This design comes from an exercise in tuning for small area and a short achievable clock period on the open sky130 flow, not from production work. RTL that was checked went through simulation tests only; none was proved equivalent to the original. Some runs may be left out. An edit can pass the tests and still lose a function that they never use. No functional check of the RTL was part of runs 3 to 8 and 10.

Figure 1. Cell placement (run 1).
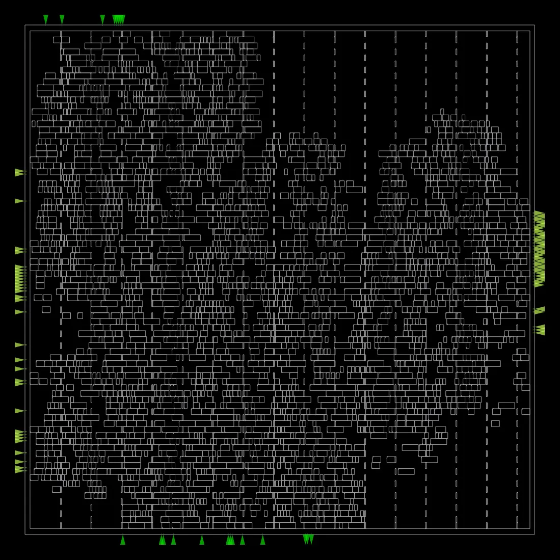
Figure 2. Layout detail (run 1).
Window x 48 to 68, y 48 to 68 um. Cells in gray, sequential cells in the stronger gray; small squares are vias.
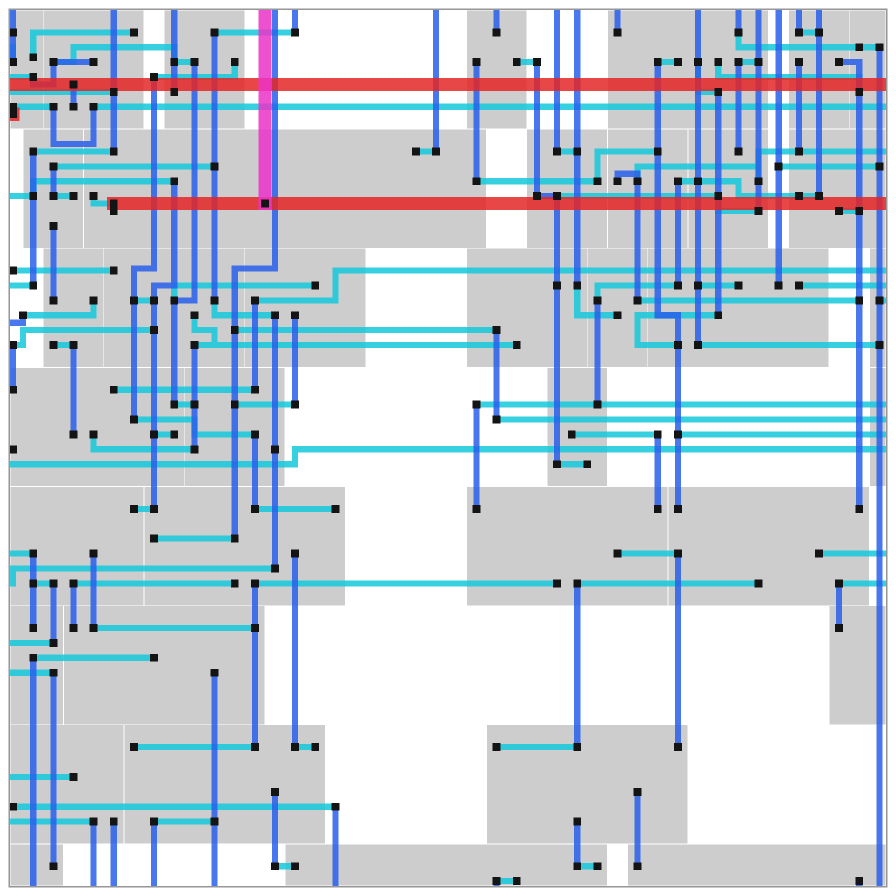
Figure 3. Flops by top-level scope (run 1).
Drawn at 3 px/um. Other sequential cells in the stronger gray, the rest of the logic in the fainter gray.
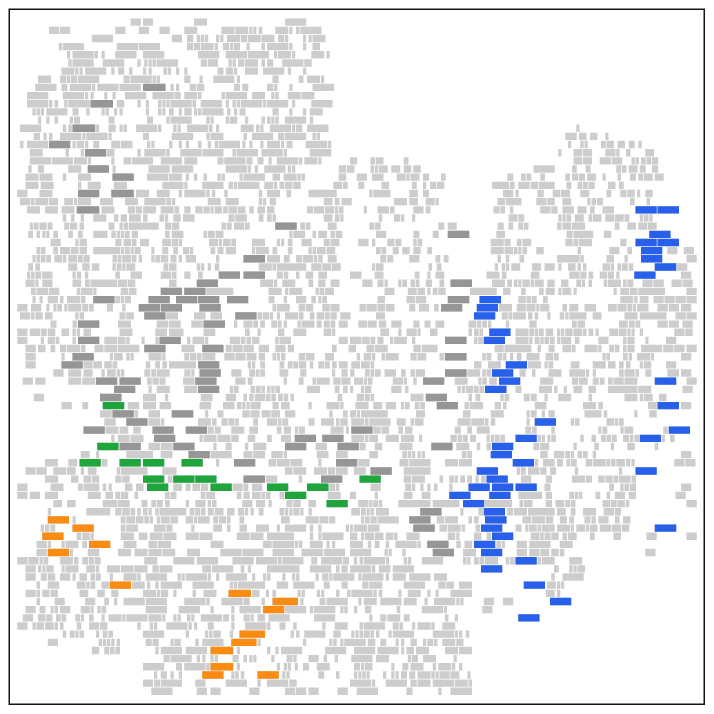
## flow/config.mk

```make
export PLATFORM = sky130hd
export DESIGN_NAME = top_level
export DESIGN_NICKNAME = top_level
export VERILOG_FILES = /design/flow/design.v
export SDC_FILE = /design/flow/constraint.sdc
export NUM_CORES = 4
export LEC_CHECK = 0
export CAP_MARGIN = 20
export CORE_MARGIN = 2
export CORE_UTILIZATION = 40
export SLEW_MARGIN = 20
```

## flow/constraint.sdc

```tcl
create_clock -name core_clock -period 13.5 [get_ports {clk}]
set_input_delay 2.7000 -clock core_clock [delete_from_list [all_inputs] [get_ports {clk}]]
set_output_delay 2.7000 -clock core_clock [all_outputs]
set_load 0.01 [all_outputs]
```

## flow/design.v

```verilog
module top_level(f1,f2,p,in_1,in_2,out,clk,clk2);
input [7:0]in_1, in_2;
input clk;
input clk2;
input [15:0]p;   
input [15:0]f1,f2;  
output [15:0]out;
wire [15:0]a,b;
wire [15:0]r1,r2,r3,r4,r5;
convert inst_1(.float(a), .int8(in_1), .clk(clk));  
convert inst_2(.float(b), .int8(in_2), .clk(clk));
mult inst_3(.B(f1), .C(r1), .A(a), .clk(clk));   
mult inst_4(.B(f2), .C(r2), .A(b), .clk(clk));
main_adder inst_5 (.AA(r1), .BB(r2),.clk(clk), .R_add(r3)); 
mux inst_6(.in1(r4), .in2(p), .sel(clk2), .out(r5));  
main_adder inst_7 (.AA(r3), .BB(r5),.clk(clk), .R_add(r4));  
assign out=r4;
endmodule
module convert( float, int8,clk);
input clk;
output [15:0] float;
input [7:0] int8;
reg [4:0] exp;
reg [9:0] mantissa;
integer i;
always @(negedge clk)
begin
if(int8 != 8'b0) 
begin
for(i = 0; i < 8; i = i + 1)
    if(int8[i]) 
      exp = i;
      if(exp < 10)
      mantissa = int8 << (10 - exp);
      else
      mantissa = int8;
      exp = exp + 15;
 end
else begin
 mantissa=0;
exp=0;
    end
end
assign float = {1'b0, exp, mantissa};
endmodule
module mult(B,C, A, clk);
input  [15:0]A;
input clk;
input [15:0]B;
output reg    [15:0]C;
wire          [5:0]e;   
wire           [21:0]m;  
wire            [10:0]A_m;     
wire            [10:0]B_m;     
reg           [4:0]C_e;  
wire            C_sign;  
reg           [9:0]C_m;  
assign C_sign=(A[15]^B[15]); 
assign e[5:0]=(A[14:10]+B[14:10]-4'b1111); 
assign A_m[10:0]={1'b1, A[9:0]};
assign B_m[10:0]={1'b1, B[9:0]};
assign m[21:0]=(A_m[10:0])*(B_m[10:0]);   
always@(posedge clk)
begin
if (A==0)   
  begin
  C<=16'b0;
  end
else begin
    if (m[21]==1'b1) 
    begin
    C_m=m[20:11];
    C_e=e[4:0]+m[21];
    C<={C_sign,C_e[4:0],C_m[9:0]};
    end 
    else begin
    C_m=m[19:10];
    C_e=e[4:0]+m[21];
    C<={C_sign,C_e[4:0],C_m[9:0]};
    end
end
end
endmodule
module main_adder (AA, BB,clk, R_add);
input [15:0] AA, BB; 
input clk;             
output  [15:0] R_add;                
wire [14:0]temp_Sum_M_C; 
wire [13:0]temp_Sub_M_C, temp_lza_count_reg;
wire [15:0]temp_L, temp_S;
compare_adder inst_1  (.C_L(temp_L), .C_S(temp_S), .A(AA), .B(BB),.clk(clk));  
shift_adder inst_2    ( temp_sign, temp_Sum_M_C, temp_Sub_M_C, temp_lza_count_reg, temp_L, temp_S,clk);
adder inst_3          (R_add, temp_L, temp_S, temp_sign, temp_Sum_M_C, temp_Sub_M_C, temp_lza_count_reg,clk );
endmodule
module compare_adder (C_L, C_S, A, B,clk);
input [15:0] A, B;
input clk;
output reg[15:0] C_L, C_S;
always@ (posedge clk)
if (A[14:0]>=B[14:0])
 begin
C_L<=A[15:0]; C_S<=B[15:0];
 end
 else begin
C_L<=B[15:0]; C_S<=A[15:0];
 end
endmodule
module shift_adder ( sign, Sum_M_C, Sub_M_C, lza_count_reg,L, S,clk);
input [15:0] L, S;  
input clk;             
output reg sign;                       
reg [13:0] M_C_L, M_C_S;        
reg [13:0]M_C_Lnew, M_C_Snew;   
output  reg[14:0] Sum_M_C;             
output  reg[13:0] Sub_M_C;            
reg [13:0] Sub_M_CS;                     
output reg [13:0] lza_count_reg;                
reg [4:0] count; 
always@ (*)
begin
M_C_L[13:0]={1'b1, L[9:0], 3'b000};                      
M_C_S[13:0]={1'b1, S[9:0], 3'b000};
sign=L[15];                                              
M_C_Snew[13:0]=M_C_S[13:0]>>(L[14:10]-S[14:10]);         
M_C_Lnew[13:0]=M_C_L[13:0];                              
Sum_M_C[14:0]=M_C_Lnew[13:0]+ M_C_Snew[13:0];            
Sub_M_C[13:0]=M_C_Lnew[13:0]- M_C_Snew[13:0];            
begin 
lza_count_reg=14;                                            
for( count=0; count<14; count=count+1 ) 
if( Sub_M_C[ count ] ) 
lza_count_reg=13-count; 
end 
end
endmodule
module adder(R_add, L, S, sign, Sum_M_C, Sub_M_C,lza_count_reg,clk );
input clk;
input [15:0] L, S;               
input sign;                       
input [14:0] Sum_M_C;             
input [13:0] Sub_M_C;            
reg [13:0] Sub_M_CS;                     
input [13:0] lza_count_reg;                
output reg [15:0] R_add;                
always @(posedge clk)
begin
if (L==0 &  S==0)
  begin
  R_add<=16'b0;
  end
  else begin
if (L[15]^S[15]==0)            
 begin
R_add[15]<=sign;                      
R_add[14:10]<=L[14:10]+Sum_M_C[14];   
 if (Sum_M_C[14]==1)
 begin
 R_add[9:0]<=Sum_M_C[13:4];
 end 
 else begin
 R_add[9:0]<=Sum_M_C[12:3];             
 end
 end 
 else begin                         
R_add[15]<=sign;
R_add[14:10]<=L[14:10]-lza_count_reg;
Sub_M_CS[13:0]=(Sub_M_C[13:0]<<lza_count_reg);
R_add[9:0]<=Sub_M_CS[12:3];          
end
end
end
endmodule
module mux(in1, in2, sel, out);  
input [15:0]in1,in2;
input sel;
output reg [15:0]out;
 always @ (*)  
 begin : MUX        
   if (sel == 1'b0) begin
      out = in1;
   end else begin
       out = in2 ;
   end
end
endmodule  
```

## flow/run.sh

```bash
#!/bin/bash
# synth_recipe.tcl (not shown) runs the flow's synth.tcl, then flattens the netlist and writes it again
# the make line also repeats each setting of config.mk as NAME=value (left out here)
make -C /OpenROAD-flow-scripts/flow DESIGN_CONFIG=/design/flow/config.mk WORK_HOME=/design/flow/orfs CLKGATE_MAP_FILE= SYNTH_SCRIPT=/design/flow/synth_recipe.tcl finish
```

==> flow_metrics.tcl, run 1 <==
set metrics [dict create \
    status "finished clean" \
    syn2layout_area_growth_pct 11.9 \
    totalWireLength_um 56300 \
    cap_violations 0 \
    cp_max_fo 3 \
    drc 0 \
    worst-path-buf-inv 5 \
    dp_slack_ps -51.6 \
    initial_core_util 0.403 \
    cpPeakStageDelay_ps 530 \
    path_class "flop to flop" \
    rsz0062_at_grt "true" \
    syn_area_um2 20600 \
    layout_common_cells "368 x inv_1, 234 x nand2_1, 225 x ha_1" \
    timing.final.ws_setup_ps 238 \
    ios 82 \
    yosys_warnings 7 \
    required_ps 13820 \
    hold_path.class "flop to flop" \
    num_vias 17900 \
    drtIter0Drc 1156 \
    synth.mux.area_fraction 0.0598 \
    synthAdderAreaFrac 0.298 \
    grt-ovfl-total 0 \
    path_clk_slew_ps 70 \
    numCtsBuffers 17 \
    gp_congestion 0.976 \
    grt_first_pass_wirelength_um 92600 \
    crit_start "inst_1.mantissa[6]" \
    nFillCells 5063 \
    fin_nets 3061 \
    cts_buffer_depth 2 \
    synth_xor_xnor_area_share 0.0376 \
    final-seq-area_um2 3180 \
    synth_edf_count 0 \
    cts_root_buffer "clkbuf_16" \
    worstPathArrival_ps 13580 \
]
Notes on Figure 1 above:
Well Taps: 680
fraction of area in registers: 0.138
seq_cells: 158

Notes on Figure 2 above:
- met4: magenta
- met2: blue
- met1: cyan
- met3: red
- most frequent: ha_1 (8), nor2_1 (3), o21ai_0 (3)
- cells with their middle in the window: 28
- sequential cells in the window: 0

Notes on Figure 3 above:
- inst_1: orange (sequential cells 15)
- inst_3: green (sequential cells 16)
- inst_7: blue (sequential cells 48)
- not colored: 79
Util after Layout: 0.451
die area: 53400 um^2
Final Non-Filler Cells: 3296

[run 1: flip-flops by register name, summed over array words and instances (netlist names)]
name and flops:
inst_3.C 16, inst_4.C 16, inst_5.inst_1.C_L 16, inst_5.inst_1.C_S 16, inst_5.inst_3.R_add 16, inst_7.inst_1.C_L 16
inst_7.inst_1.C_S 16, inst_7.inst_3.R_add 16, inst_1.mantissa 10, inst_2.mantissa 10, inst_1.exp 5, inst_2.exp 5
[run 1: metal layers]
layer	up-vias	wire, um	GRT usage	share of wire
met1	8572	24800	0.267	0.44
met3	91	2270	0.0260	0.040
li1	8767	-	-	-
met2	498	27600	0.381	0.49
met4	0	1680	0.0724	0.030
met5	-	0	0	0
[run 1: synth_stat cells (all sizes together) (7+ instances only)]
master    n
and2     87
nand3    35
o21ai   125
nand2   236
o31ai     8
mux2i    60
a21o     40
o221ai   10
nor3b     8
xnor2    57
nor2    183
a211oi   23
nand2b   30
xor2     30
dfxtp   158
nand4    15
o211ai   29
and3     15
a21boi    7
nor4     36
buf      26
or2       8
a21oi   147
ha      226
a211o     7
nand3b    7
fa      166
o21a     19
or3      21
nor3     59
a31oi    14
inv     343
o21bai   16
mux2     54
clkbuf   84
nor2b    25
[run 1: cell type report]
class / instances / share of cell area
multi-input cells: 1920 / 0.685
well taps: 680 / 0.0368
flip-flops and latches: 158 / 0.138
clock inverters: 41 / 0.0107
inverters: 343 / 0.0557
repair buffers: 133 / 0.0529
clock buffers: 21 / 0.0213
[run 1: worst reg2reg max path: cells and delay by family (launching register included)]
kind	cells	cell delay (ps)
buffers and inverters	5	260
adders and majority gates	8	3310
xor gates and xnor gates	1	120
DFF	1	370
AOI/OAI and AO/OA	7	1230
and+or+nand+nor	7	1060
[run 1: cell families after synthesis]
family          Yosys count
flops                   158
xor+xnor                 87
fa+ha+maj               392
buf+inv                 454
simple gates            785
compound gates          541
mux                     115
[run 1: timing repair]
item / CTS / global route
setup endpoints to repair: 1 / 6
hold buffers: 0 / 0
pin swaps: 0 / 4
setup buffers: 0 / 1
resized for setup: 3 / 23
Figure 4. M3 wires (run 1).
Drawn at 2 px/um.
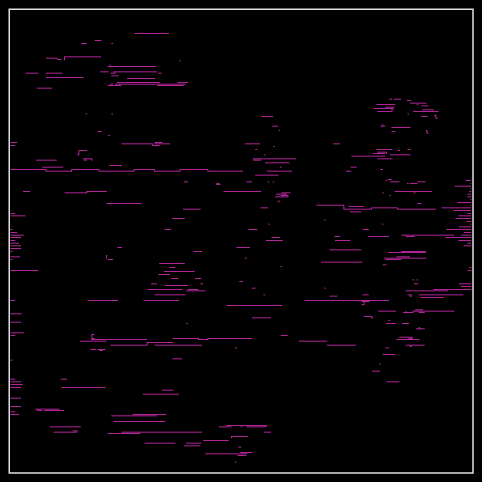

## Run 2: files that changed since run 1, shown whole
==> flow/design.v <==
module top_level(f1,f2,p,in_1,in_2,out,clk,clk2);
input [7:0]in_1, in_2;
input clk;
input clk2;
input [15:0]p;   
input [15:0]f1,f2;  
output [15:0]out;
wire       nz1_d, nz2_d;
wire [2:0] k1_d, k2_d;
wire [6:0] xf1_d, xf2_d;
convert cv1 (.int8(in_1), .nz(nz1_d), .k(k1_d), .xf(xf1_d));
convert cv2 (.int8(in_2), .nz(nz2_d), .k(k2_d), .xf(xf2_d));
reg        nz1, nz2, s1, s2;
reg  [4:0] e1, e2;
reg  [6:0] xf1, xf2;
reg  [9:0] bm1, bm2;
always @(posedge clk) begin
  nz1 <= nz1_d;  nz2 <= nz2_d;
  s1  <= f1[15]; s2  <= f2[15];
  e1  <= f1[14:10] + {2'b00, k1_d};
  e2  <= f2[14:10] + {2'b00, k2_d};
  xf1 <= xf1_d;  xf2 <= xf2_d;
  bm1 <= f1[9:0]; bm2 <= f2[9:0];
end
wire [15:0] m1_d, m2_d;
mult mu1 (.nz(nz1), .xf(xf1), .e(e1), .s(s1), .bm(bm1), .C(m1_d));
mult mu2 (.nz(nz2), .xf(xf2), .e(e2), .s(s2), .bm(bm2), .C(m2_d));
reg [15:0] m1, m2;
always @(posedge clk) begin
  m1 <= m1_d;
  m2 <= m2_d;
end
wire [14:0] sR_d;
wire [4:0]  sLe_d;
wire        sLs_d, sbz_d;
main_adder ad1 (.AA(m1), .BB(m2), .R(sR_d), .Le(sLe_d), .Ls(sLs_d), .bz(sbz_d));
reg [14:0] sR;
reg [4:0]  sLe;
reg        sLs, sbz;
always @(posedge clk) begin
  sR  <= sR_d;
  sLe <= sLe_d;
  sLs <= sLs_d;
  sbz <= sbz_d;
end
wire [3:0]  slz;
wire [15:0] S_sum;
lzc15 lz1 (.R(sR), .lz(slz));
adder no1 (.R(sR), .Le(sLe), .Ls(sLs), .bz(sbz), .lz(slz), .R_add(S_sum));
wire [15:0] Y;
mux mx (.in1(out), .in2(p), .sel(clk2), .out(Y));
wire ge_d;
compare_adder cp2 (.A(S_sum), .B(Y), .ge(ge_d));
reg [15:0] aA, aB;
reg        age;
always @(posedge clk) begin
  aA  <= S_sum;
  aB  <= Y;
  age <= ge_d;
end
wire [14:0] oR_d;
wire [4:0]  oLe_d;
wire        oLs_d, obz_d;
wire [3:0]  olz_d;
shift_adder sa2 (.A(aA), .B(aB), .ge(age), .R(oR_d), .Le(oLe_d), .Ls(oLs_d), .bz(obz_d));
lzc15 lz2 (.R(oR_d), .lz(olz_d));
reg [14:0] oR;
reg [4:0]  oLe;
reg        oLs, obz;
reg [3:0]  olz;
always @(posedge clk) begin
  oR  <= oR_d;
  oLe <= oLe_d;
  oLs <= oLs_d;
  obz <= obz_d;
  olz <= olz_d;
end
adder no2 (.R(oR), .Le(oLe), .Ls(oLs), .bz(obz), .lz(olz), .R_add(out));
endmodule
module convert(int8, nz, k, xf);
input  [7:0] int8;
output       nz;
output reg [2:0] k;
output [6:0] xf;
integer i;
always @(*) begin
  k = 3'd0;
  for (i = 0; i < 8; i = i + 1)
    if (int8[i]) k = i;
end
wire [7:0] sh = int8 << (3'd7 - k);
assign nz = |int8;
assign xf = sh[6:0];
endmodule
module mult(nz, xf, e, s, bm, C);
input        nz;
input  [6:0] xf;
input  [4:0] e;
input        s;
input  [9:0] bm;
output [15:0] C;
wire [18:0] P = {1'b1, xf} * {1'b1, bm};
wire        n = P[18];
wire [9:0]  m = n ? P[17:8] : P[16:7];
wire [4:0]  E = e + n;
assign C = nz ? {s, E, m} : 16'h0000;
endmodule
module main_adder(AA, BB, R, Le, Ls, bz);
input  [15:0] AA, BB;
output [14:0] R;
output [4:0]  Le;
output        Ls;
output        bz;
wire ge;
compare_adder u_c (.A(AA), .B(BB), .ge(ge));
shift_adder   u_s (.A(AA), .B(BB), .ge(ge), .R(R), .Le(Le), .Ls(Ls), .bz(bz));
endmodule
module compare_adder(A, B, ge);
input  [15:0] A, B;
output        ge;
assign ge = A[14:0] >= B[14:0];
endmodule
module shift_adder(A, B, ge, R, Le, Ls, bz);
input  [15:0] A, B;
input         ge;
output [14:0] R;
output [4:0]  Le;
output        Ls;
output        bz;
wire [15:0] L = ge ? A : B;
wire [15:0] S = ge ? B : A;
wire [4:0]  d_ab = A[14:10] - B[14:10];
wire [4:0]  d_ba = B[14:10] - A[14:10];
wire [4:0]  sh = ge ? d_ab : d_ba;
wire [13:0] ML = {1'b1, L[9:0], 3'b000};
wire [13:0] MS = {1'b1, S[9:0], 3'b000} >> sh;
wire        op = A[15] ^ B[15];
assign R  = op ? {1'b0, ML - MS} : ({1'b0, ML} + {1'b0, MS});
assign Le = L[14:10];
assign Ls = L[15];
assign bz = (A == 16'h0000) & (B == 16'h0000);
endmodule
module lzc15(R, lz);
input  [14:0] R;
output reg [3:0] lz;
integer i;
always @(*) begin
  lz = 4'd15;
  for (i = 0; i < 15; i = i + 1)
    if (R[i]) lz = 14 - i;
end
endmodule
module adder(R, Le, Ls, bz, lz, R_add);
input  [14:0] R;
input  [4:0]  Le;
input         Ls;
input         bz;
input  [3:0]  lz;
output [15:0] R_add;
wire [14:0] Rn = R << lz;
wire [4:0]  E  = Le + 5'd1 - {1'b0, lz};
assign R_add = bz ? 16'h0000 : {Ls, E, Rn[13:4]};
endmodule
module mux(in1, in2, sel, out);
input  [15:0] in1, in2;
input         sel;
output [15:0] out;
assign out = sel ? in2 : in1;
endmodule
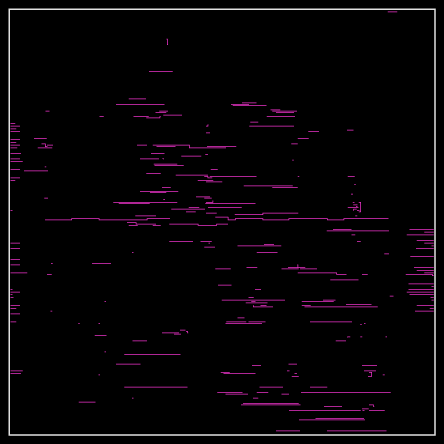
Figure 5: run 2, M3 wires.
Drawn at 2 px/um.
- wire length on this layer: 2060 um
- nets with wire on the layer: 179
routed wire length: 43300 um
via count: 14700

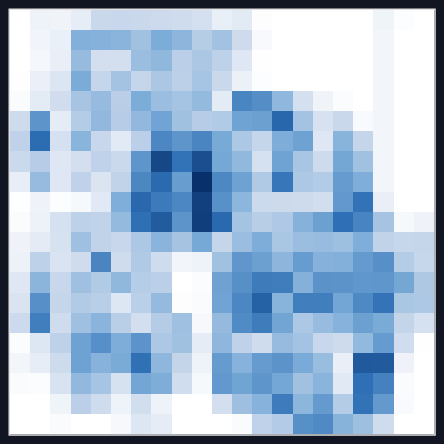
Figure 6: run 2, wiring heat map.
Drawn at 2 px/um. The die is cut into 21 by 21 equal tiles; white is low, dark blue is high, scaled to the fullest tile. Values are wire area over tile area, all layers added.
- densest ninth of the die: middle
- emptiest ninth of the die: top right
- tiles over half the peak: 22%
- mean over tiles: 0.15
- fullest tile: 0.51
Wirelength per Cell: 15.9 um
Total GRT Usage: 0.197

==> flow_metrics.tcl, run 2 <==
set metrics [dict create \
    drtIter0Drc 878 \
    finalCriticalPeriod_ps 6880 \
    grt_first_pass_wirelength_um 71200 \
    top_layer_used "met5" \
    yosys_warnings 3 \
    clock_sinks 160 \
    grt-ovfl-total 0 \
    nFillCells 4301 \
    wl_met2_um 19700 \
    crit_top_cell "fa_1" \
    path_clk_slew_ps 80 \
    grtUsageMet3 0.0264 \
    wl_met3_um 2060 \
    layout_common_cells "275 x inv_1, 179 x ha_1, 175 x nand2_1" \
    holdBufCountCts 0 \
    cts_buffer_depth 2 \
    cpPeakStageDelay_ps 610 \
    required_ps 13840 \
    slew_violations 0 \
    cts_root_buffer "clkbuf_16" \
    hold_path.class "flop to flop" \
    vias_per_cell 5.38 \
    fin_util 0.450 \
    hpwlAfterDp_um 35000 \
    busiest_layer "met2" \
    synth_edf_count 0 \
    synth_nets 2451 \
    numCtsBuffers 17 \
    status "finished clean" \
    worstPathArrival_ps 7220 \
    drc 0 \
    syn2layout_area_growth_pct 11.4 \
    cts-resized-gates 0 \
    synth.most_common_cell "inv_1" \
    met1_length_um 20400 \
    rsz0062_at_grt "false" \
    gp_congestion 0.892 \
    ios 82 \
    worst-path-buf-inv 3 \
    syn_area_um2 17300 \
    grt.met1_usage 0.270 \
    path_class "flop to flop" \
    cp_max_fo 13 \
    cts_setup_buffers 0 \
    met2_usage 0.318 \
    netlist_top_cells_count "275 x inv_1, 179 x ha_1, 175 x nand2_1" \
    die_area_um2 45000 \
    fin_nets 2492 \
    initial_core_util 0.404 \
    cap_violations 0 \
]
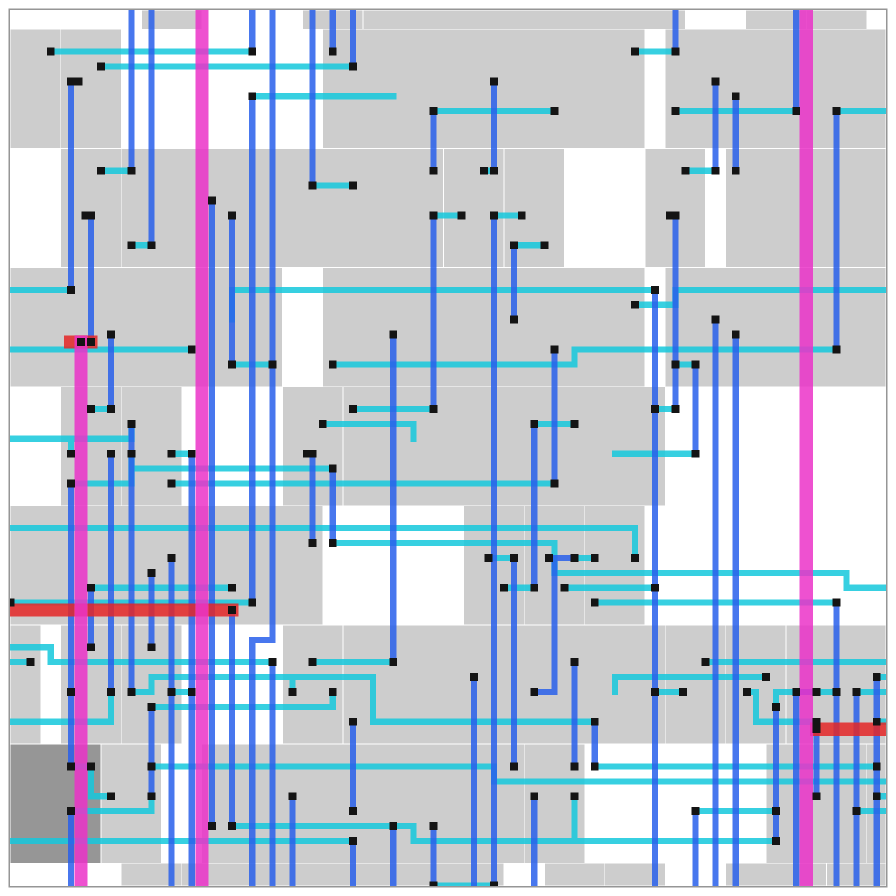
Figure 7: run 2, layout detail.
Window x 43 to 63, y 43 to 63 um. Cells in gray, sequential cells in the stronger gray; small squares are vias.

[run 2: changes by cell type after synthesis, moves of 15 or more]
cell / delta
mux2i_1: +16
o21ai_0: -21
inv_1: -64
xnor2_1: -19
a21oi_1: -30
nor2_1: -30
fa_1: -50
nor3_1: -17
and2_1: +24
clkbuf_1: -34
a21o_1: -15
mux2_2: -26
ha_1: -47
nand2_1: -60
[run 2: worst register-to-register path: cells and delay by family, from the launching register on]
| family | cells | cell delay [ps] |
|---|---|---|
| adders and majority gates | 7 | 2820 |
| AOI/OAI and AO/OA | 6 | 1830 |
| xor gates and xnor gates | 2 | 650 |
| and+or+nand+nor | 4 | 570 |
| buffers and inverters | 3 | 490 |
| DFF | 1 | 420 |
[run 2: metrics by stage]
| step | cell area, um^2 | setup slack (ps) | std cells | hold WS (ps) |
|---|---|---|---|---|
| floorplan | 17300 | 7770 | 2090 | 406 |
| global placement | 18700 | 6930 | 2697 | 428 |
| detailed placement | 18700 | 6720 | 2697 | 434 |
| finish | 19300 | 6620 | 2729 | 446 |
| global route | 19300 | 6060 | 2729 | 465 |
| CTS | 19300 | 6640 | 2729 | 449 |
[run 2: cell type report]
| class | count | area (um^2) | area share |
|---|---|---|---|
| Clock inverter | 14 | 214 | 0.0111 |
| Inverter | 281 | 1050 | 0.0547 |
| Sequential cell | 160 | 3200 | 0.166 |
| Clock buffer | 18 | 429 | 0.0222 |
| Multi-Input combinational cell | 1577 | 12800 | 0.661 |
| Tap cell | 585 | 732 | 0.0379 |
| Timing Repair Buffer | 94 | 908 | 0.0471 |
[run 2: path summary, 6_finish.rpt]
kind	start	slack [ps]	to	cells after the start
setup / recovery	xf2[4]	6620	m2[14]	22
hold / removal	s2	450	m2[15]	1
setup reg to reg	xf2[4]	6620	m2[14]	22
hold reg to reg	s2	450	m2[15]	1
[run 2: cell families (layout without fill, tap and decap cells)]
group | Yosys count | after routing | share of synthesized area
and+or+nand+nor | 647 | 647 | 0.186
muxes | 121 | 121 | 0.0823
xor gates and xnor gates | 63 | 63 | 0.0323
adders and majority gates | 295 | 295 | 0.263
DFF | 160 | 160 | 0.185
AOI/OAI and AO/OA | 451 | 451 | 0.172
buffers and inverters | 353 | 407 | 0.0790
Figure 8. Cell classes on the final placement (run 2).
Drawn at 3 px/um. Fill, decap, tap and diode cells in gray.
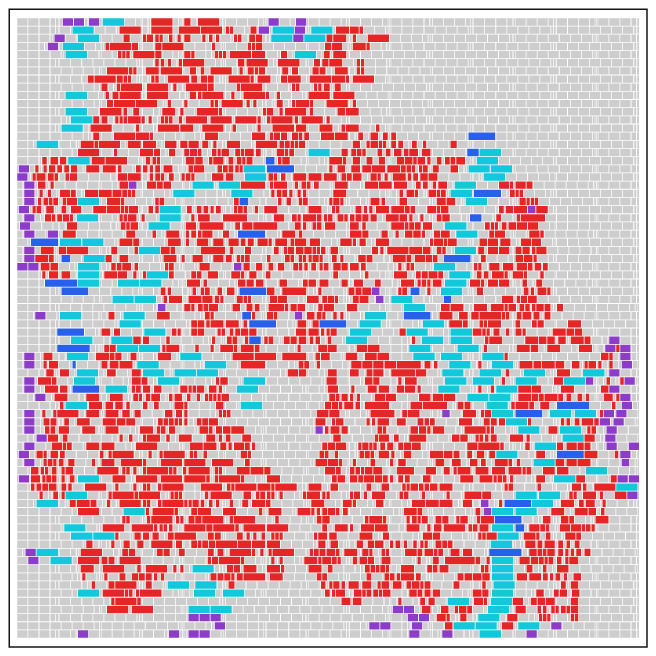

==> run 3: a larger rewrite; changed files in full <==
==> flow/design.v <==
module top_level(f1,f2,p,in_1,in_2,out,clk,clk2);
input [7:0]in_1, in_2;
input clk;
input clk2;
input [15:0]p;   
input [15:0]f1,f2;  
output [15:0]out;
wire       nz1_d, nz2_d;
wire [2:0] k1_d, k2_d;
wire [6:0] xf1_d, xf2_d;
convert cv1 (.int8(in_1), .nz(nz1_d), .k(k1_d), .xf(xf1_d));
convert cv2 (.int8(in_2), .nz(nz2_d), .k(k2_d), .xf(xf2_d));
reg        nz1, nz2, s1, s2;
reg  [2:0] k1, k2;
reg  [4:0] be1, be2;
reg  [6:0] xf1, xf2;
reg  [9:0] bm1, bm2;
always @(posedge clk) begin
  nz1 <= nz1_d;  nz2 <= nz2_d;
  k1  <= k1_d;   k2  <= k2_d;
  xf1 <= xf1_d;  xf2 <= xf2_d;
  s1  <= f1[15]; s2  <= f2[15];
  be1 <= f1[14:10]; be2 <= f2[14:10];
  bm1 <= f1[9:0]; bm2 <= f2[9:0];
end
wire [18:7] P1_d, P2_d;
mult mu1 (.xf(xf1), .bm(bm1), .P(P1_d));
mult mu2 (.xf(xf2), .bm(bm2), .P(P2_d));
reg [18:7] P1, P2;
reg [4:0]  e1, e2;
reg        z1, z2, t1, t2;
always @(posedge clk) begin
  P1 <= P1_d;  P2 <= P2_d;
  e1 <= be1 + {2'b00, k1};
  e2 <= be2 + {2'b00, k2};
  z1 <= nz1;   z2 <= nz2;
  t1 <= s1;    t2 <= s2;
end
wire [15:0] m1, m2;
mult_norm mn1 (.nz(z1), .s(t1), .e0(e1), .P(P1), .C(m1));
mult_norm mn2 (.nz(z2), .s(t2), .e0(e2), .P(P2), .C(m2));
wire        sge;
wire [13:0] sML_d, sMS_d;
wire [4:0]  sLe_d;
wire        sLs_d, sop_d, sbz_d;
compare_adder #(.W(15)) cp1 (.A(m1[14:0]), .B(m2[14:0]), .ge(sge));
shift_adder sa1 (.A(m1), .B(m2), .ge(sge), .ML(sML_d), .MS(sMS_d), .Le(sLe_d), .Ls(sLs_d), .op(sop_d), .bz(sbz_d));
reg [13:0] sML, sMS;
reg [4:0]  sLe;
reg        sLs, sop, sbz;
always @(posedge clk) begin
  sML <= sML_d;
  sMS <= sMS_d;
  sLe <= sLe_d;
  sLs <= sLs_d;
  sop <= sop_d;
  sbz <= sbz_d;
end
wire [14:0] sR;
wire [15:0] S_sum;
main_adder ma1 (.ML(sML), .MS(sMS), .op(sop), .R(sR));
normalize  no1 (.R(sR), .Le(sLe), .Ls(sLs), .bz(sbz), .Z(S_sum));
wire [15:0] Y;
mux mx (.in1(out), .in2(p), .sel(clk2), .out(Y));
wire ge_p, ge_o;
compare_adder #(.W(15)) cpp (.A(S_sum[14:0]), .B(p[14:0]),   .ge(ge_p));
compare_adder #(.W(15)) cpo (.A(S_sum[14:0]), .B(out[14:0]), .ge(ge_o));
reg [15:0] aA, aB;
reg        age;
always @(posedge clk) begin
  aA  <= S_sum;
  aB  <= Y;
  age <= clk2 ? ge_p : ge_o;
end
wire [13:0] oML, oMS;
wire [4:0]  oLe_d, oE1_d;
wire        oLs_d, oop, obz_d;
wire [14:0] oR_d, oR2_d;
shift_adder sa2 (.A(aA), .B(aB), .ge(age), .ML(oML), .MS(oMS), .Le(oLe_d), .Ls(oLs_d), .op(oop), .bz(obz_d));
main_adder  ma2 (.ML(oML), .MS(oMS), .op(oop), .R(oR_d));
norm_hi     nh2 (.R(oR_d), .Le(oLe_d), .R2(oR2_d), .E1(oE1_d));
reg [14:0] oR2;
reg [4:0]  oE1;
reg        oLs, obz;
always @(posedge clk) begin
  oR2 <= oR2_d;
  oE1 <= oE1_d;
  oLs <= oLs_d;
  obz <= obz_d;
end
norm_lo nl2 (.R2(oR2), .E1(oE1), .Ls(oLs), .bz(obz), .Z(out));
endmodule
module convert(int8, nz, k, xf);
input  [7:0] int8;
output       nz;
output [2:0] k;
output [6:0] xf;
wire [7:0] x = int8;
wire [7:0] h;
assign h[7] = x[7];
assign h[6] = ~x[7] & x[6];
assign h[5] = ~|x[7:6] & x[5];
assign h[4] = ~|x[7:5] & x[4];
assign h[3] = ~|x[7:4] & x[3];
assign h[2] = ~|x[7:3] & x[2];
assign h[1] = ~|x[7:2] & x[1];
assign h[0] = ~|x[7:1] & x[0];
genvar j, q;
generate
  for (j = 0; j < 7; j = j + 1) begin : bitj
    wire [7:0] t;
    for (q = 0; q < 8; q = q + 1) begin : pos
      if (j - 7 + q >= 0) begin : v
        assign t[q] = h[q] & x[j - 7 + q];
      end else begin : z
        assign t[q] = 1'b0;
      end
    end
    assign xf[j] = |t;
  end
endgenerate
assign nz = |x;
assign k[2] = |x[7:4];
assign k[1] = h[7] | h[6] | h[3] | h[2];
assign k[0] = h[7] | h[5] | h[3] | h[1];
endmodule
module mult(xf, bm, P);
input  [6:0]  xf;
input  [9:0]  bm;
output [18:7] P;
wire [18:0] p = {1'b1, xf} * {1'b1, bm};
assign P = p[18:7];
endmodule
module mult_norm(nz, s, e0, P, C);
input         nz;
input         s;
input  [4:0]  e0;
input  [18:7] P;
output [15:0] C;
wire       n  = P[18];
wire [4:0] e1;
adder #(.W(5)) u_e1 (.A(e0), .B(5'd0), .ci(1'b1), .S(e1));
wire [9:0] m  = n ? P[17:8] : P[16:7];
wire [4:0] E  = n ? e1 : e0;
assign C = nz ? {s, E, m} : 16'h0000;
endmodule
module main_adder(ML, MS, op, R);
input  [13:0] ML, MS;
input         op;
output [14:0] R;
adder #(.W(15)) u_add (.A({1'b0, ML}), .B({op, MS ^ {14{op}}}), .ci(op), .S(R));
endmodule
module norm_hi(R, Le, R2, E1);
input  [14:0] R;
input  [4:0]  Le;
output [14:0] R2;
output [4:0]  E1;
wire        z8 = ~|R[14:7];
wire [14:0] R1 = z8 ? {R[6:0], 8'b0} : R;
wire        z4 = ~|R1[14:11];
assign R2 = z4 ? {R1[10:0], 4'b0} : R1;
wire [4:0]  c0, c1, c2, c3;
adder #(.W(5)) u_c0 (.A(Le), .B(5'd1),  .ci(1'b0), .S(c0));
adder #(.W(5)) u_c1 (.A(Le), .B(5'd29), .ci(1'b0), .S(c1));
adder #(.W(5)) u_c2 (.A(Le), .B(5'd25), .ci(1'b0), .S(c2));
adder #(.W(5)) u_c3 (.A(Le), .B(5'd21), .ci(1'b0), .S(c3));
assign E1 = z8 ? (z4 ? c3 : c2) : (z4 ? c1 : c0);
endmodule
module norm_lo(R2, E1, Ls, bz, Z);
input  [14:0] R2;
input  [4:0]  E1;
input         Ls;
input         bz;
output [15:0] Z;
wire        z2 = ~|R2[14:13];
wire [14:0] R3 = z2 ? {R2[12:0], 2'b0} : R2;
wire        z1 = ~R3[14];
wire [9:0]  mt = z1 ? R3[12:3] : R3[13:4];
wire [4:0]  d1, d2, d3;
adder #(.W(5)) u_d1 (.A(E1), .B(5'd31), .ci(1'b0), .S(d1));
adder #(.W(5)) u_d2 (.A(E1), .B(5'd30), .ci(1'b0), .S(d2));
adder #(.W(5)) u_d3 (.A(E1), .B(5'd29), .ci(1'b0), .S(d3));
wire [4:0]  E  = z2 ? (z1 ? d3 : d2) : (z1 ? d1 : E1);
assign Z = bz ? 16'h0000 : {Ls, E, mt};
endmodule
module normalize(R, Le, Ls, bz, Z);
input  [14:0] R;
input  [4:0]  Le;
input         Ls;
input         bz;
output [15:0] Z;
wire [14:0] R2;
wire [4:0]  E1;
norm_hi u_h (.R(R), .Le(Le), .R2(R2), .E1(E1));
norm_lo u_l (.R2(R2), .E1(E1), .Ls(Ls), .bz(bz), .Z(Z));
endmodule
module compare_adder #(parameter W = 15) (A, B, ge);
input  [W-1:0] A, B;
output         ge;
localparam N = (W <= 1) ? 1 : (W <= 2) ? 2 : (W <= 4) ? 4 : (W <= 8) ? 8 : (W <= 16) ? 16 : 32;
localparam LV = (N == 1) ? 0 : (N == 2) ? 1 : (N == 4) ? 2 : (N == 8) ? 3 : (N == 16) ? 4 : 5;
wire [N-1:0] gt0, lt0;
genvar i, l;
generate
  for (i = 0; i < N; i = i + 1) begin : leaf
    if (i < W) begin : b
      assign gt0[i] = A[i] & ~B[i];
      assign lt0[i] = ~A[i] & B[i];
    end else begin : z
      assign gt0[i] = 1'b0;
      assign lt0[i] = 1'b0;
    end
  end
  for (l = 0; l <= LV; l = l + 1) begin : lvl
    wire [(N >> l)-1:0] gt, lt;
    if (l == 0) begin : base
      assign gt = gt0;
      assign lt = lt0;
    end else begin : comb
      for (i = 0; i < (N >> l); i = i + 1) begin : node
        wire gh = lvl[l-1].gt[2*i+1], lh = lvl[l-1].lt[2*i+1];
        wire gl = lvl[l-1].gt[2*i],   ll = lvl[l-1].lt[2*i];
        assign gt[i] = gh | (~lh & gl);
        assign lt[i] = lh | (~gh & ll);
      end
    end
  end
endgenerate
assign ge = ~lvl[LV].lt[0];
endmodule
module shift_adder(A, B, ge, ML, MS, Le, Ls, op, bz);
input  [15:0] A, B;
input         ge;
output [13:0] ML, MS;
output [4:0]  Le;
output        Ls;
output        op;
output        bz;
wire [15:0] L = ge ? A : B;
wire [9:0]  Sm = ge ? B[9:0] : A[9:0];
wire [4:0]  d_ab, d_ba;
adder #(.W(5)) u_ab (.A(A[14:10]), .B(~B[14:10]), .ci(1'b1), .S(d_ab));
adder #(.W(5)) u_ba (.A(B[14:10]), .B(~A[14:10]), .ci(1'b1), .S(d_ba));
wire [4:0]  sh = ge ? d_ab : d_ba;
assign ML = {1'b1, L[9:0], 3'b000};
assign MS = {1'b1, Sm, 3'b000} >> sh;
assign Le = L[14:10];
assign Ls = L[15];
assign op = A[15] ^ B[15];
assign bz = (A == 16'h0000) & (B == 16'h0000);
endmodule
module adder #(parameter W = 15) (A, B, ci, S);
input  [W-1:0] A, B;
input          ci;
output [W-1:0] S;
localparam LV = (W <= 2) ? 1 : (W <= 4) ? 2 : (W <= 8) ? 3 : (W <= 16) ? 4 : 5;
wire [W:0] g0 = {A & B, ci};
wire [W:0] p0 = {A ^ B, 1'b0};
genvar i, l;
generate
  for (l = 0; l <= LV; l = l + 1) begin : lvl
    wire [W:0] g, p;
    if (l == 0) begin : base
      assign g = g0;
      assign p = p0;
    end else begin : comb
      for (i = 0; i <= W; i = i + 1) begin : node
        if ((i >> (l-1)) & 1) begin : op
          localparam integer J = ((i >> (l-1)) << (l-1)) - 1;
          assign g[i] = lvl[l-1].g[i] | (lvl[l-1].p[i] & lvl[l-1].g[J]);
          assign p[i] = lvl[l-1].p[i] & lvl[l-1].p[J];
        end else begin : pass
          assign g[i] = lvl[l-1].g[i];
          assign p[i] = lvl[l-1].p[i];
        end
      end
    end
  end
endgenerate
assign S = p0[W:1] ^ lvl[LV].g[W-1:0];
endmodule
module mux(in1, in2, sel, out);
input  [15:0] in1, in2;
input         sel;
output [15:0] out;
assign out = sel ? in2 : in1;
endmodule
==> flow/config.mk <==
export PLATFORM = sky130hd
export DESIGN_NAME = top_level
export DESIGN_NICKNAME = top_level
export VERILOG_FILES = /design/flow/design.v
export SDC_FILE = /design/flow/constraint.sdc
export NUM_CORES = 4
export LEC_CHECK = 0
export ABC_AREA = 1
export CAP_MARGIN = 20
export CORE_MARGIN = 2
export CORE_UTILIZATION = 40
export SLEW_MARGIN = 20
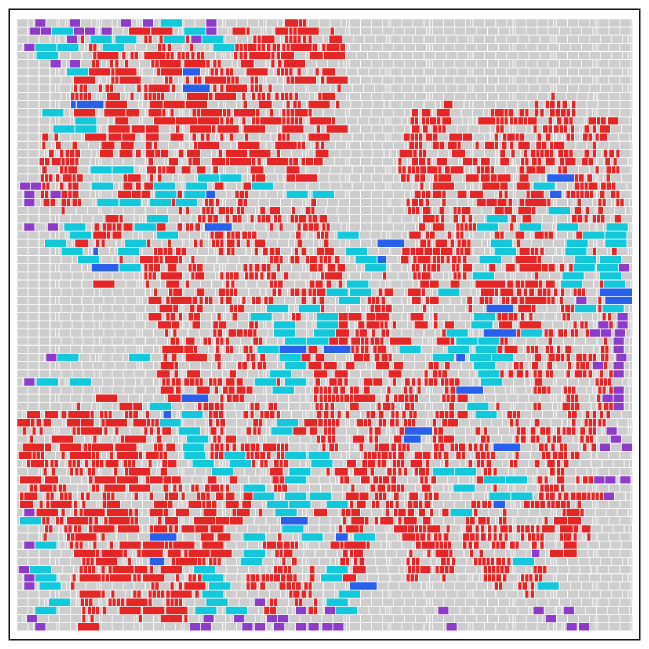
Figure 9: run 3, cell classes on the final placement.
Drawn at 3 px/um. Fill, decap, tap and diode cells in gray.
- all other logic: red (cells 2179; share of their area 72%)
- clock drivers and dummy loads: blue (cells 31; share of their area 3.4%)
- other buffers and delay cells: purple (cells 82; share of their area 4.5%)
- flops: cyan (cells 178; share of their area 20%)
Util after Layout: 0.447
core area: 41900 um^2
Final Cell Area: 18700 um^2

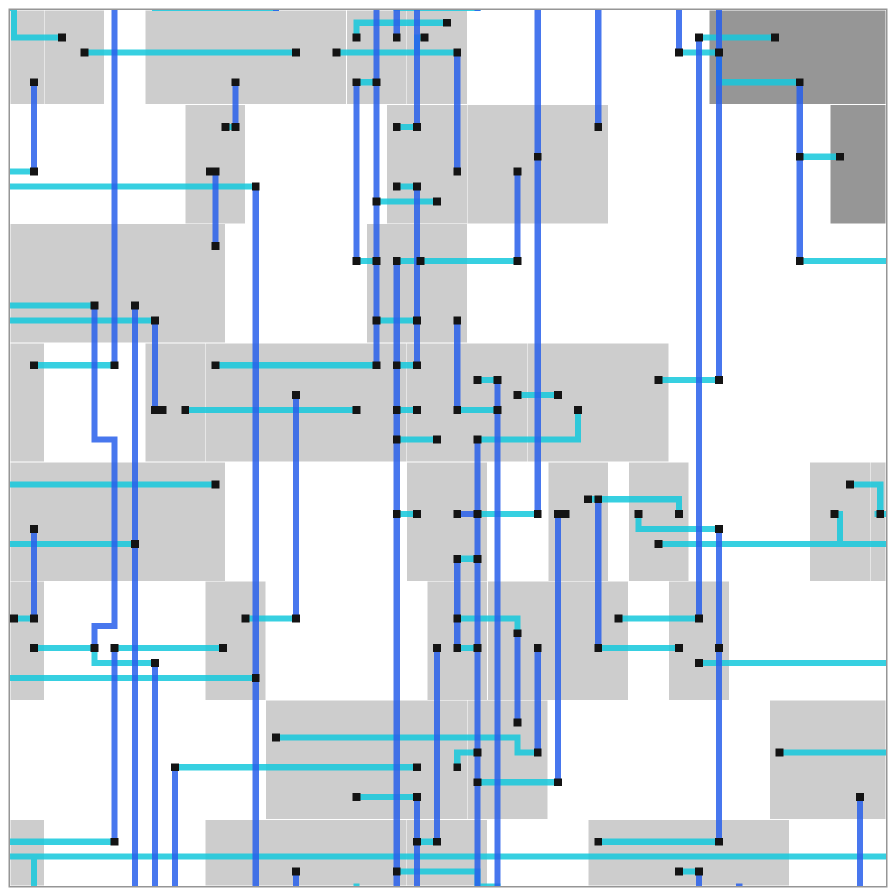
Figure 10: run 3, layout detail.
Window x 42 to 62, y 42 to 62 um. Cells in gray, sequential cells in the stronger gray; small squares are vias.
- met2: blue
- met1: cyan
- most frequent: inv_1 (7), ha_1 (6), nand2_1 (5)
- netlist names of flops here include: P2 (1)
- sequential cells in the window: 1
- cells with their middle in the window: 31

==> flow_metrics.tcl, run 3 <==
set metrics [dict create \
    syn2layout_area_growth_pct 10.6 \
    grt-ovfl-total 0 \
    clock_sinks 178 \
    rsz0062_at_grt "false" \
    syn_area_um2 16900 \
    slew_violations 0 \
    cp_max_fo 15 \
    cts_root_buffer "clkbuf_16" \
    numCtsBuffers 17 \
    fin_nets 2790 \
    r2r-start "sop" \
    drc 0 \
    status "finished clean" \
    hold_depth 0 \
    cts-resized-gates 0 \
    grt_first_pass_wirelength_um 71700 \
    path_class "flop to primary output" \
    holdBufCountCts 0 \
    hold_path.class "flop to flop" \
    reg_top3 "aA (16), aB (16)" \
    yosys_warnings 1 \
    hpwlAfterDp_um 35600 \
    synth.most_common_cell "nand2_1" \
    r2r-end "age" \
    totalWireLength_um 43000 \
    hold_path_end "z1" \
    required_ps 10800 \
    gp_congestion 0.963 \
    vias_per_cell 4.90 \
]
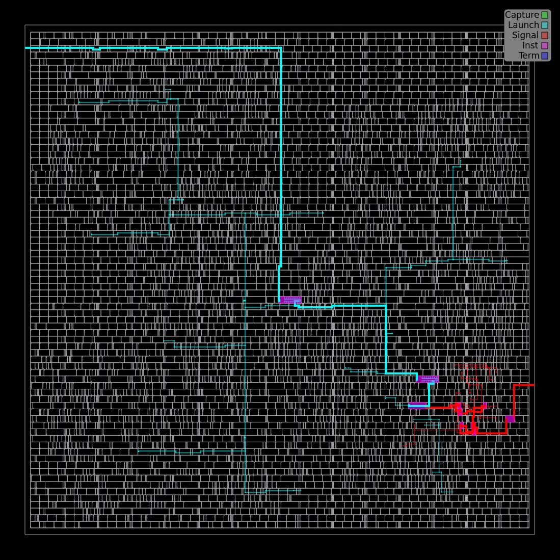
Figure 11: run 3, the worst timing path.
post-layout minimum cycle time: 6050 ps
Final Non-Filler Cells: 3009
Final WS setup: 7450 ps
setup TNS: 0 ps

-- run 3: cell type report --
type | count | area, um^2
Sequential cell | 178 | 3560
Timing Repair Buffer | 82 | 818
Multi-Input combinational cell | 1699 | 11200
Clock inverter | 13 | 170
Clock buffer | 18 | 439
Fill cell | 4248 | 23100
Tap cell | 539 | 674
Inverter | 480 | 1810
-- run 3: critical path, stage by stage (launching register included) --
cell	delay, ps
dfxtp_1	390
inv_1	100
a21oi_1	720
inv_1	440
nor2_1	180
o21ai_0	110
nor2_1	320
clkdlybuf4s50_1	620
-- run 3: cells by family (layout without fill, tap and decap cells) --
family,Yosys count,after routing,share of synthesized area
AOI/OAI and AO/OA,317,317,0.108
xor gates and xnor gates,86,86,0.0461
adders and majority gates,266,266,0.250
buffers and inverters,538,593,0.125
DFF,178,178,0.211
muxes,7,7,0.00414
and+or+nand+nor,1023,1023,0.256
-- run 3: worst max path at each step --
stage                       start       to  slack (ps)  cells past startpoint
after floorplan            aA[12]   oR2[7]        8720                     28
after global placement        sop      age        7940                     36
after detailed placement      sop      age        7810                     36
after CTS                 oR2[14]   out[8]        7500                      6
after global routing          sop      age        7130                     36
final                     oR2[13]  out[13]        7450                      7
-- run 3: routing by layer --
| metal | up-vias | track usage | share of wire |
|---|---|---|---|
| met4 | 0 | 0.0704 | 0.025 |
| met1 | 6812 | 0.242 | 0.43 |
| li1 | 7589 | - | - |
| met2 | 281 | 0.370 | 0.50 |
| met5 | - | 0 | 0 |
| met3 | 62 | 0.0355 | 0.037 |
-- run 3: stage by stage --
stage	hold WS, ps	area (um^2)
floorplan	310	16900
global placement	314	18100
detailed placement	312	18100
CTS	331	18700
global route	348	18700
finish	329	18700
Figure 12. Wiring heat map (run 3).
Drawn at 2 px/um. The die is cut into 21 by 21 equal tiles; white is low, dark blue is high, scaled to the fullest tile. Values are wire area over tile area, all layers added.
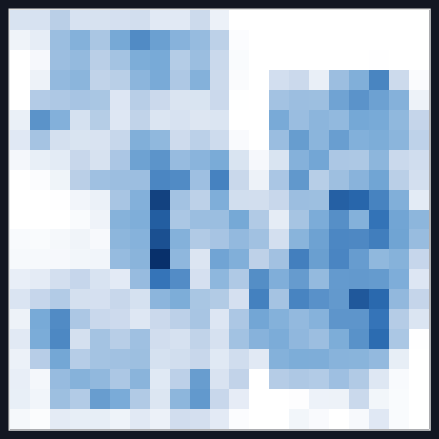

==> run 4: changes to the inputs <==
==> flow/flow/run.sh (new file) <==
#!/bin/bash
set -euo pipefail
bash standard.sh synth > synth.log 2>&1
bash standard.sh SETUP_SLACK_MARGIN=9 "BUFFER_PORTS_ARGS=-buffer_cell sky130_fd_sc_hd__buf_2" finish > layout.log 2>&1
==> flow/standard.sh (new file) <==
#!/bin/bash
# synth_recipe.tcl (not shown) runs the flow's synth.tcl, then flattens the netlist and writes it again
# the make line also repeats each setting of config.mk as NAME=value (left out here)
make -C /OpenROAD-flow-scripts/flow DESIGN_CONFIG=/design/flow/config.mk WORK_HOME=/design/flow/orfs CLKGATE_MAP_FILE= SYNTH_SCRIPT=/design/flow/synth_recipe.tcl "${@:-finish}"
removed: flow/run.sh
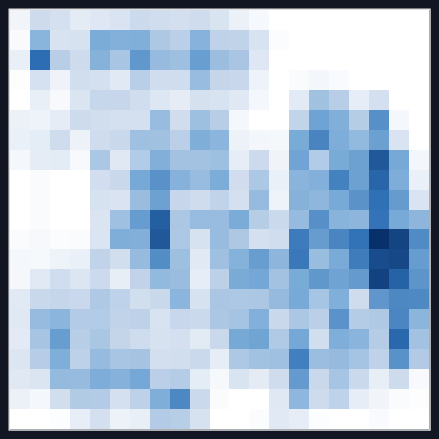
Figure 13: run 4, wiring heat map.
Drawn at 2 px/um. The die is cut into 21 by 21 equal tiles; white is low, dark blue is high, scaled to the fullest tile. Values are wire area over tile area, all layers added.
- tiles over half the peak: 14%
- fullest tile: 0.63
- nearly empty tiles: 14%
- densest ninth of the die: right middle
- mean over tiles: 0.17
routed wire length: 47300 um
Wirelength per Cell: 14.8 um
via count: 15900
Total GRT Usage: 0.211

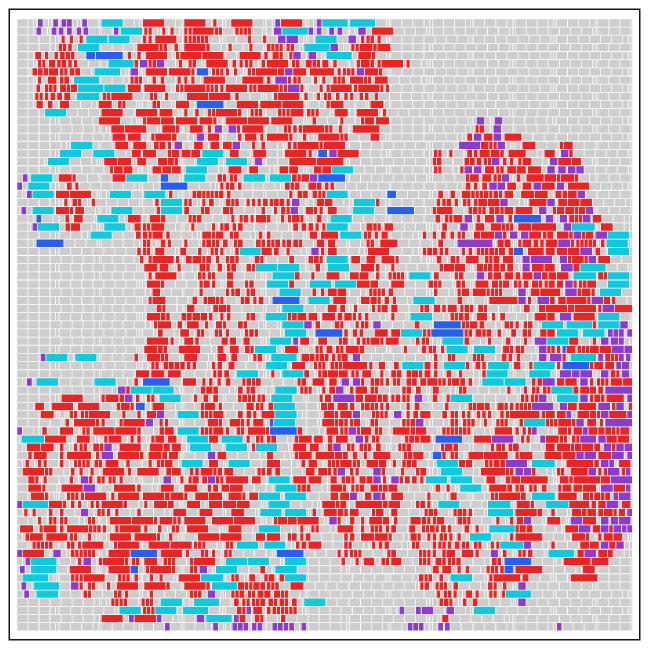
Figure 14: run 4, cell classes on the final placement.
Drawn at 3 px/um. Fill, decap, tap and diode cells in gray.
- all other logic: red (cells 2184; share of their area 69%)
- other buffers and delay cells: purple (cells 265; share of their area 10%)
- clock drivers and dummy loads: blue (cells 31; share of their area 2.7%)
- flops: cyan (cells 178; share of their area 18%)
fraction of area in registers: 0.174
Rows: 75
Util after Layout: 0.506
Final Cell Area: 21200 um^2

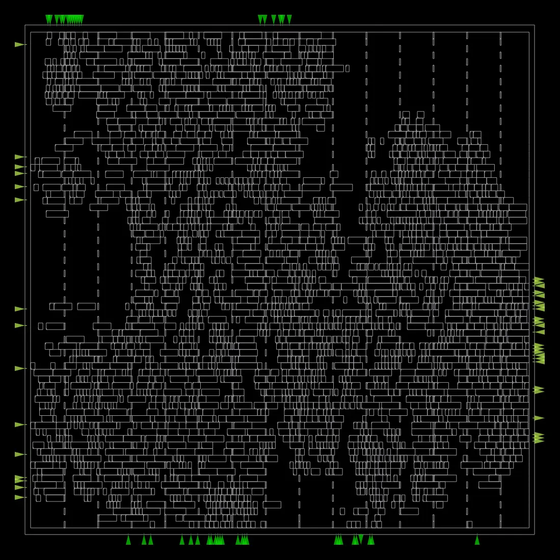
Figure 15: run 4, cell placement.
Fillers: 4015
seq_cells: 178
Final Non-Filler Cells: 3197
Well Taps: 539

==> flow_metrics.tcl, run 4 <==
set metrics [dict create \
    status "finished clean" \
    drtPass1Iterations 5 \
    path_clk_slew_ps 70 \
    layout_common_cells "577 x nand2_1, 429 x inv_1, 150 x nor2_1" \
    synth.most_common_cell "nand2_1" \
    numCtsBuffers 17 \
    syn2layout_area_growth_pct 25.0 \
    drtIter0Drc 900 \
    hpwlAfterDp_um 33900 \
    cap_violations 0 \
    slowest_stage "fa_1" \
    crit_top_cell "nand2_2" \
    die_y_um 210 \
    cp_max_fo 8 \
    antenna_cells_inserted 0 \
    ant_nets 0 \
    cpPeakStageDelay_ps 480 \
    grt_first_pass_wirelength_um 74100 \
    cts_root_buffer "clkbuf_16" \
    fin_nets 2978 \
    grt-ovfl-total 0 \
    place_area_um2 17800 \
    hold_path.class "flop to flop" \
    netlist_top_cells_count "614 x nand2_1, 463 x inv_1, 178 x dfxtp_1" \
    syn_area_um2 16900 \
    gp_congestion 0.926 \
    finalSetupViolCount 0 \
    die_area_um2 44000 \
    path_class "flop to flop" \
    cts_buffer_depth 2 \
    required_ps 13880 \
    vias_per_cell 4.98 \
    finalCriticalPeriod_ps 5050 \
    ios 82 \
    cp-end-kind "flop" \
    syn_inst 2415 \
    ys_top_cells_by_area "dfxtp_1 21%, fa_1 14%, nand2_1 14%" \
    synth_nets 2747 \
    rsz0062_at_grt "true" \
    clock_sinks 178 \
    synthFlopType "dfxtp_1" \
    drc 0 \
    initial_core_util 0.404 \
    fin_tns_setup_ps 0 \
    reg_top3 "aA (16), aB (16)" \
    grt_max_degree 54 \
    post-route-period-util 0.374 \
    holdBufCountCts 0 \
    slew_violations 0 \
    yosys_warnings 1 \
    netlist.top_cell.by_area "dfxtp_1" \
    skew_ps 9.74 \
    worstPathArrival_ps 5440 \
    core_area_um2 41900 \
    synth_edf_count 0 \
]
==> run 4: area by class of cell <==
type / instances / area (um^2)
Fill cell: 4015 / 20700
Inverter: 480 / 1850
Sequential cell: 178 / 3670
Clock inverter: 12 / 123
Timing Repair inverter: 1 / 8.76
Multi-Input combinational cell: 1703 / 12300
Clock buffer: 19 / 433
Timing Repair Buffer: 265 / 2060
Tap cell: 539 / 674
==> run 4: logic make-up after synthesis <==
family / after synthesis / share of synthesized area
AND/OR/NAND/NOR: 1023 / 0.256
buffers and inverters: 538 / 0.125
AO/OA/AOI/OAI: 317 / 0.108
adder cells (fa/ha/maj): 266 / 0.250
flip-flops: 178 / 0.211
XOR/XNOR: 86 / 0.0461
multiplexers: 7 / 0.00414
==> run 4: path summary, 6_finish.rpt <==
| check | start | end | slack [ps] | cells past startpoint |
|---|---|---|---|---|
| max reg2reg | aA[10] | oE1[4] | 8450 | 31 |
| max | aA[10] | oE1[4] | 8450 | 31 |
| min reg2reg | nz2 | z2 | 330 | 0 |
| min | nz2 | z2 | 330 | 0 |
==> run 4: per-layer routing <==
metal	track usage	share of wire
met3	0.0416	0.047
met5	0	0
met4	0.0893	0.035
met1	0.243	0.41
met2	0.381	0.51
==> run 4: per-stage QoR <==
stage               setup WS [ps]  utilization  instances  hold WS [ps]
floorplan                    8980            -       2415           310
global placement             8040        0.425       2979           313
detailed placement           7850        0.425       2979           316
CTS                          8620        0.475       3127           333
global route                 8210        0.506       3197           333
finish                       8450        0.506       3197           330
==> run 4: worst max-delay path, delay by kind of cell (launching register included) <==
kind / cells / cell delay (ps)
flip-flops: 1 / 340
XOR/XNOR: 2 / 400
buffers and inverters: 7 / 810
AND/OR/NAND/NOR: 12 / 1230
AO/OA/AOI/OAI: 6 / 950
adder cells (fa/ha/maj): 4 / 1210
==> run 4: timing repair <==
action	4_1_cts	5_1_grt
pin swaps	59	127
gates cloned	4	5
endpoints found under the setup margin	66	54
buffers inserted	113	65
gates resized for setup	187	209
Figure 16. The worst timing path (run 4).
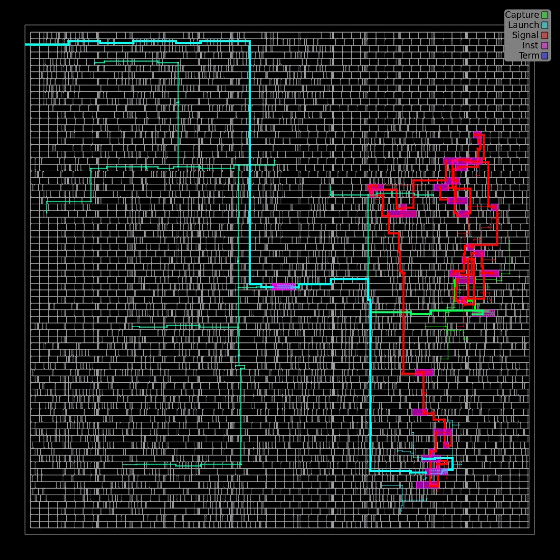

==> run 5: changes to the inputs <==
==> flow/flow/run.sh (replaced) <==
#!/bin/bash
set -euo pipefail
bash standard.sh synth > synth.log 2>&1
bash standard.sh SETUP_SLACK_MARGIN=8 TNS_END_PERCENT=0 "BUFFER_PORTS_ARGS=-buffer_cell sky130_fd_sc_hd__buf_2" finish > layout.log 2>&1
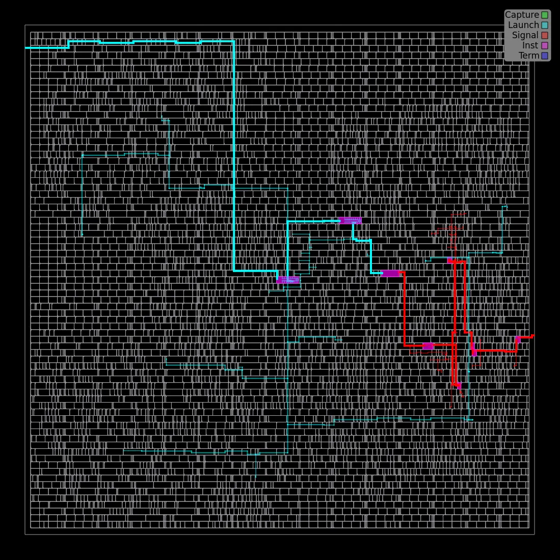
Figure 17: run 5, the worst timing path.
Util after Layout: 0.441
Final Non-Filler Cells: 3019

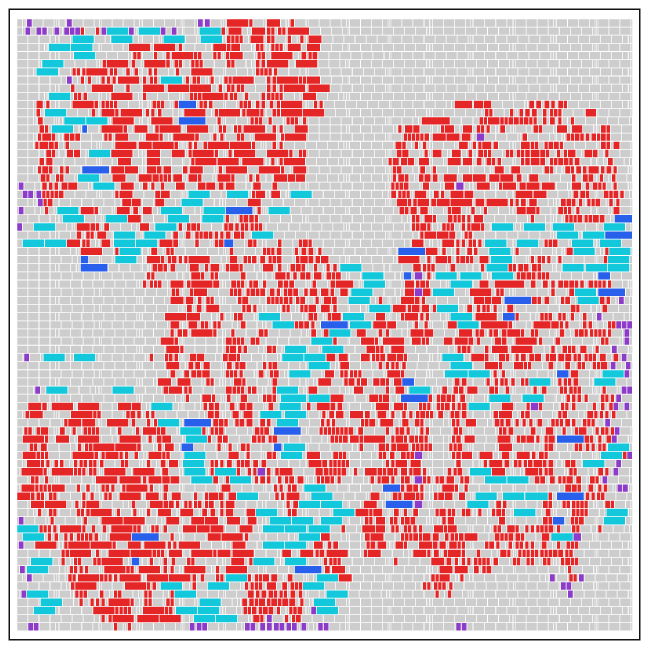
Figure 18: run 5, cell classes on the final placement.
Drawn at 3 px/um. Fill, decap, tap and diode cells in gray.
- other buffers and delay cells: purple (cells 91; share of their area 2.7%)
- clock drivers and dummy loads: blue (cells 32; share of their area 3.3%)
- flops: cyan (cells 178; share of their area 20%)
- all other logic: red (cells 2179; share of their area 74%)
Final Cell Area: 18500 um^2
fraction of area in registers: 0.193

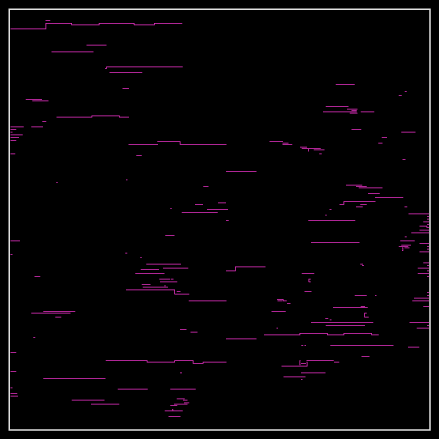
Figure 19: run 5, M3 wires.
Drawn at 2 px/um.
- nets with wire on the layer: 136
- main direction: horizontal
- share of all routed wire: 3.4%
via count: 14800
routed wire length: 42000 um
M3 GR Usage: 0.0331

==> flow_metrics.tcl, run 5 <==
set metrics [dict create \
    grt-ovfl-total 0 \
    vias_per_cell 4.91 \
    synthFlopType "dfxtp_1" \
    crit_chain "nor2_4, inv_1, o21ai_0, nor2_1, nor3_1, buf_2" \
    grt_first_pass_wirelength_um 70200 \
    required_ps 10800 \
    path_clk_slew_ps 80 \
    hpwlAfterDp_um 34600 \
    r2r-end "P1[16]" \
    reg2reg_slack_ps 8430 \
    die_y_um 210 \
    cts_buffer_depth 2 \
    netlist_top_cells_count "614 x nand2_1, 463 x inv_1, 178 x dfxtp_1" \
    cp-end-kind "primary output" \
    clock_sinks 178 \
    syn_area_um2 16900 \
    ant_nets 0 \
    grt_max_degree 54 \
    hold_path_end "z2" \
    syn2layout_area_growth_pct 9.18 \
    worstPathArrival_ps 2590 \
    layout_common_cells "613 x nand2_1, 463 x inv_1, 175 x dfxtp_1" \
    synth_edf_count 0 \
    status "finished clean" \
    synth.most_common_cell "nand2_1" \
    fp-row-count 75 \
    gp_congestion 0.933 \
    worst-path-buf-inv 2 \
    reg_top3 "aA (16), aB (16)" \
    wire_per_inst_um 13.9 \
    post-route-period-util 0.392 \
    drc 0 \
]
-- run 5: cell counts after synthesis --
Identical to the previous run, type by type.
-- run 5: worst register-to-register path, cell delays in order (launching register included) --
cell	delay, ps
dfxtp_1	490
nand2_1	130
inv_1	60
fa_1	440
fa_1	490
inv_1	50
fa_1	520
inv_1	50
fa_1	450
ha_1	300
nand2_1	50
o21ai_0	370
a21o_1	210
a21oi_1	90
o21bai_1	210
a21oi_1	130
o21bai_1	210
a21oi_1	150
o21bai_1	210
nand2_1	70
nand2_1	90
a21oi_1	80
xnor2_1	120
-- run 5: metal layers --
layer | part of all wire | track usage
met4 | 0.026 | 0.0690
met1 | 0.44 | 0.240
met3 | 0.034 | 0.0331
met2 | 0.50 | 0.357
met5 | 0 | 0
-- run 5: how the worst max path moves through the flow --
stage	to	from	depth (start not counted)	slack (ps)
2_1_floorplan	oR2[7]	aA[12]	28	8720
3_3_place_gp	age	sop	36	7980
3_5_place_dp	age	sop	33	7750
4_1_cts	age	sop	33	7970
5_1_grt	age	sop	37	7970
6_report	out[7]	oR2[14]	6	8210
-- run 5: cells by family after synthesis --
family	count (synthesis)	share of synthesized area
simple gates	1023	0.256
buf+inv	538	0.125
compound gates	317	0.108
fa+ha+maj	266	0.250
flops	178	0.211
xor+xnor	86	0.0461
mux	7	0.00414
-- run 5: metrics by stage --
stage / instance area [um^2] / hold WS (ps) / setup slack (ps) / cells / utilization
2_1_floorplan: 16900 / 310 / 8720 / 2415 / -
3_3_place_gp: 17700 / 317 / 7980 / 2980 / 0.423
3_5_place_dp: 17700 / 316 / 7750 / 2980 / 0.423
5_1_grt: 18500 / 346 / 7970 / 3019 / 0.441
6_report: 18500 / 333 / 8210 / 3019 / 0.441
4_1_cts: 18300 / 336 / 7970 / 3012 / 0.438
-- run 5: timing repair --
action,in CTS,in global routing
gates cloned,0,0
pin swaps,0,6
gates resized for setup,3,25
setup endpoints to repair,6,19
setup buffers,0,7
endpoints found under the hold margin,0,0
-- run 5: final cells by class --
cell class	count	area (um^2)
inverters	480	1810
fillers	4368	23400
multi-input cells	1699	11400
well taps	539	674
flip-flops and latches	178	3570
repair buffers	91	480
clock inverters	15	160
clock buffers	17	425
Figure 20. Wiring heat map (run 5).
Drawn at 2 px/um. The die is cut into 21 by 21 equal tiles; white is low, dark blue is high, scaled to the fullest tile. Values are wire area over tile area, all layers added.
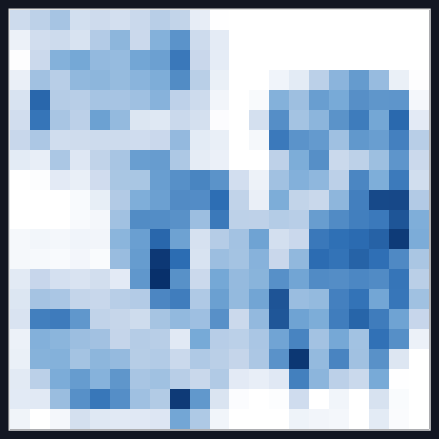

==> run 6: changes to the inputs <==
==> flow/flow/run.sh (replaced) <==
#!/bin/bash
set -euo pipefail
bash standard.sh synth > synth.log 2>&1
bash standard.sh SETUP_SLACK_MARGIN=9 TNS_END_PERCENT=0 "BUFFER_PORTS_ARGS=-buffer_cell sky130_fd_sc_hd__buf_2" finish > layout.log 2>&1
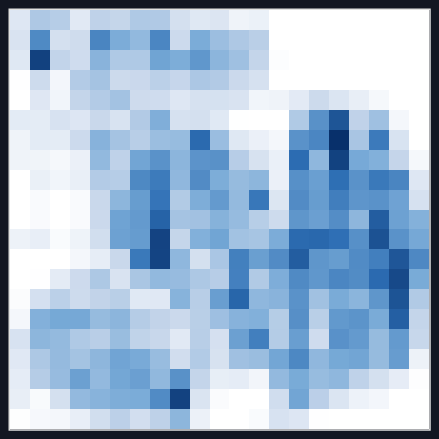
Figure 21: run 6, wiring heat map.
Drawn at 2 px/um. The die is cut into 21 by 21 equal tiles; white is low, dark blue is high, scaled to the fullest tile. Values are wire area over tile area, all layers added.
- nearly empty tiles: 15%
- emptiest ninth of the die: top right
- mean over tiles: 0.15
- densest ninth of the die: right middle
- fullest tile: 0.48
- tiles over half the peak: 24%
Total GRT Usage: 0.199
routed wire length: 42800 um
Wirelength per Cell: 14.0 um

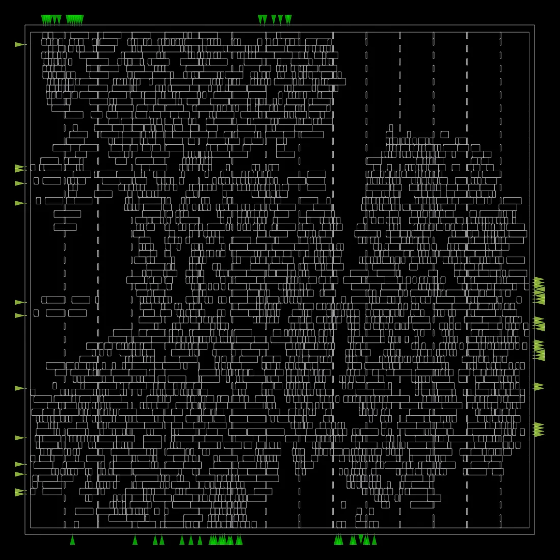
Figure 22: run 6, cell placement.
fraction of area in registers: 0.188
Final Non-Filler Cells: 3057
Util after Layout: 0.457
Fillers: 4265

==> flow_metrics.tcl, run 6 <==
set metrics [dict create \
    path_class "flop to flop" \
    worstPathArrival_ps 5250 \
    finalSetupViolCount 0 \
    reg2reg_slack_ps 8610 \
    hold_path.class "flop to flop" \
    post-route-period-util 0.362 \
    die_y_um 210 \
    hpwlAfterDp_um 34300 \
    grt-ovfl-total 0 \
    layout_common_cells "607 x nand2_1, 458 x inv_1, 172 x nor2_1" \
    cp_max_fo 11 \
    reg_top3 "aA (16), aB (16)" \
    cts_root_buffer "clkbuf_16" \
    ant_nets 0 \
    synthFlopType "dfxtp_1" \
    synth.most_common_cell "nand2_1" \
    worstHoldStart "nz1" \
    vias_per_cell 4.95 \
    ys_top_cells_by_area "dfxtp_1 21%, fa_1 14%, nand2_1 14%" \
    drc 0 \
    clock_sinks 178 \
    skew_ps 9.71 \
    netlist_top_cells_count "614 x nand2_1, 463 x inv_1, 178 x dfxtp_1" \
    fin_nets 2838 \
    required_ps 13870 \
    synth_edf_count 0 \
    cp-end-kind "flop" \
    num_vias 15100 \
    status "finished clean" \
    synth_nets 2747 \
    numCtsBuffers 17 \
    die_area_um2 44000 \
    grt_first_pass_wirelength_um 70500 \
    syn_inst 2415 \
    gp_congestion 0.923 \
    ios 82 \
    core_area_um2 41900 \
    r2r_cells 26 \
    holdBufCountCts 0 \
    drtIter0Drc 902 \
    syn2layout_area_growth_pct 13.0 \
    r2r-end "oE1[3]" \
]
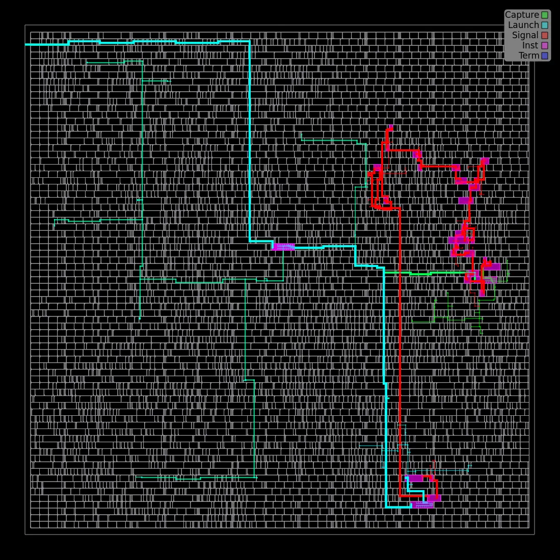
Figure 23: run 6, the worst timing path.
Final WS setup: 8610 ps
post-layout minimum cycle time: 4890 ps

==> run 6: cell counts after synthesis <==
No cell type changed its count.
==> run 6: cell families after synthesis <==
group | count (synthesis) | share of synthesized area
compound gates | 317 | 0.108
fa+ha+maj | 266 | 0.250
flops | 178 | 0.211
simple gates | 1023 | 0.256
xor+xnor | 86 | 0.0461
buf+inv | 538 | 0.125
mux | 7 | 0.00414
==> run 6: per-stage QoR <==
| stage | cell area, um^2 | worst slack [ps] |
|---|---|---|
| 2_1_floorplan | 17000 | 8980 |
| 3_3_place_gp | 17800 | 8060 |
| 3_5_place_dp | 17800 | 7950 |
| 4_1_cts | 18800 | 8630 |
| 5_1_grt | 19100 | 8350 |
| 6_report | 19100 | 8610 |
==> run 6: worst max path at each step <==
stage,to,slack [ps],startpoint,depth (start not counted)
final,oE1[3],8610,aA[10],26
after CTS,out[14],8630,oE1[2],10
after detailed placement,age,7950,sop,35
after global placement,age,8060,sop,35
after global routing,oE1[3],8350,aA[10],30
after floorplan,P1[16],8980,xf1[2],23
==> run 6: worst max-delay path: stages, from the launching register on <==
cell and delay, ps:
dfxtp_1 340, inv_1 70, ha_2 520, clkinvlp_4 280
o21ai_0 380, nand2_1 100, nand2_1 120, a21oi_1 60
o21ai_0 80, nand2_1 100, xor2_1 150, ha_1 360
a21oi_2 190, nor2_1 60, a211oi_2 260, o21ai_4 100
fa_2 550, inv_1 70, nand2_2 100, nor2_4 50
nand3_1 80, nand2_2 70, nor2_4 260, buf_6 140
nand3b_1 100, nand3_1 110, nand2_1 60
==> run 6: area by class of cell <==
type / count / area, um^2
flip-flops and latches: 178 / 3600
inverters: 480 / 1820
well taps: 539 / 674
clock inverters: 14 / 181
repair buffers: 129 / 822
multi-input cells: 1700 / 11600
clock buffers: 17 / 425
fillers: 4265 / 22700
==> run 6: metal layers <==
layer,wire length [um],track usage,up-vias
met5,0,0,-
met4,1260,0.0844,0
met3,1680,0.0323,80
met2,21600,0.358,308
met1,18300,0.234,7072
li1,-,-,7679
Figure 24. Layout detail (run 6).
Window x 42 to 62, y 42 to 62 um. Cells in gray, sequential cells in the stronger gray; small squares are vias.
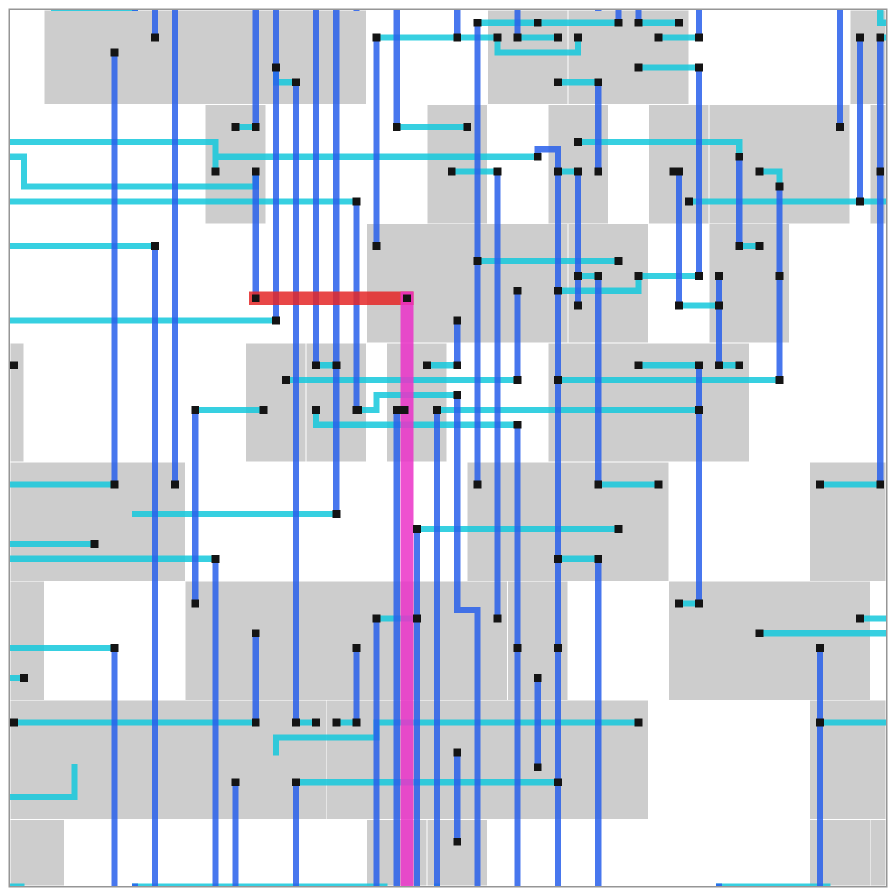

==> run 7: changes to the inputs <==
==> flow/flow/run.sh (replaced) <==
#!/bin/bash
# Own layout flow: the standard synthesis, then the standard layout
# with port buffers as buf_2 cells and a larger repair_timing setup margin.
set -euo pipefail
bash standard.sh synth > synth.log 2>&1
bash standard.sh SETUP_SLACK_MARGIN=9 TNS_END_PERCENT=20 "BUFFER_PORTS_ARGS=-buffer_cell sky130_fd_sc_hd__buf_2" finish > layout.log 2>&1
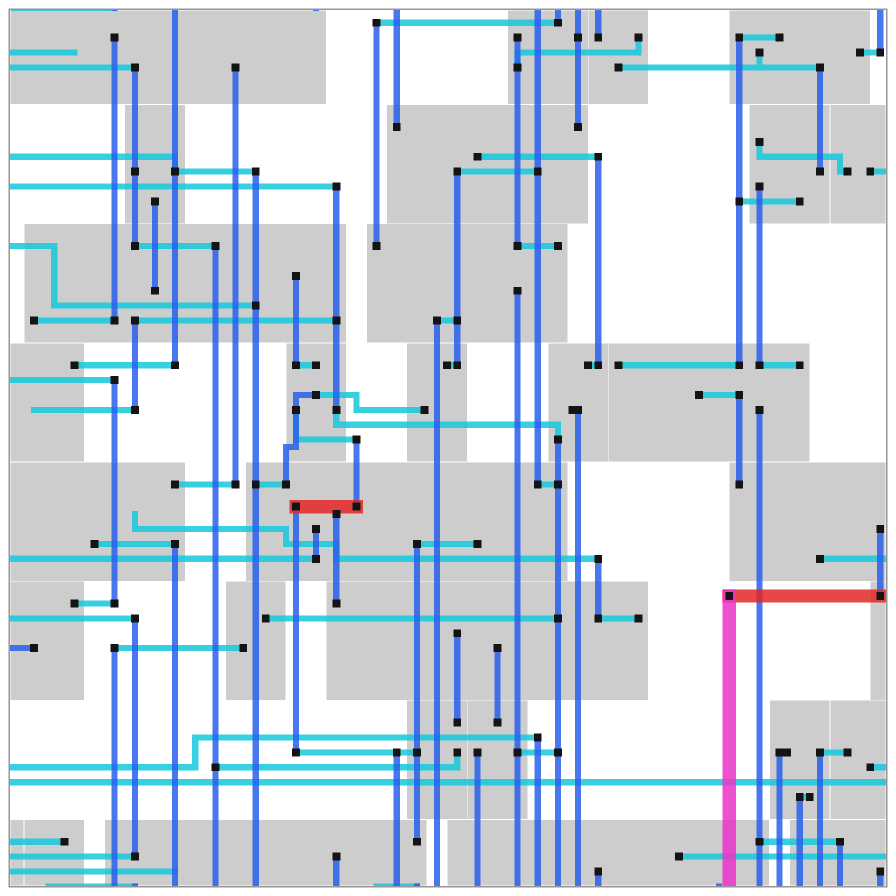
Figure 25: run 7, layout detail.
Window x 42 to 62, y 42 to 62 um. Cells in gray, sequential cells in the stronger gray; small squares are vias.
- met1: cyan
- met2: blue
- met4: magenta
- met3: red
- most frequent: inv_1 (7), fa_1 (7), nand2_1 (5)
- cells with their middle in the window: 26
- sequential cells in the window: 0

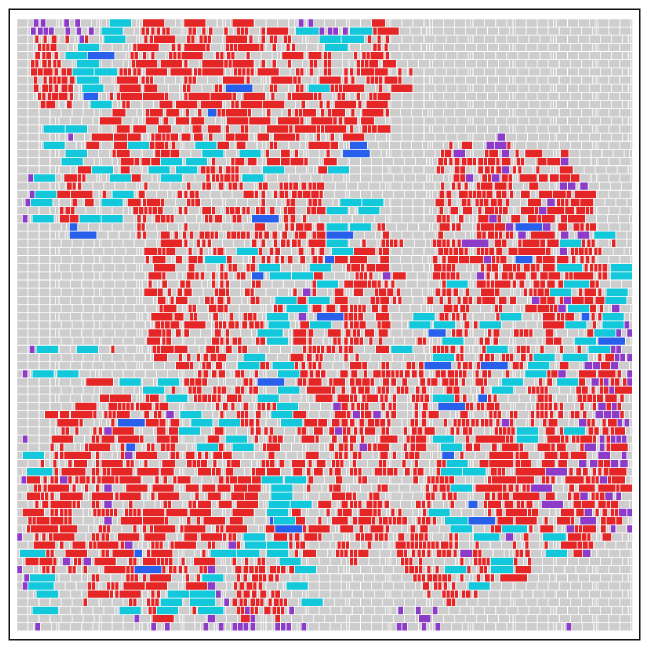
Figure 26: run 7, cell classes on the final placement.
Drawn at 3 px/um. Fill, decap, tap and diode cells in gray.
- other buffers and delay cells: purple (cells 164; share of their area 5.8%)
- flops: cyan (cells 178; share of their area 19%)
- all other logic: red (cells 2182; share of their area 72%)
- clock drivers and dummy loads: blue (cells 32; share of their area 3.0%)
Util after Layout: 0.471
fraction of area in registers: 0.184
Final Cell Area: 19700 um^2

==> flow_metrics.tcl, run 7 <==
set metrics [dict create \
    status "finished clean" \
    netlist.top_cell.by_area "dfxtp_1" \
    reg_top3 "aA (16), aB (16)" \
    path_class "flop to primary output" \
    synth_top_family_by_area "simple AND/OR/NAND/NOR gates" \
    ant_nets 0 \
    die_area_um2 44000 \
    yosys_warnings 1 \
    r2r-start "aA[12]" \
    layout_common_cells "596 x nand2_1, 440 x inv_1, 159 x nor2_1" \
    path_clk_slew_ps 80 \
    crit_start "oE1[1]" \
    drtIter0Drc 1000 \
    grtUsageTotal 0.202 \
    r2r-end "oE1[3]" \
    syn2layout_area_growth_pct 16.5 \
    ys_top_cells_by_area "dfxtp_1 21%, fa_1 14%, nand2_1 14%" \
    r2r_cells 29 \
    num_vias 15400 \
    hold_path_end "t2" \
    slew_violations 0 \
    fp-row-count 75 \
    synth_compound_area_frac 0.108 \
    whs_ps 332 \
    holdBufCountCts 0 \
    dp_slack_ps 7880 \
    clock_sinks 178 \
    cts_buffer_depth 2 \
    reg2reg_slack_ps 8710 \
    grt-ovfl-total 0 \
    cp-end-kind "primary output" \
    rsz0062_at_grt "true" \
]
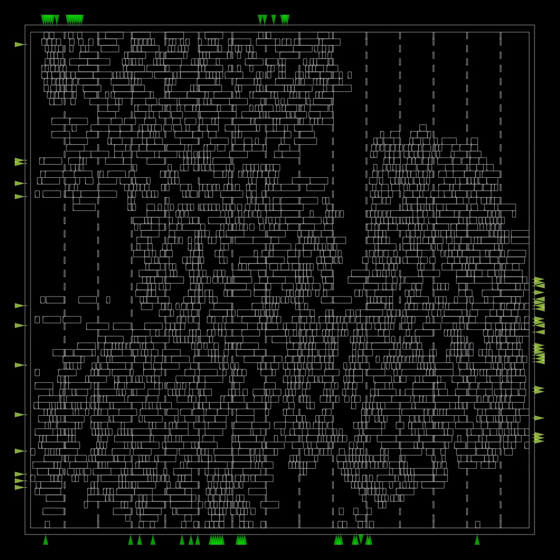
Figure 27: run 7, cell placement.
Fillers: 4127
Final Non-Filler Cells: 3095

## run 7: cell counts after synthesis
No cell type changed its count.
## run 7: how the worst max path moves through the flow
stage,end,cells after the start
2_1_floorplan,P1[16],23
3_3_place_gp,age,35
3_5_place_dp,age,35
4_1_cts,out[14],10
5_1_grt,out[14],12
6_report,out[14],12
## run 7: cells by family (layout without fill, tap and decap cells)
family	after synthesis	after routing
mux	7	7
xor+xnor	86	86
buf+inv	538	676
simple gates	1023	1026
fa+ha+maj	266	266
flops	178	178
compound gates	317	317
## run 7: per-stage QoR
stage / util / instance area, um^2
detailed placement: 0.425 / 17800
global route: 0.471 / 19700
floorplan: - / 17000
global placement: 0.425 / 17800
finish: 0.471 / 19700
CTS: 0.457 / 19100
## run 7: what timing repair did
item,in CTS,in global routing
setup endpoints to repair,67,61
cloned,4,1
resized for setup,96,115
setup buffers,52,27
pin swaps,39,53
## run 7: layout make-up
class,instances,area [um^2]
inverter,480,1830
fill,4127,22100
sequential,178,3640
clock inverter,13,138
tap,539,674
clock buffer,19,443
multi-input combinational,1702,11900
timing repair buffer,164,1110
## run 7: per-layer routing
layer	GRT usage	part of all wire	up-vias
li1	-	-	7758
met1	0.241	0.42	7150
met2	0.359	0.50	415
met3	0.0322	0.041	101
met4	0.0873	0.034	0
met5	0	0	-
## run 7: critical path, cell delays in order, from the launching register on
cell and delay, ps:
dfxtp_2 330, buf_4 130, ha_1 200, a21oi_2 170, ha_2 200, nand2_1 50, nand3_1 60, o211ai_1 90
inv_1 100, or2_4 130, nand3_4 100, inv_4 100, buf_6 100
Figure 28. M3 wires (run 7).
Drawn at 2 px/um.
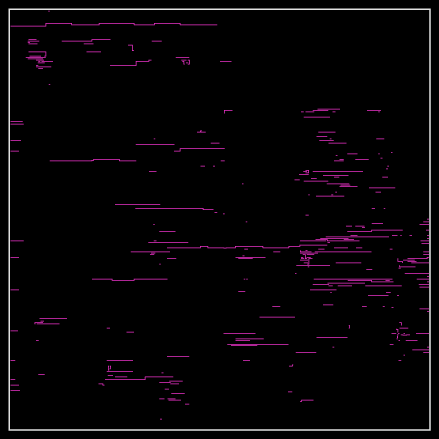

==> run 8: changes to the inputs <==
==> flow/flow/run.sh (replaced) <==
#!/bin/bash
# Own layout flow: the standard synthesis, then the standard layout
# with port buffers as buf_2 cells and a larger repair_timing setup margin.
set -euo pipefail
bash standard.sh synth > synth.log 2>&1
bash standard.sh SETUP_SLACK_MARGIN=10 TNS_END_PERCENT=0 "BUFFER_PORTS_ARGS=-buffer_cell sky130_fd_sc_hd__buf_2" finish > layout.log 2>&1
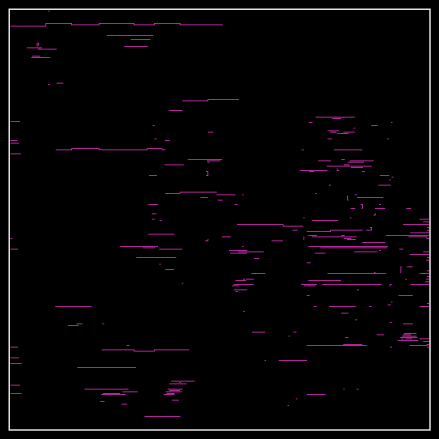
Figure 29: run 8, M3 wires.
Drawn at 2 px/um.
via count: 15300
routed wire length: 43600 um
M3 GR Usage: 0.0289

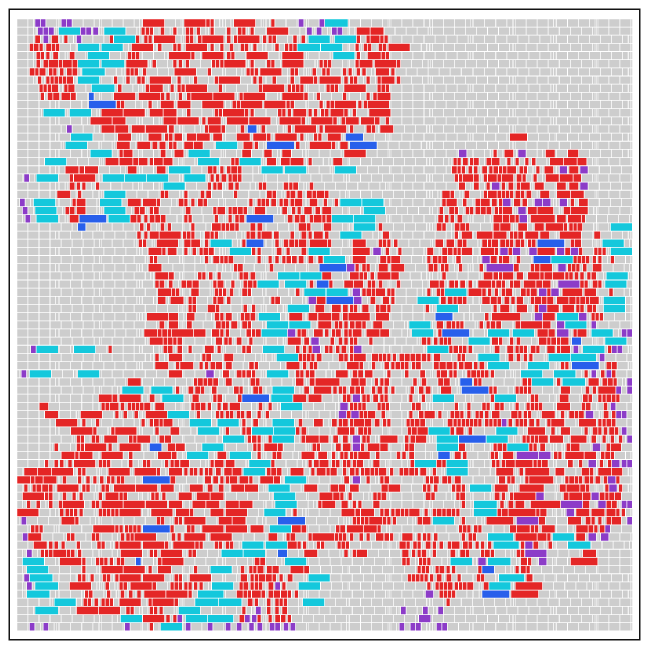
Figure 30: run 8, cell classes on the final placement.
Drawn at 3 px/um. Fill, decap, tap and diode cells in gray.
- other buffers and delay cells: purple (cells 147; share of their area 5.3%)
- all other logic: red (cells 2180; share of their area 72%)
- clock drivers and dummy loads: blue (cells 32; share of their area 3.2%)
- flops: cyan (cells 178; share of their area 19%)
Final Cell Area: 19400 um^2
Util after Layout: 0.464
fraction of area in registers: 0.186

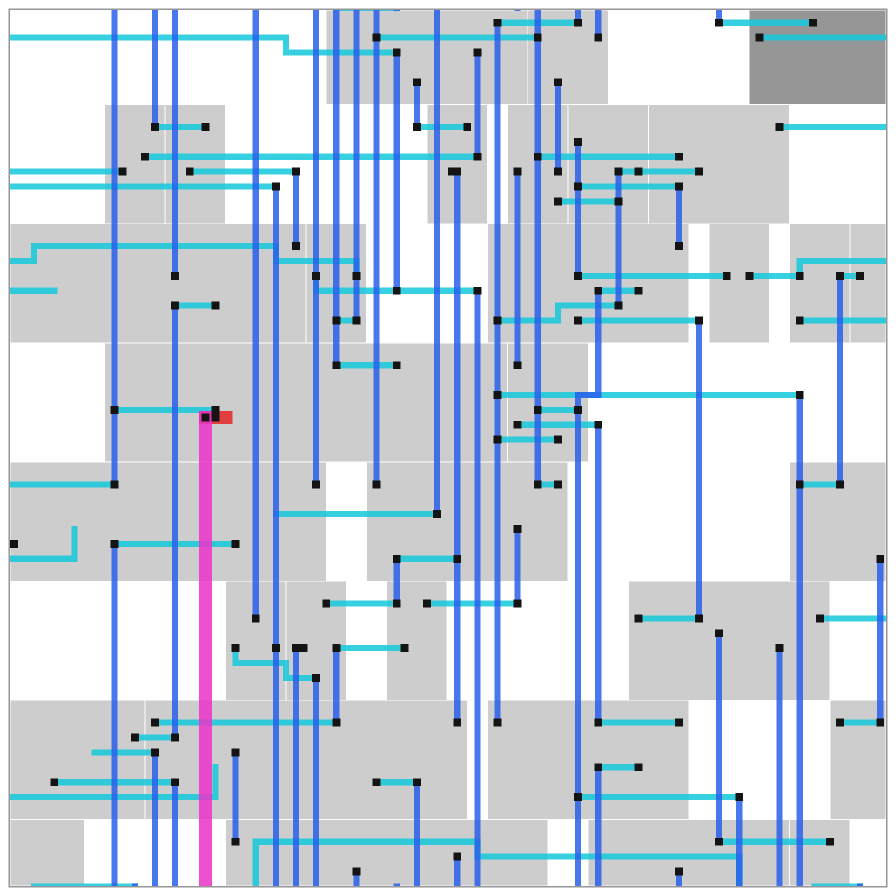
Figure 31: run 8, layout detail.
Window x 42 to 62, y 42 to 62 um. Cells in gray, sequential cells in the stronger gray; small squares are vias.
- met2: blue
- met4: magenta
- met3: red
- met1: cyan
- cells with their middle in the window: 27
- sequential cells in the window: 0
- most frequent: inv_1 (7), ha_1 (6)

==> flow_metrics.tcl, run 8 <==
set metrics [dict create \
    status "finished clean" \
    layout_common_cells "601 x nand2_1, 449 x inv_1, 167 x nor2_1" \
    grt_max_degree 54 \
    cap_violations 0 \
    place_area_um2 17800 \
    nFillCells 4178 \
    cp_max_fo 10 \
    fin_tns_setup_ps 0 \
    finalSetupViolCount 0 \
    netlist.top_cell.by_area "dfxtp_1" \
    reg_top3 "aA (16), aB (16)" \
    timing.final.ws_setup_ps 8560 \
    syn2layout_area_growth_pct 14.7 \
    required_ps 10800 \
    worstPathArrival_ps 2240 \
    reg2reg_slack_ps 8570 \
    crit_path_end "out[0]" \
    grt_first_pass_wirelength_um 72600 \
    ios 82 \
    synth.most_common_cell "nand2_1" \
    cpPeakStageDelay_ps 540 \
    drtPass1Iterations 5 \
    slowest_stage "dfxtp_1" \
    cts_buffer_depth 2 \
    wire_per_inst_um 14.2 \
    ant_nets 0 \
    grt-ovfl-total 0 \
    cts_root_buffer "clkbuf_16" \
    crit_cells 6 \
    grtUsageTotal 0.203 \
    die_area_um2 44000 \
    fp-row-count 75 \
    rsz0062_at_grt "true" \
    numCtsBuffers 17 \
    clock_sinks 178 \
    r2r-start "aA[12]" \
    finalNonFillerCells 3076 \
    finalCriticalPeriod_ps 4940 \
    crit_start "oR2[14]" \
    netlist_top_cells_count "614 x nand2_1, 463 x inv_1, 178 x dfxtp_1" \
    r2r_cells 29 \
    crit_chain "nor2_4, buf_4, o21ai_0, o21ai_0, a21oi_1, buf_2" \
    initial_core_util 0.404 \
    core_area_um2 41900 \
    ys_top_cells_by_area "dfxtp_1 21%, fa_1 14%, nand2_1 14%" \
    synth_nets 2747 \
    hpwlAfterDp_um 34300 \
    synth_edf_count 0 \
    yosys_warnings 1 \
    skew_ps 15.2 \
    hold_path.class "flop to flop" \
]
-- run 8: cell count changes in the layout (fill, tap and decap cells not counted), sizes merged --
| cell | before | now |
|---|---|---|
| clkbuf | 21 | 19 |
| inv | 481 | 482 |
| clkinv | 6 | 10 |
| clkinvlp | 6 | 3 |
| buf | 162 | 145 |
| nor2 | 189 | 187 |
-- run 8: per-stage QoR --
step	hold WS (ps)
after floorplan	310
after global placement	313
after detailed placement	318
after CTS	334
after global routing	350
final	330
-- run 8: final cells by class --
class                   count  area (um^2)  share of cell area
inverters                 480         1830              0.0944
well taps                 539          674              0.0347
repair buffers            147          995              0.0513
flip-flops and latches    178         3610               0.186
multi-input cells        1700        11700               0.603
clock buffers              17          425              0.0219
clock inverters            15          165             0.00851
-- run 8: logic make-up (layout without fill, tap and decap cells) --
group	Yosys count	count (layout)	synth area share
compound gates	317	317	0.108
xor+xnor	86	86	0.0461
fa+ha+maj	266	266	0.250
buf+inv	538	659	0.125
flops	178	178	0.211
mux	7	7	0.00414
simple gates	1023	1024	0.256
-- run 8: per-layer routing --
metal | global-route usage | vias to the layer above | wire [um]
met3 | 0.0289 | 91 | 1570
met5 | 0 | - | 0
met2 | 0.366 | 347 | 22000
li1 | - | 7727 | -
met1 | 0.241 | 7141 | 18700
met4 | 0.0861 | 0 | 1440
-- run 8: what timing repair did --
item,in CTS,in global routing
gates resized for setup,79,67
setup endpoints to repair,92,107
hold buffers,0,0
pin swaps,32,43
cloned,1,1
setup buffers,31,32
-- run 8: worst min path at each step --
stage | from | to | slack, ps | depth (start not counted)
floorplan | s1 | t1 | 310 | 0
global placement | s2 | t2 | 310 | 0
detailed placement | nz2 | z2 | 320 | 0
CTS | nz2 | z2 | 330 | 0
global route | nz2 | z2 | 350 | 0
finish | nz2 | z2 | 330 | 0
Figure 32. Cell placement (run 8).
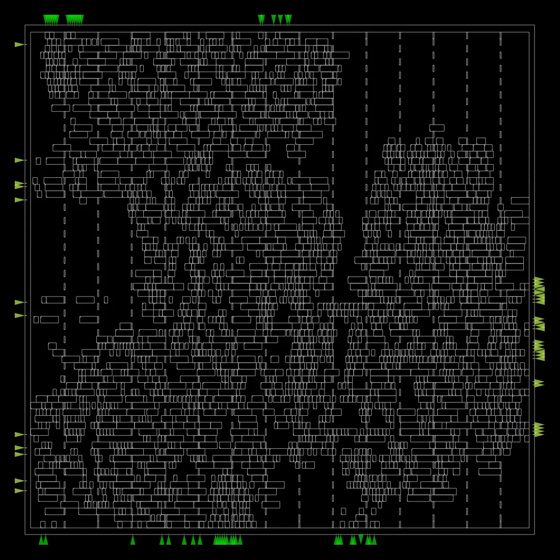

==> run 9: changes to the inputs <==
--- a/flow/design.v
+++ b/flow/design.v
@@ -13,4 +13,3 @@
 reg        nz1, nz2, s1, s2;
-reg  [2:0] k1, k2;
-reg  [4:0] be1, be2;
+reg  [4:0] e1, e2;
 reg  [6:0] xf1, xf2;
@@ -19,6 +18,6 @@
   nz1 <= nz1_d;  nz2 <= nz2_d;
-  k1  <= k1_d;   k2  <= k2_d;
+  e1  <= f1[14:10] + {2'b00, k1_d};
+  e2  <= f2[14:10] + {2'b00, k2_d};
   xf1 <= xf1_d;  xf2 <= xf2_d;
   s1  <= f1[15]; s2  <= f2[15];
-  be1 <= f1[14:10]; be2 <= f2[14:10];
   bm1 <= f1[9:0]; bm2 <= f2[9:0];
@@ -29,3 +28,3 @@
 reg [18:7] P1, P2;
-reg [4:0]  e1, e2;
+reg [4:0]  g1, g2;
 reg        z1, z2, t1, t2;
@@ -33,4 +32,3 @@
   P1 <= P1_d;  P2 <= P2_d;
-  e1 <= be1 + {2'b00, k1};
-  e2 <= be2 + {2'b00, k2};
+  g1 <= e1;    g2 <= e2;
   z1 <= nz1;   z2 <= nz2;
@@ -39,4 +37,4 @@
 wire [15:0] m1, m2;
-mult_norm mn1 (.nz(z1), .s(t1), .e0(e1), .P(P1), .C(m1));
-mult_norm mn2 (.nz(z2), .s(t2), .e0(e2), .P(P2), .C(m2));
+mult_norm mn1 (.nz(z1), .s(t1), .e0(g1), .P(P1), .C(m1));
+mult_norm mn2 (.nz(z2), .s(t2), .e0(g2), .P(P2), .C(m2));
 wire        sge;
@@ -126,2 +124,9 @@
 endmodule
+module csa #(parameter W = 19) (A, B, D, S, C);
+input  [W-1:0] A, B, D;
+output [W-1:0] S, C;
+assign S = A ^ B ^ D;
+wire [W-1:0] m = (A & B) | (A & D) | (B & D);
+assign C = {m[W-2:0], 1'b0};
+endmodule
 module mult(xf, bm, P);
@@ -130,3 +135,20 @@
 output [18:7] P;
-wire [18:0] p = {1'b1, xf} * {1'b1, bm};
+wire [7:0]  a = {1'b1, xf};
+wire [10:0] b = {1'b1, bm};
+wire [18:0] r0 = {8'd0, b & {11{a[0]}}};
+wire [18:0] r1 = {7'd0, b & {11{a[1]}}, 1'd0};
+wire [18:0] r2 = {6'd0, b & {11{a[2]}}, 2'd0};
+wire [18:0] r3 = {5'd0, b & {11{a[3]}}, 3'd0};
+wire [18:0] r4 = {4'd0, b & {11{a[4]}}, 4'd0};
+wire [18:0] r5 = {3'd0, b & {11{a[5]}}, 5'd0};
+wire [18:0] r6 = {2'd0, b & {11{a[6]}}, 6'd0};
+wire [18:0] r7 = {1'd0, b, 7'd0};
+wire [18:0] s1a, c1a, s1b, c1b, s2a, c2a, s2b, c2b, s3, c3, s4, c4;
+csa l1a (.A(r0),  .B(r1),  .D(r2),  .S(s1a), .C(c1a));
+csa l1b (.A(r3),  .B(r4),  .D(r5),  .S(s1b), .C(c1b));
+csa l2a (.A(s1a), .B(c1a), .D(s1b), .S(s2a), .C(c2a));
+csa l2b (.A(c1b), .B(r6),  .D(r7),  .S(s2b), .C(c2b));
+csa l3  (.A(s2a), .B(c2a), .D(s2b), .S(s3),  .C(c3));
+csa l4  (.A(s3),  .B(c3),  .D(c2b), .S(s4),  .C(c4));
+wire [18:0] p = s4 + c4;
 assign P = p[18:7];
==> flow/flow/run.sh (replaced) <==
#!/bin/bash
set -euo pipefail
bash standard.sh synth > synth.log 2>&1
bash standard.sh SETUP_SLACK_MARGIN=9 TNS_END_PERCENT=0 "BUFFER_PORTS_ARGS=-buffer_cell sky130_fd_sc_hd__buf_2" finish > layout.log 2>&1
--- a/flow/config.mk
+++ b/flow/config.mk
@@ -10,3 +10,4 @@
 export CORE_MARGIN = 2
-export CORE_UTILIZATION = 40
+export CORE_UTILIZATION = 65
+export PLACE_DENSITY = 0.75
 export SLEW_MARGIN = 20
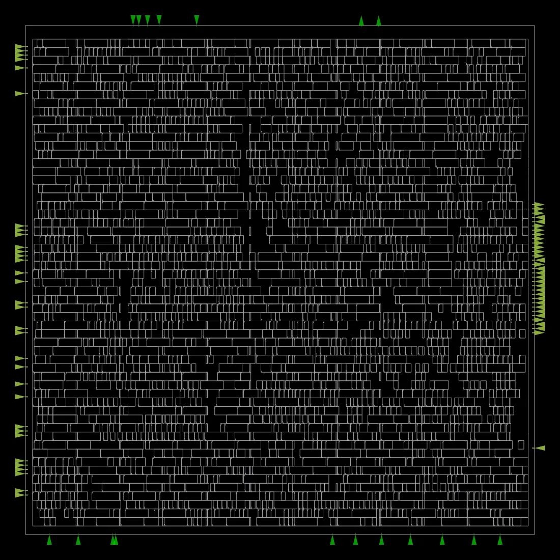
Figure 33: run 9, cell placement.
Fillers: 1949
Final Non-Filler Cells: 2780
Rows: 57
fraction of area in registers: 0.192

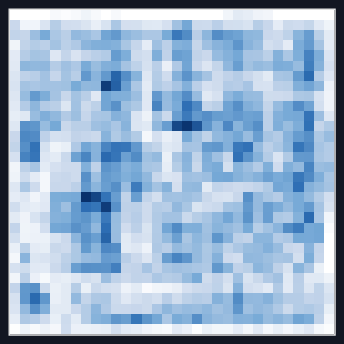
Figure 34: run 9, wiring heat map.
Drawn at 2 px/um. The die is cut into 32 by 32 equal tiles; white is low, dark blue is high, scaled to the fullest tile. Values are wire area over tile area, all layers added.
- nearly empty tiles: 2.7%
- densest ninth of the die: right middle
- fullest tile: 0.74
- mean over tiles: 0.25
- tiles over half the peak: 19%
routed wire length: 41200 um
Wirelength per Cell: 14.8 um
Total GRT Usage: 0.313
via count: 15100

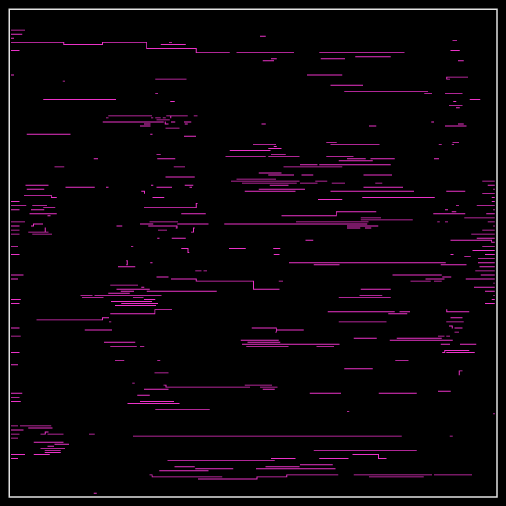
Figure 35: run 9, M3 wires.
Drawn at 3 px/um.
- nets with wire on the layer: 251
- longest straight run: 89.2 um
- main direction: horizontal
M3 GR Usage: 0.0424

==> flow_metrics.tcl, run 9 <==
set metrics [dict create \
    rsz0062_at_grt "true" \
    path_clk_slew_ps 80 \
    drtIter0Drc 1250 \
    drtPass1Iterations 6 \
    syn2layout_area_growth_pct 12.8 \
    syn_area_um2 16200 \
    dp_slack_ps 8150 \
    status "finished clean" \
    skew_ps 21.8 \
    gp_congestion 0.967 \
    required_ps 13840 \
    cap_violations 0 \
    initial_core_util 0.664 \
    dp_cells 2687 \
    whs_ps 328 \
    drc 0 \
    fin_nets 2755 \
    ant_nets 0 \
    layout_common_cells "606 x nand2_1, 444 x inv_1, 149 x nor2_1" \
    ios 82 \
    numCtsBuffers 17 \
    timing.final.ws_setup_ps 8490 \
    hold_path.class "flop to flop" \
    grt_max_degree 46 \
    netlist_top_cells_count "630 x nand2_1, 450 x inv_1, 172 x dfxtp_1" \
    synth_edf_count 0 \
    antenna_cells_inserted 0 \
    path_class "flop to flop" \
    holdBufCountCts 0 \
    finalCriticalPeriod_ps 5010 \
    cpPeakStageDelay_ps 550 \
]
-- run 9: final timing paths --
path / depth (start not counted) / endpoint / slack (ps) / from
max: 29 / P2[18] / 8490 / xf2[4]
max reg2reg: 29 / P2[18] / 8490 / xf2[4]
min: 0 / g2[2] / 330 / e2[2]
min reg2reg: 0 / g2[2] / 330 / e2[2]
-- run 9: layout make-up --
cell class / instances / area [um^2]
Fill cell: 1949 / 6140
Multi-Input combinational cell: 1642 / 11200
Clock inverter: 15 / 168
Clock buffer: 17 / 425
Sequential cell: 172 / 3520
Timing Repair Buffer: 143 / 886
Inverter: 467 / 1770
Tap cell: 324 / 405
-- run 9: cells by family (layout without fill, tap and decap cells) --
kind of cell / Yosys count / after routing / synth area share
multiplexers: 3 / 3 / 0.00185
AND/OR/NAND/NOR: 1001 / 1002 / 0.257
XOR/XNOR: 87 / 87 / 0.0491
flip-flops: 172 / 172 / 0.212
buffers and inverters: 525 / 642 / 0.124
AO/OA/AOI/OAI: 303 / 304 / 0.108
adder cells (fa/ha/maj): 246 / 246 / 0.248
-- run 9: repair_timing --
item / 4_1_cts / 5_1_grt
endpoints found under the setup margin: 71 / 72
buffers inserted: 23 / 36
gates resized for setup: 60 / 68
pin swaps: 11 / 37
endpoints found under the hold margin: 0 / 0
cloned: 0 / 2
-- run 9: worst max-delay path, delay by kind of cell, from the launching register on --
| family | cells | cell delay (ps) |
|---|---|---|
| and+or+nand+nor | 15 | 1010 |
| buffers and inverters | 4 | 320 |
| adders and majority gates | 5 | 2320 |
| AOI/OAI and AO/OA | 5 | 850 |
| DFF | 1 | 380 |
-- run 9: layer usage --
metal,part of all wire,track usage,wire (um),vias up
met2,0.48,0.544,19700,543
met4,0.026,0.0994,1060,0
met5,0,0,0,-
met3,0.062,0.0424,2570,93
li1,-,-,-,7465
met1,0.43,0.405,17900,6989
Figure 36. The worst timing path (run 9).
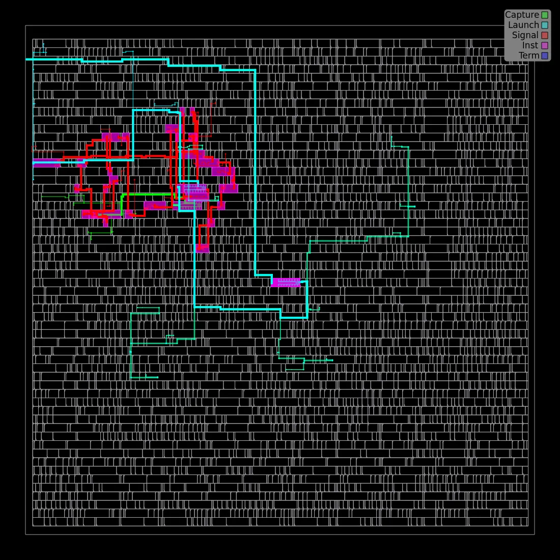

==> run 10: changes to the inputs <==
--- a/flow/design.v
+++ b/flow/design.v
@@ -21,4 +21,6 @@
   xf1 <= xf1_d;  xf2 <= xf2_d;
-  s1  <= f1[15]; s2  <= f2[15];
-  bm1 <= f1[9:0]; bm2 <= f2[9:0];
+  s1  <= f1[15] & nz1_d;
+  s2  <= f2[15] & nz2_d;
+  bm1 <= f1[9:0] & {10{nz1_d}};
+  bm2 <= f2[9:0] & {10{nz2_d}};
 end
@@ -29,7 +31,7 @@
 reg [4:0]  g1, g2;
-reg        z1, z2, t1, t2;
+reg        t1, t2;
 always @(posedge clk) begin
   P1 <= P1_d;  P2 <= P2_d;
-  g1 <= e1;    g2 <= e2;
-  z1 <= nz1;   z2 <= nz2;
+  g1 <= e1 & {5{nz1}};
+  g2 <= e2 & {5{nz2}};
   t1 <= s1;    t2 <= s2;
@@ -37,4 +39,4 @@
 wire [15:0] m1, m2;
-mult_norm mn1 (.nz(z1), .s(t1), .e0(g1), .P(P1), .C(m1));
-mult_norm mn2 (.nz(z2), .s(t2), .e0(g2), .P(P2), .C(m2));
+mult_norm mn1 (.s(t1), .e0(g1), .P(P1), .C(m1));
+mult_norm mn2 (.s(t2), .e0(g2), .P(P2), .C(m2));
 wire        sge;
@@ -155,4 +157,3 @@
 endmodule
-module mult_norm(nz, s, e0, P, C);
-input         nz;
+module mult_norm(s, e0, P, C);
 input         s;
@@ -166,3 +167,3 @@
 wire [4:0] E  = n ? e1 : e0;
-assign C = nz ? {s, E, m} : 16'h0000;
+assign C = {s, E, m};
 endmodule
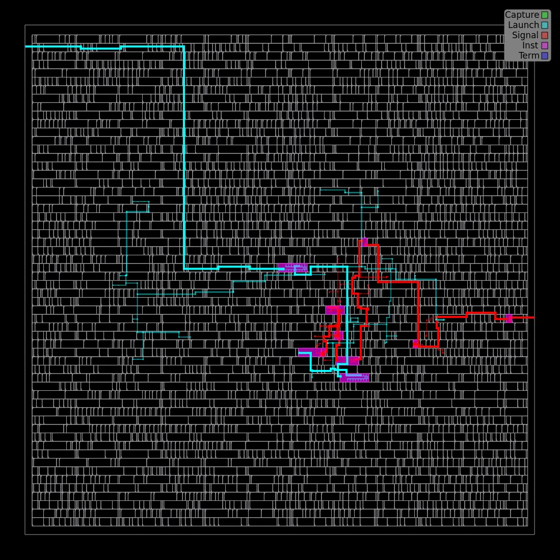
Figure 37: run 10, the worst timing path.
Final Non-Filler Cells: 2896
post-layout minimum cycle time: 4900 ps
Final WS setup: 8600 ps

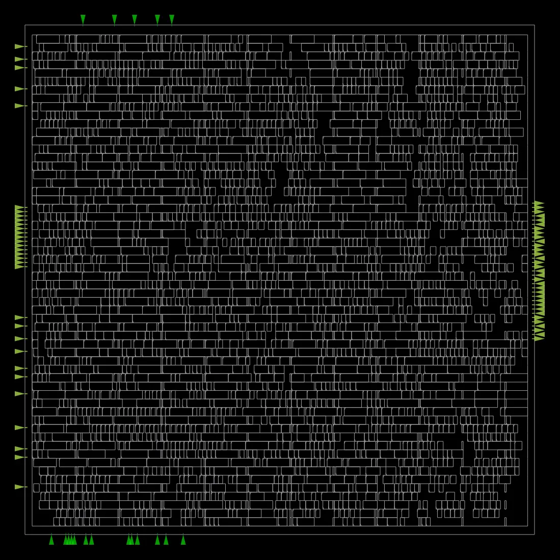
Figure 38: run 10, cell placement.
fraction of area in registers: 0.183
Util after Layout: 0.765
seq_cells: 170
core area: 25100 um^2

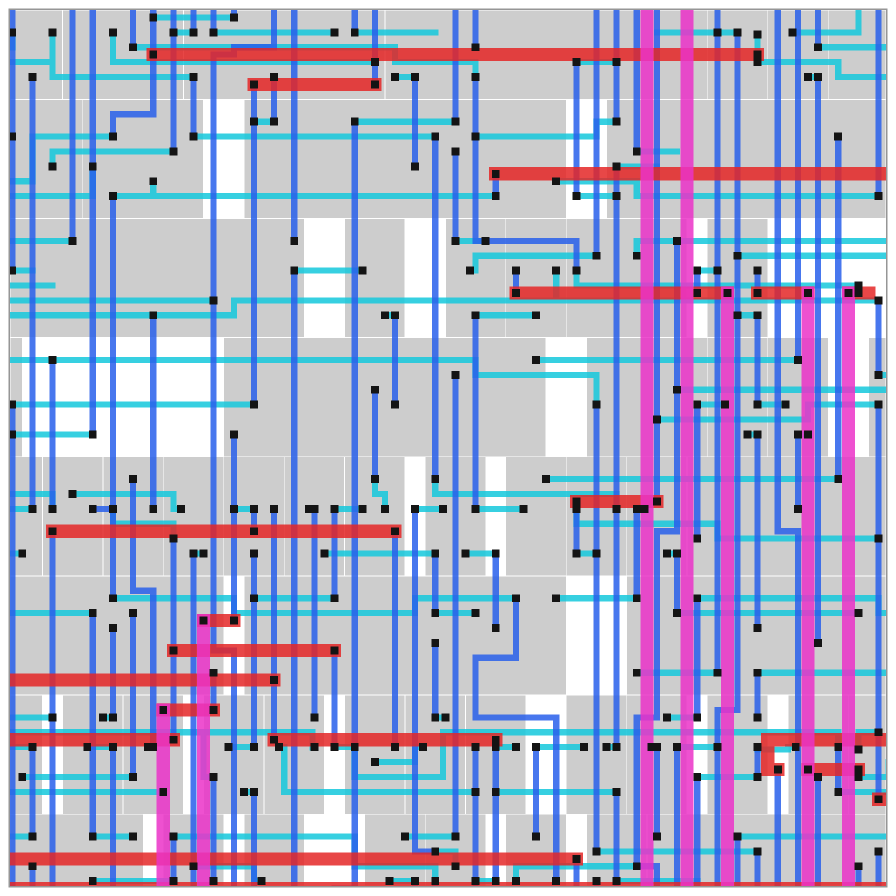
Figure 39: run 10, layout detail.
Window x 31 to 51, y 31 to 51 um. Cells in gray, sequential cells in the stronger gray; small squares are vias.
- met4: magenta
- met1: cyan
- met3: red
- met2: blue
- sequential cells in the window: 0
- cells with their middle in the window: 56
- most frequent: inv_1 (21), nand2_1 (17), fa_1 (10)

==> flow_metrics.tcl, run 10 <==
set metrics [dict create \
    status "finished clean" \
    syn_area_um2 16600 \
    num_vias 15600 \
    cap_violations 0 \
    totalWireLength_um 44000 \
    cts_buffer_depth 2 \
    drtPass1Iterations 6 \
    netlist_top_cells_count "649 x nand2_1, 503 x inv_1, 170 x dfxtp_1" \
    grt-ovfl-total 0 \
    required_ps 10800 \
    path_clk_slew_ps 70 \
    cp-end-kind "primary output" \
    ant_nets 0 \
    cts_root_buffer "clkbuf_16" \
    whs_ps 331 \
    clock_sinks 170 \
    hpwlAfterDp_um 32100 \
    hold_path.class "flop to flop" \
    grt_max_degree 52 \
    numCtsBuffers 17 \
    slowest_stage "dfxtp_1" \
    skew_ps 16.3 \
    antenna_cells_inserted 0 \
    worstPathArrival_ps 2200 \
    fp-row-count 58 \
    synth_nets 2709 \
    die_area_um2 26800 \
    critPathTopFamily "buffers and inverters" \
    slew_violations 0 \
    drtIter0Drc 1427 \
    holdBufCountCts 0 \
    syn_inst 2397 \
    multiInputGateArea_um2 11400 \
    nFillCells 1908 \
    ys_top_cells_by_area "dfxtp_1 21%, fa_1 15%, nand2_1 15%" \
    r2r_cells 27 \
    synth.most_common_cell "nand2_1" \
    hold_depth 0 \
    grtUsageTotal 0.326 \
    ios 82 \
    netlist.top_cell.by_area "dfxtp_1" \
    final-seq-area_um2 3520 \
    reg_top3 "aA (16), aB (16)" \
    fin_nets 2865 \
    cp_max_fo 12 \
    reg2reg_slack_ps 8730 \
    r2r-end "P1[18]" \
    post-route-period-util 0.363 \
    rsz0062_at_grt "true" \
    drc 0 \
    crit_chain "inv_1, a21oi_4, clkinvlp_4, buf_12, o21ai_1, nor2_1, buf_2" \
    synthFlopType "dfxtp_1" \
    initial_core_util 0.660 \
]
run 10: layer usage:
metal	up-vias	GRT usage	wire (um)
li1	7669	-	-
met1	7237	0.402	18200
met2	559	0.583	22000
met3	108	0.0439	2410
met4	0	0.110	1390
met5	-	0	0
run 10: logic make-up after synthesis:
logic type               share of synthesized area
XOR/XNOR                                    0.0502
buffers and inverters                        0.137
multiplexers                               0.00242
adder cells (fa/ha/maj)                      0.243
AO/OA/AOI/OAI                                0.109
AND/OR/NAND/NOR                              0.253
flip-flops                                   0.205
run 10: stage by stage:
stage	cell area, um^2	setup slack (ps)	utilization
2_1_floorplan	16600	8840	-
3_3_place_gp	17100	8340	0.682
3_5_place_dp	17100	8160	0.682
4_1_cts	18600	8650	0.741
5_1_grt	19200	8480	0.765
6_report	19200	8600	0.765
run 10: area by class of cell:
type	instances	share of cell area
timing repair buffer	197	0.0686
clock buffer	17	0.0221
tap	330	0.0215
multi-input combinational	1647	0.593
clock inverter	15	0.00879
sequential	170	0.183
inverter	520	0.103
run 10: worst max path at each step:
stage	slack, ps	start	endpoint	depth (start not counted)
6_report	8600	oR2[13]	out[7]	7
5_1_grt	8480	aA[11]	oE1[3]	28
4_1_cts	8650	bm1[5]	P1[18]	30
3_5_place_dp	8160	sop	age	36
3_3_place_gp	8340	sop	age	36
2_1_floorplan	8840	xf1[5]	P1[18]	31
run 10: what timing repair did:
action,CTS,global route
setup buffers,77,34
resized for setup,108,92
pin swaps,65,73
endpoints found under the setup margin,46,61
gates cloned,1,1

==> layout pictures side by side <==
Cell placement.
Plate I
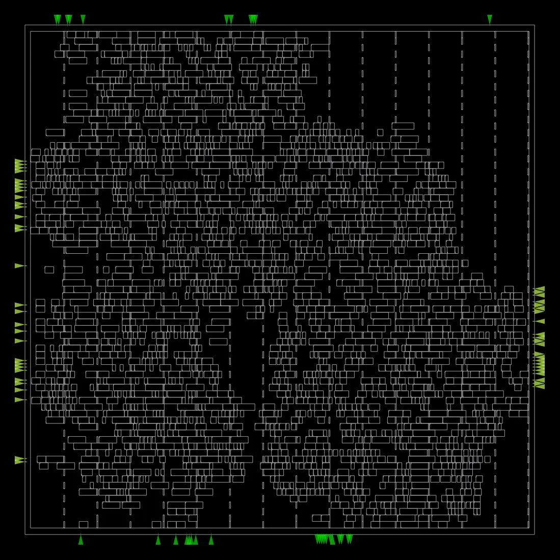
Plate II
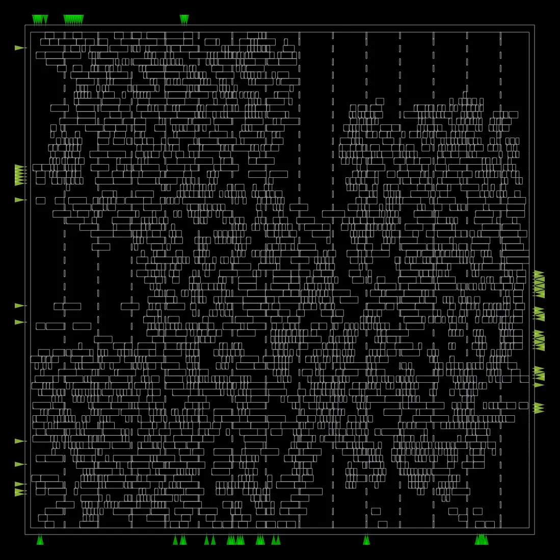
Run 2 is Plate I.
Run 3 is Plate II.

-- static timing again, ports no longer ideal --
How much do the figures lean on ideal ports? The routed layouts below were timed once more, with nothing changed but the port constraints. Step 1 (the two cells are an assumption about what drives the block):
set clk [get_ports {clk}]
set_driving_cell -lib_cell sky130_fd_sc_hd__clkbuf_16 $clk
set_driving_cell -lib_cell sky130_fd_sc_hd__buf_2 [delete_from_list [all_inputs] $clk]
Step 2 also shifts input and output timing later by t, the mid clock arrival at the registers, as if the neighbouring blocks saw the same clock. Three values: no drivers, after step 1, after step 2; two values: the first two.
| run | shift t [ns] | slack for setup (ns) | worst hold slack (ns) | worst slew at a driven data input, ns | cell pins on the clock port's net |
|---|---|---|---|---|---|
| run 2 | 0.495 | 6.622 / 6.622 / 6.622 | 0.446 / 0.446 / 0.446 | 0.04 | 1 |
| run 3 | 0.536 | 7.446 / 7.388 / 7.774 | 0.329 / 0.329 / 0.329 | 0.05 | 1 |
| run 4 | 0.541 | 8.449 / 8.449 / 8.449 | 0.330 / 0.330 / 0.330 | 0.06 | 1 |
| run 5 | 0.535 | 8.213 / 8.153 / 8.431 | 0.333 / 0.333 / 0.333 | 0.06 | 1 |
| run 6 | 0.525 | 8.615 / 8.576 / 8.615 | 0.329 / 0.329 / 0.329 | 0.05 | 1 |
| run 7 | 0.540 | 8.548 / 8.491 / 8.712 | 0.332 / 0.332 / 0.332 | 0.05 | 1 |
| run 8 | 0.528 | 8.562 / 8.507 / 8.566 | 0.330 / 0.330 / 0.330 | 0.07 | 1 |
| run 9 | 0.493 | 8.494 / 8.494 / 8.494 | 0.328 / 0.328 / 0.328 | 0.04 | 1 |
| run 10 | 0.479 | 8.596 / 8.544 / 8.707 | 0.331 / 0.331 / 0.331 | 0.04 | 1 |
After both steps setup and hold are still met in every run listed.
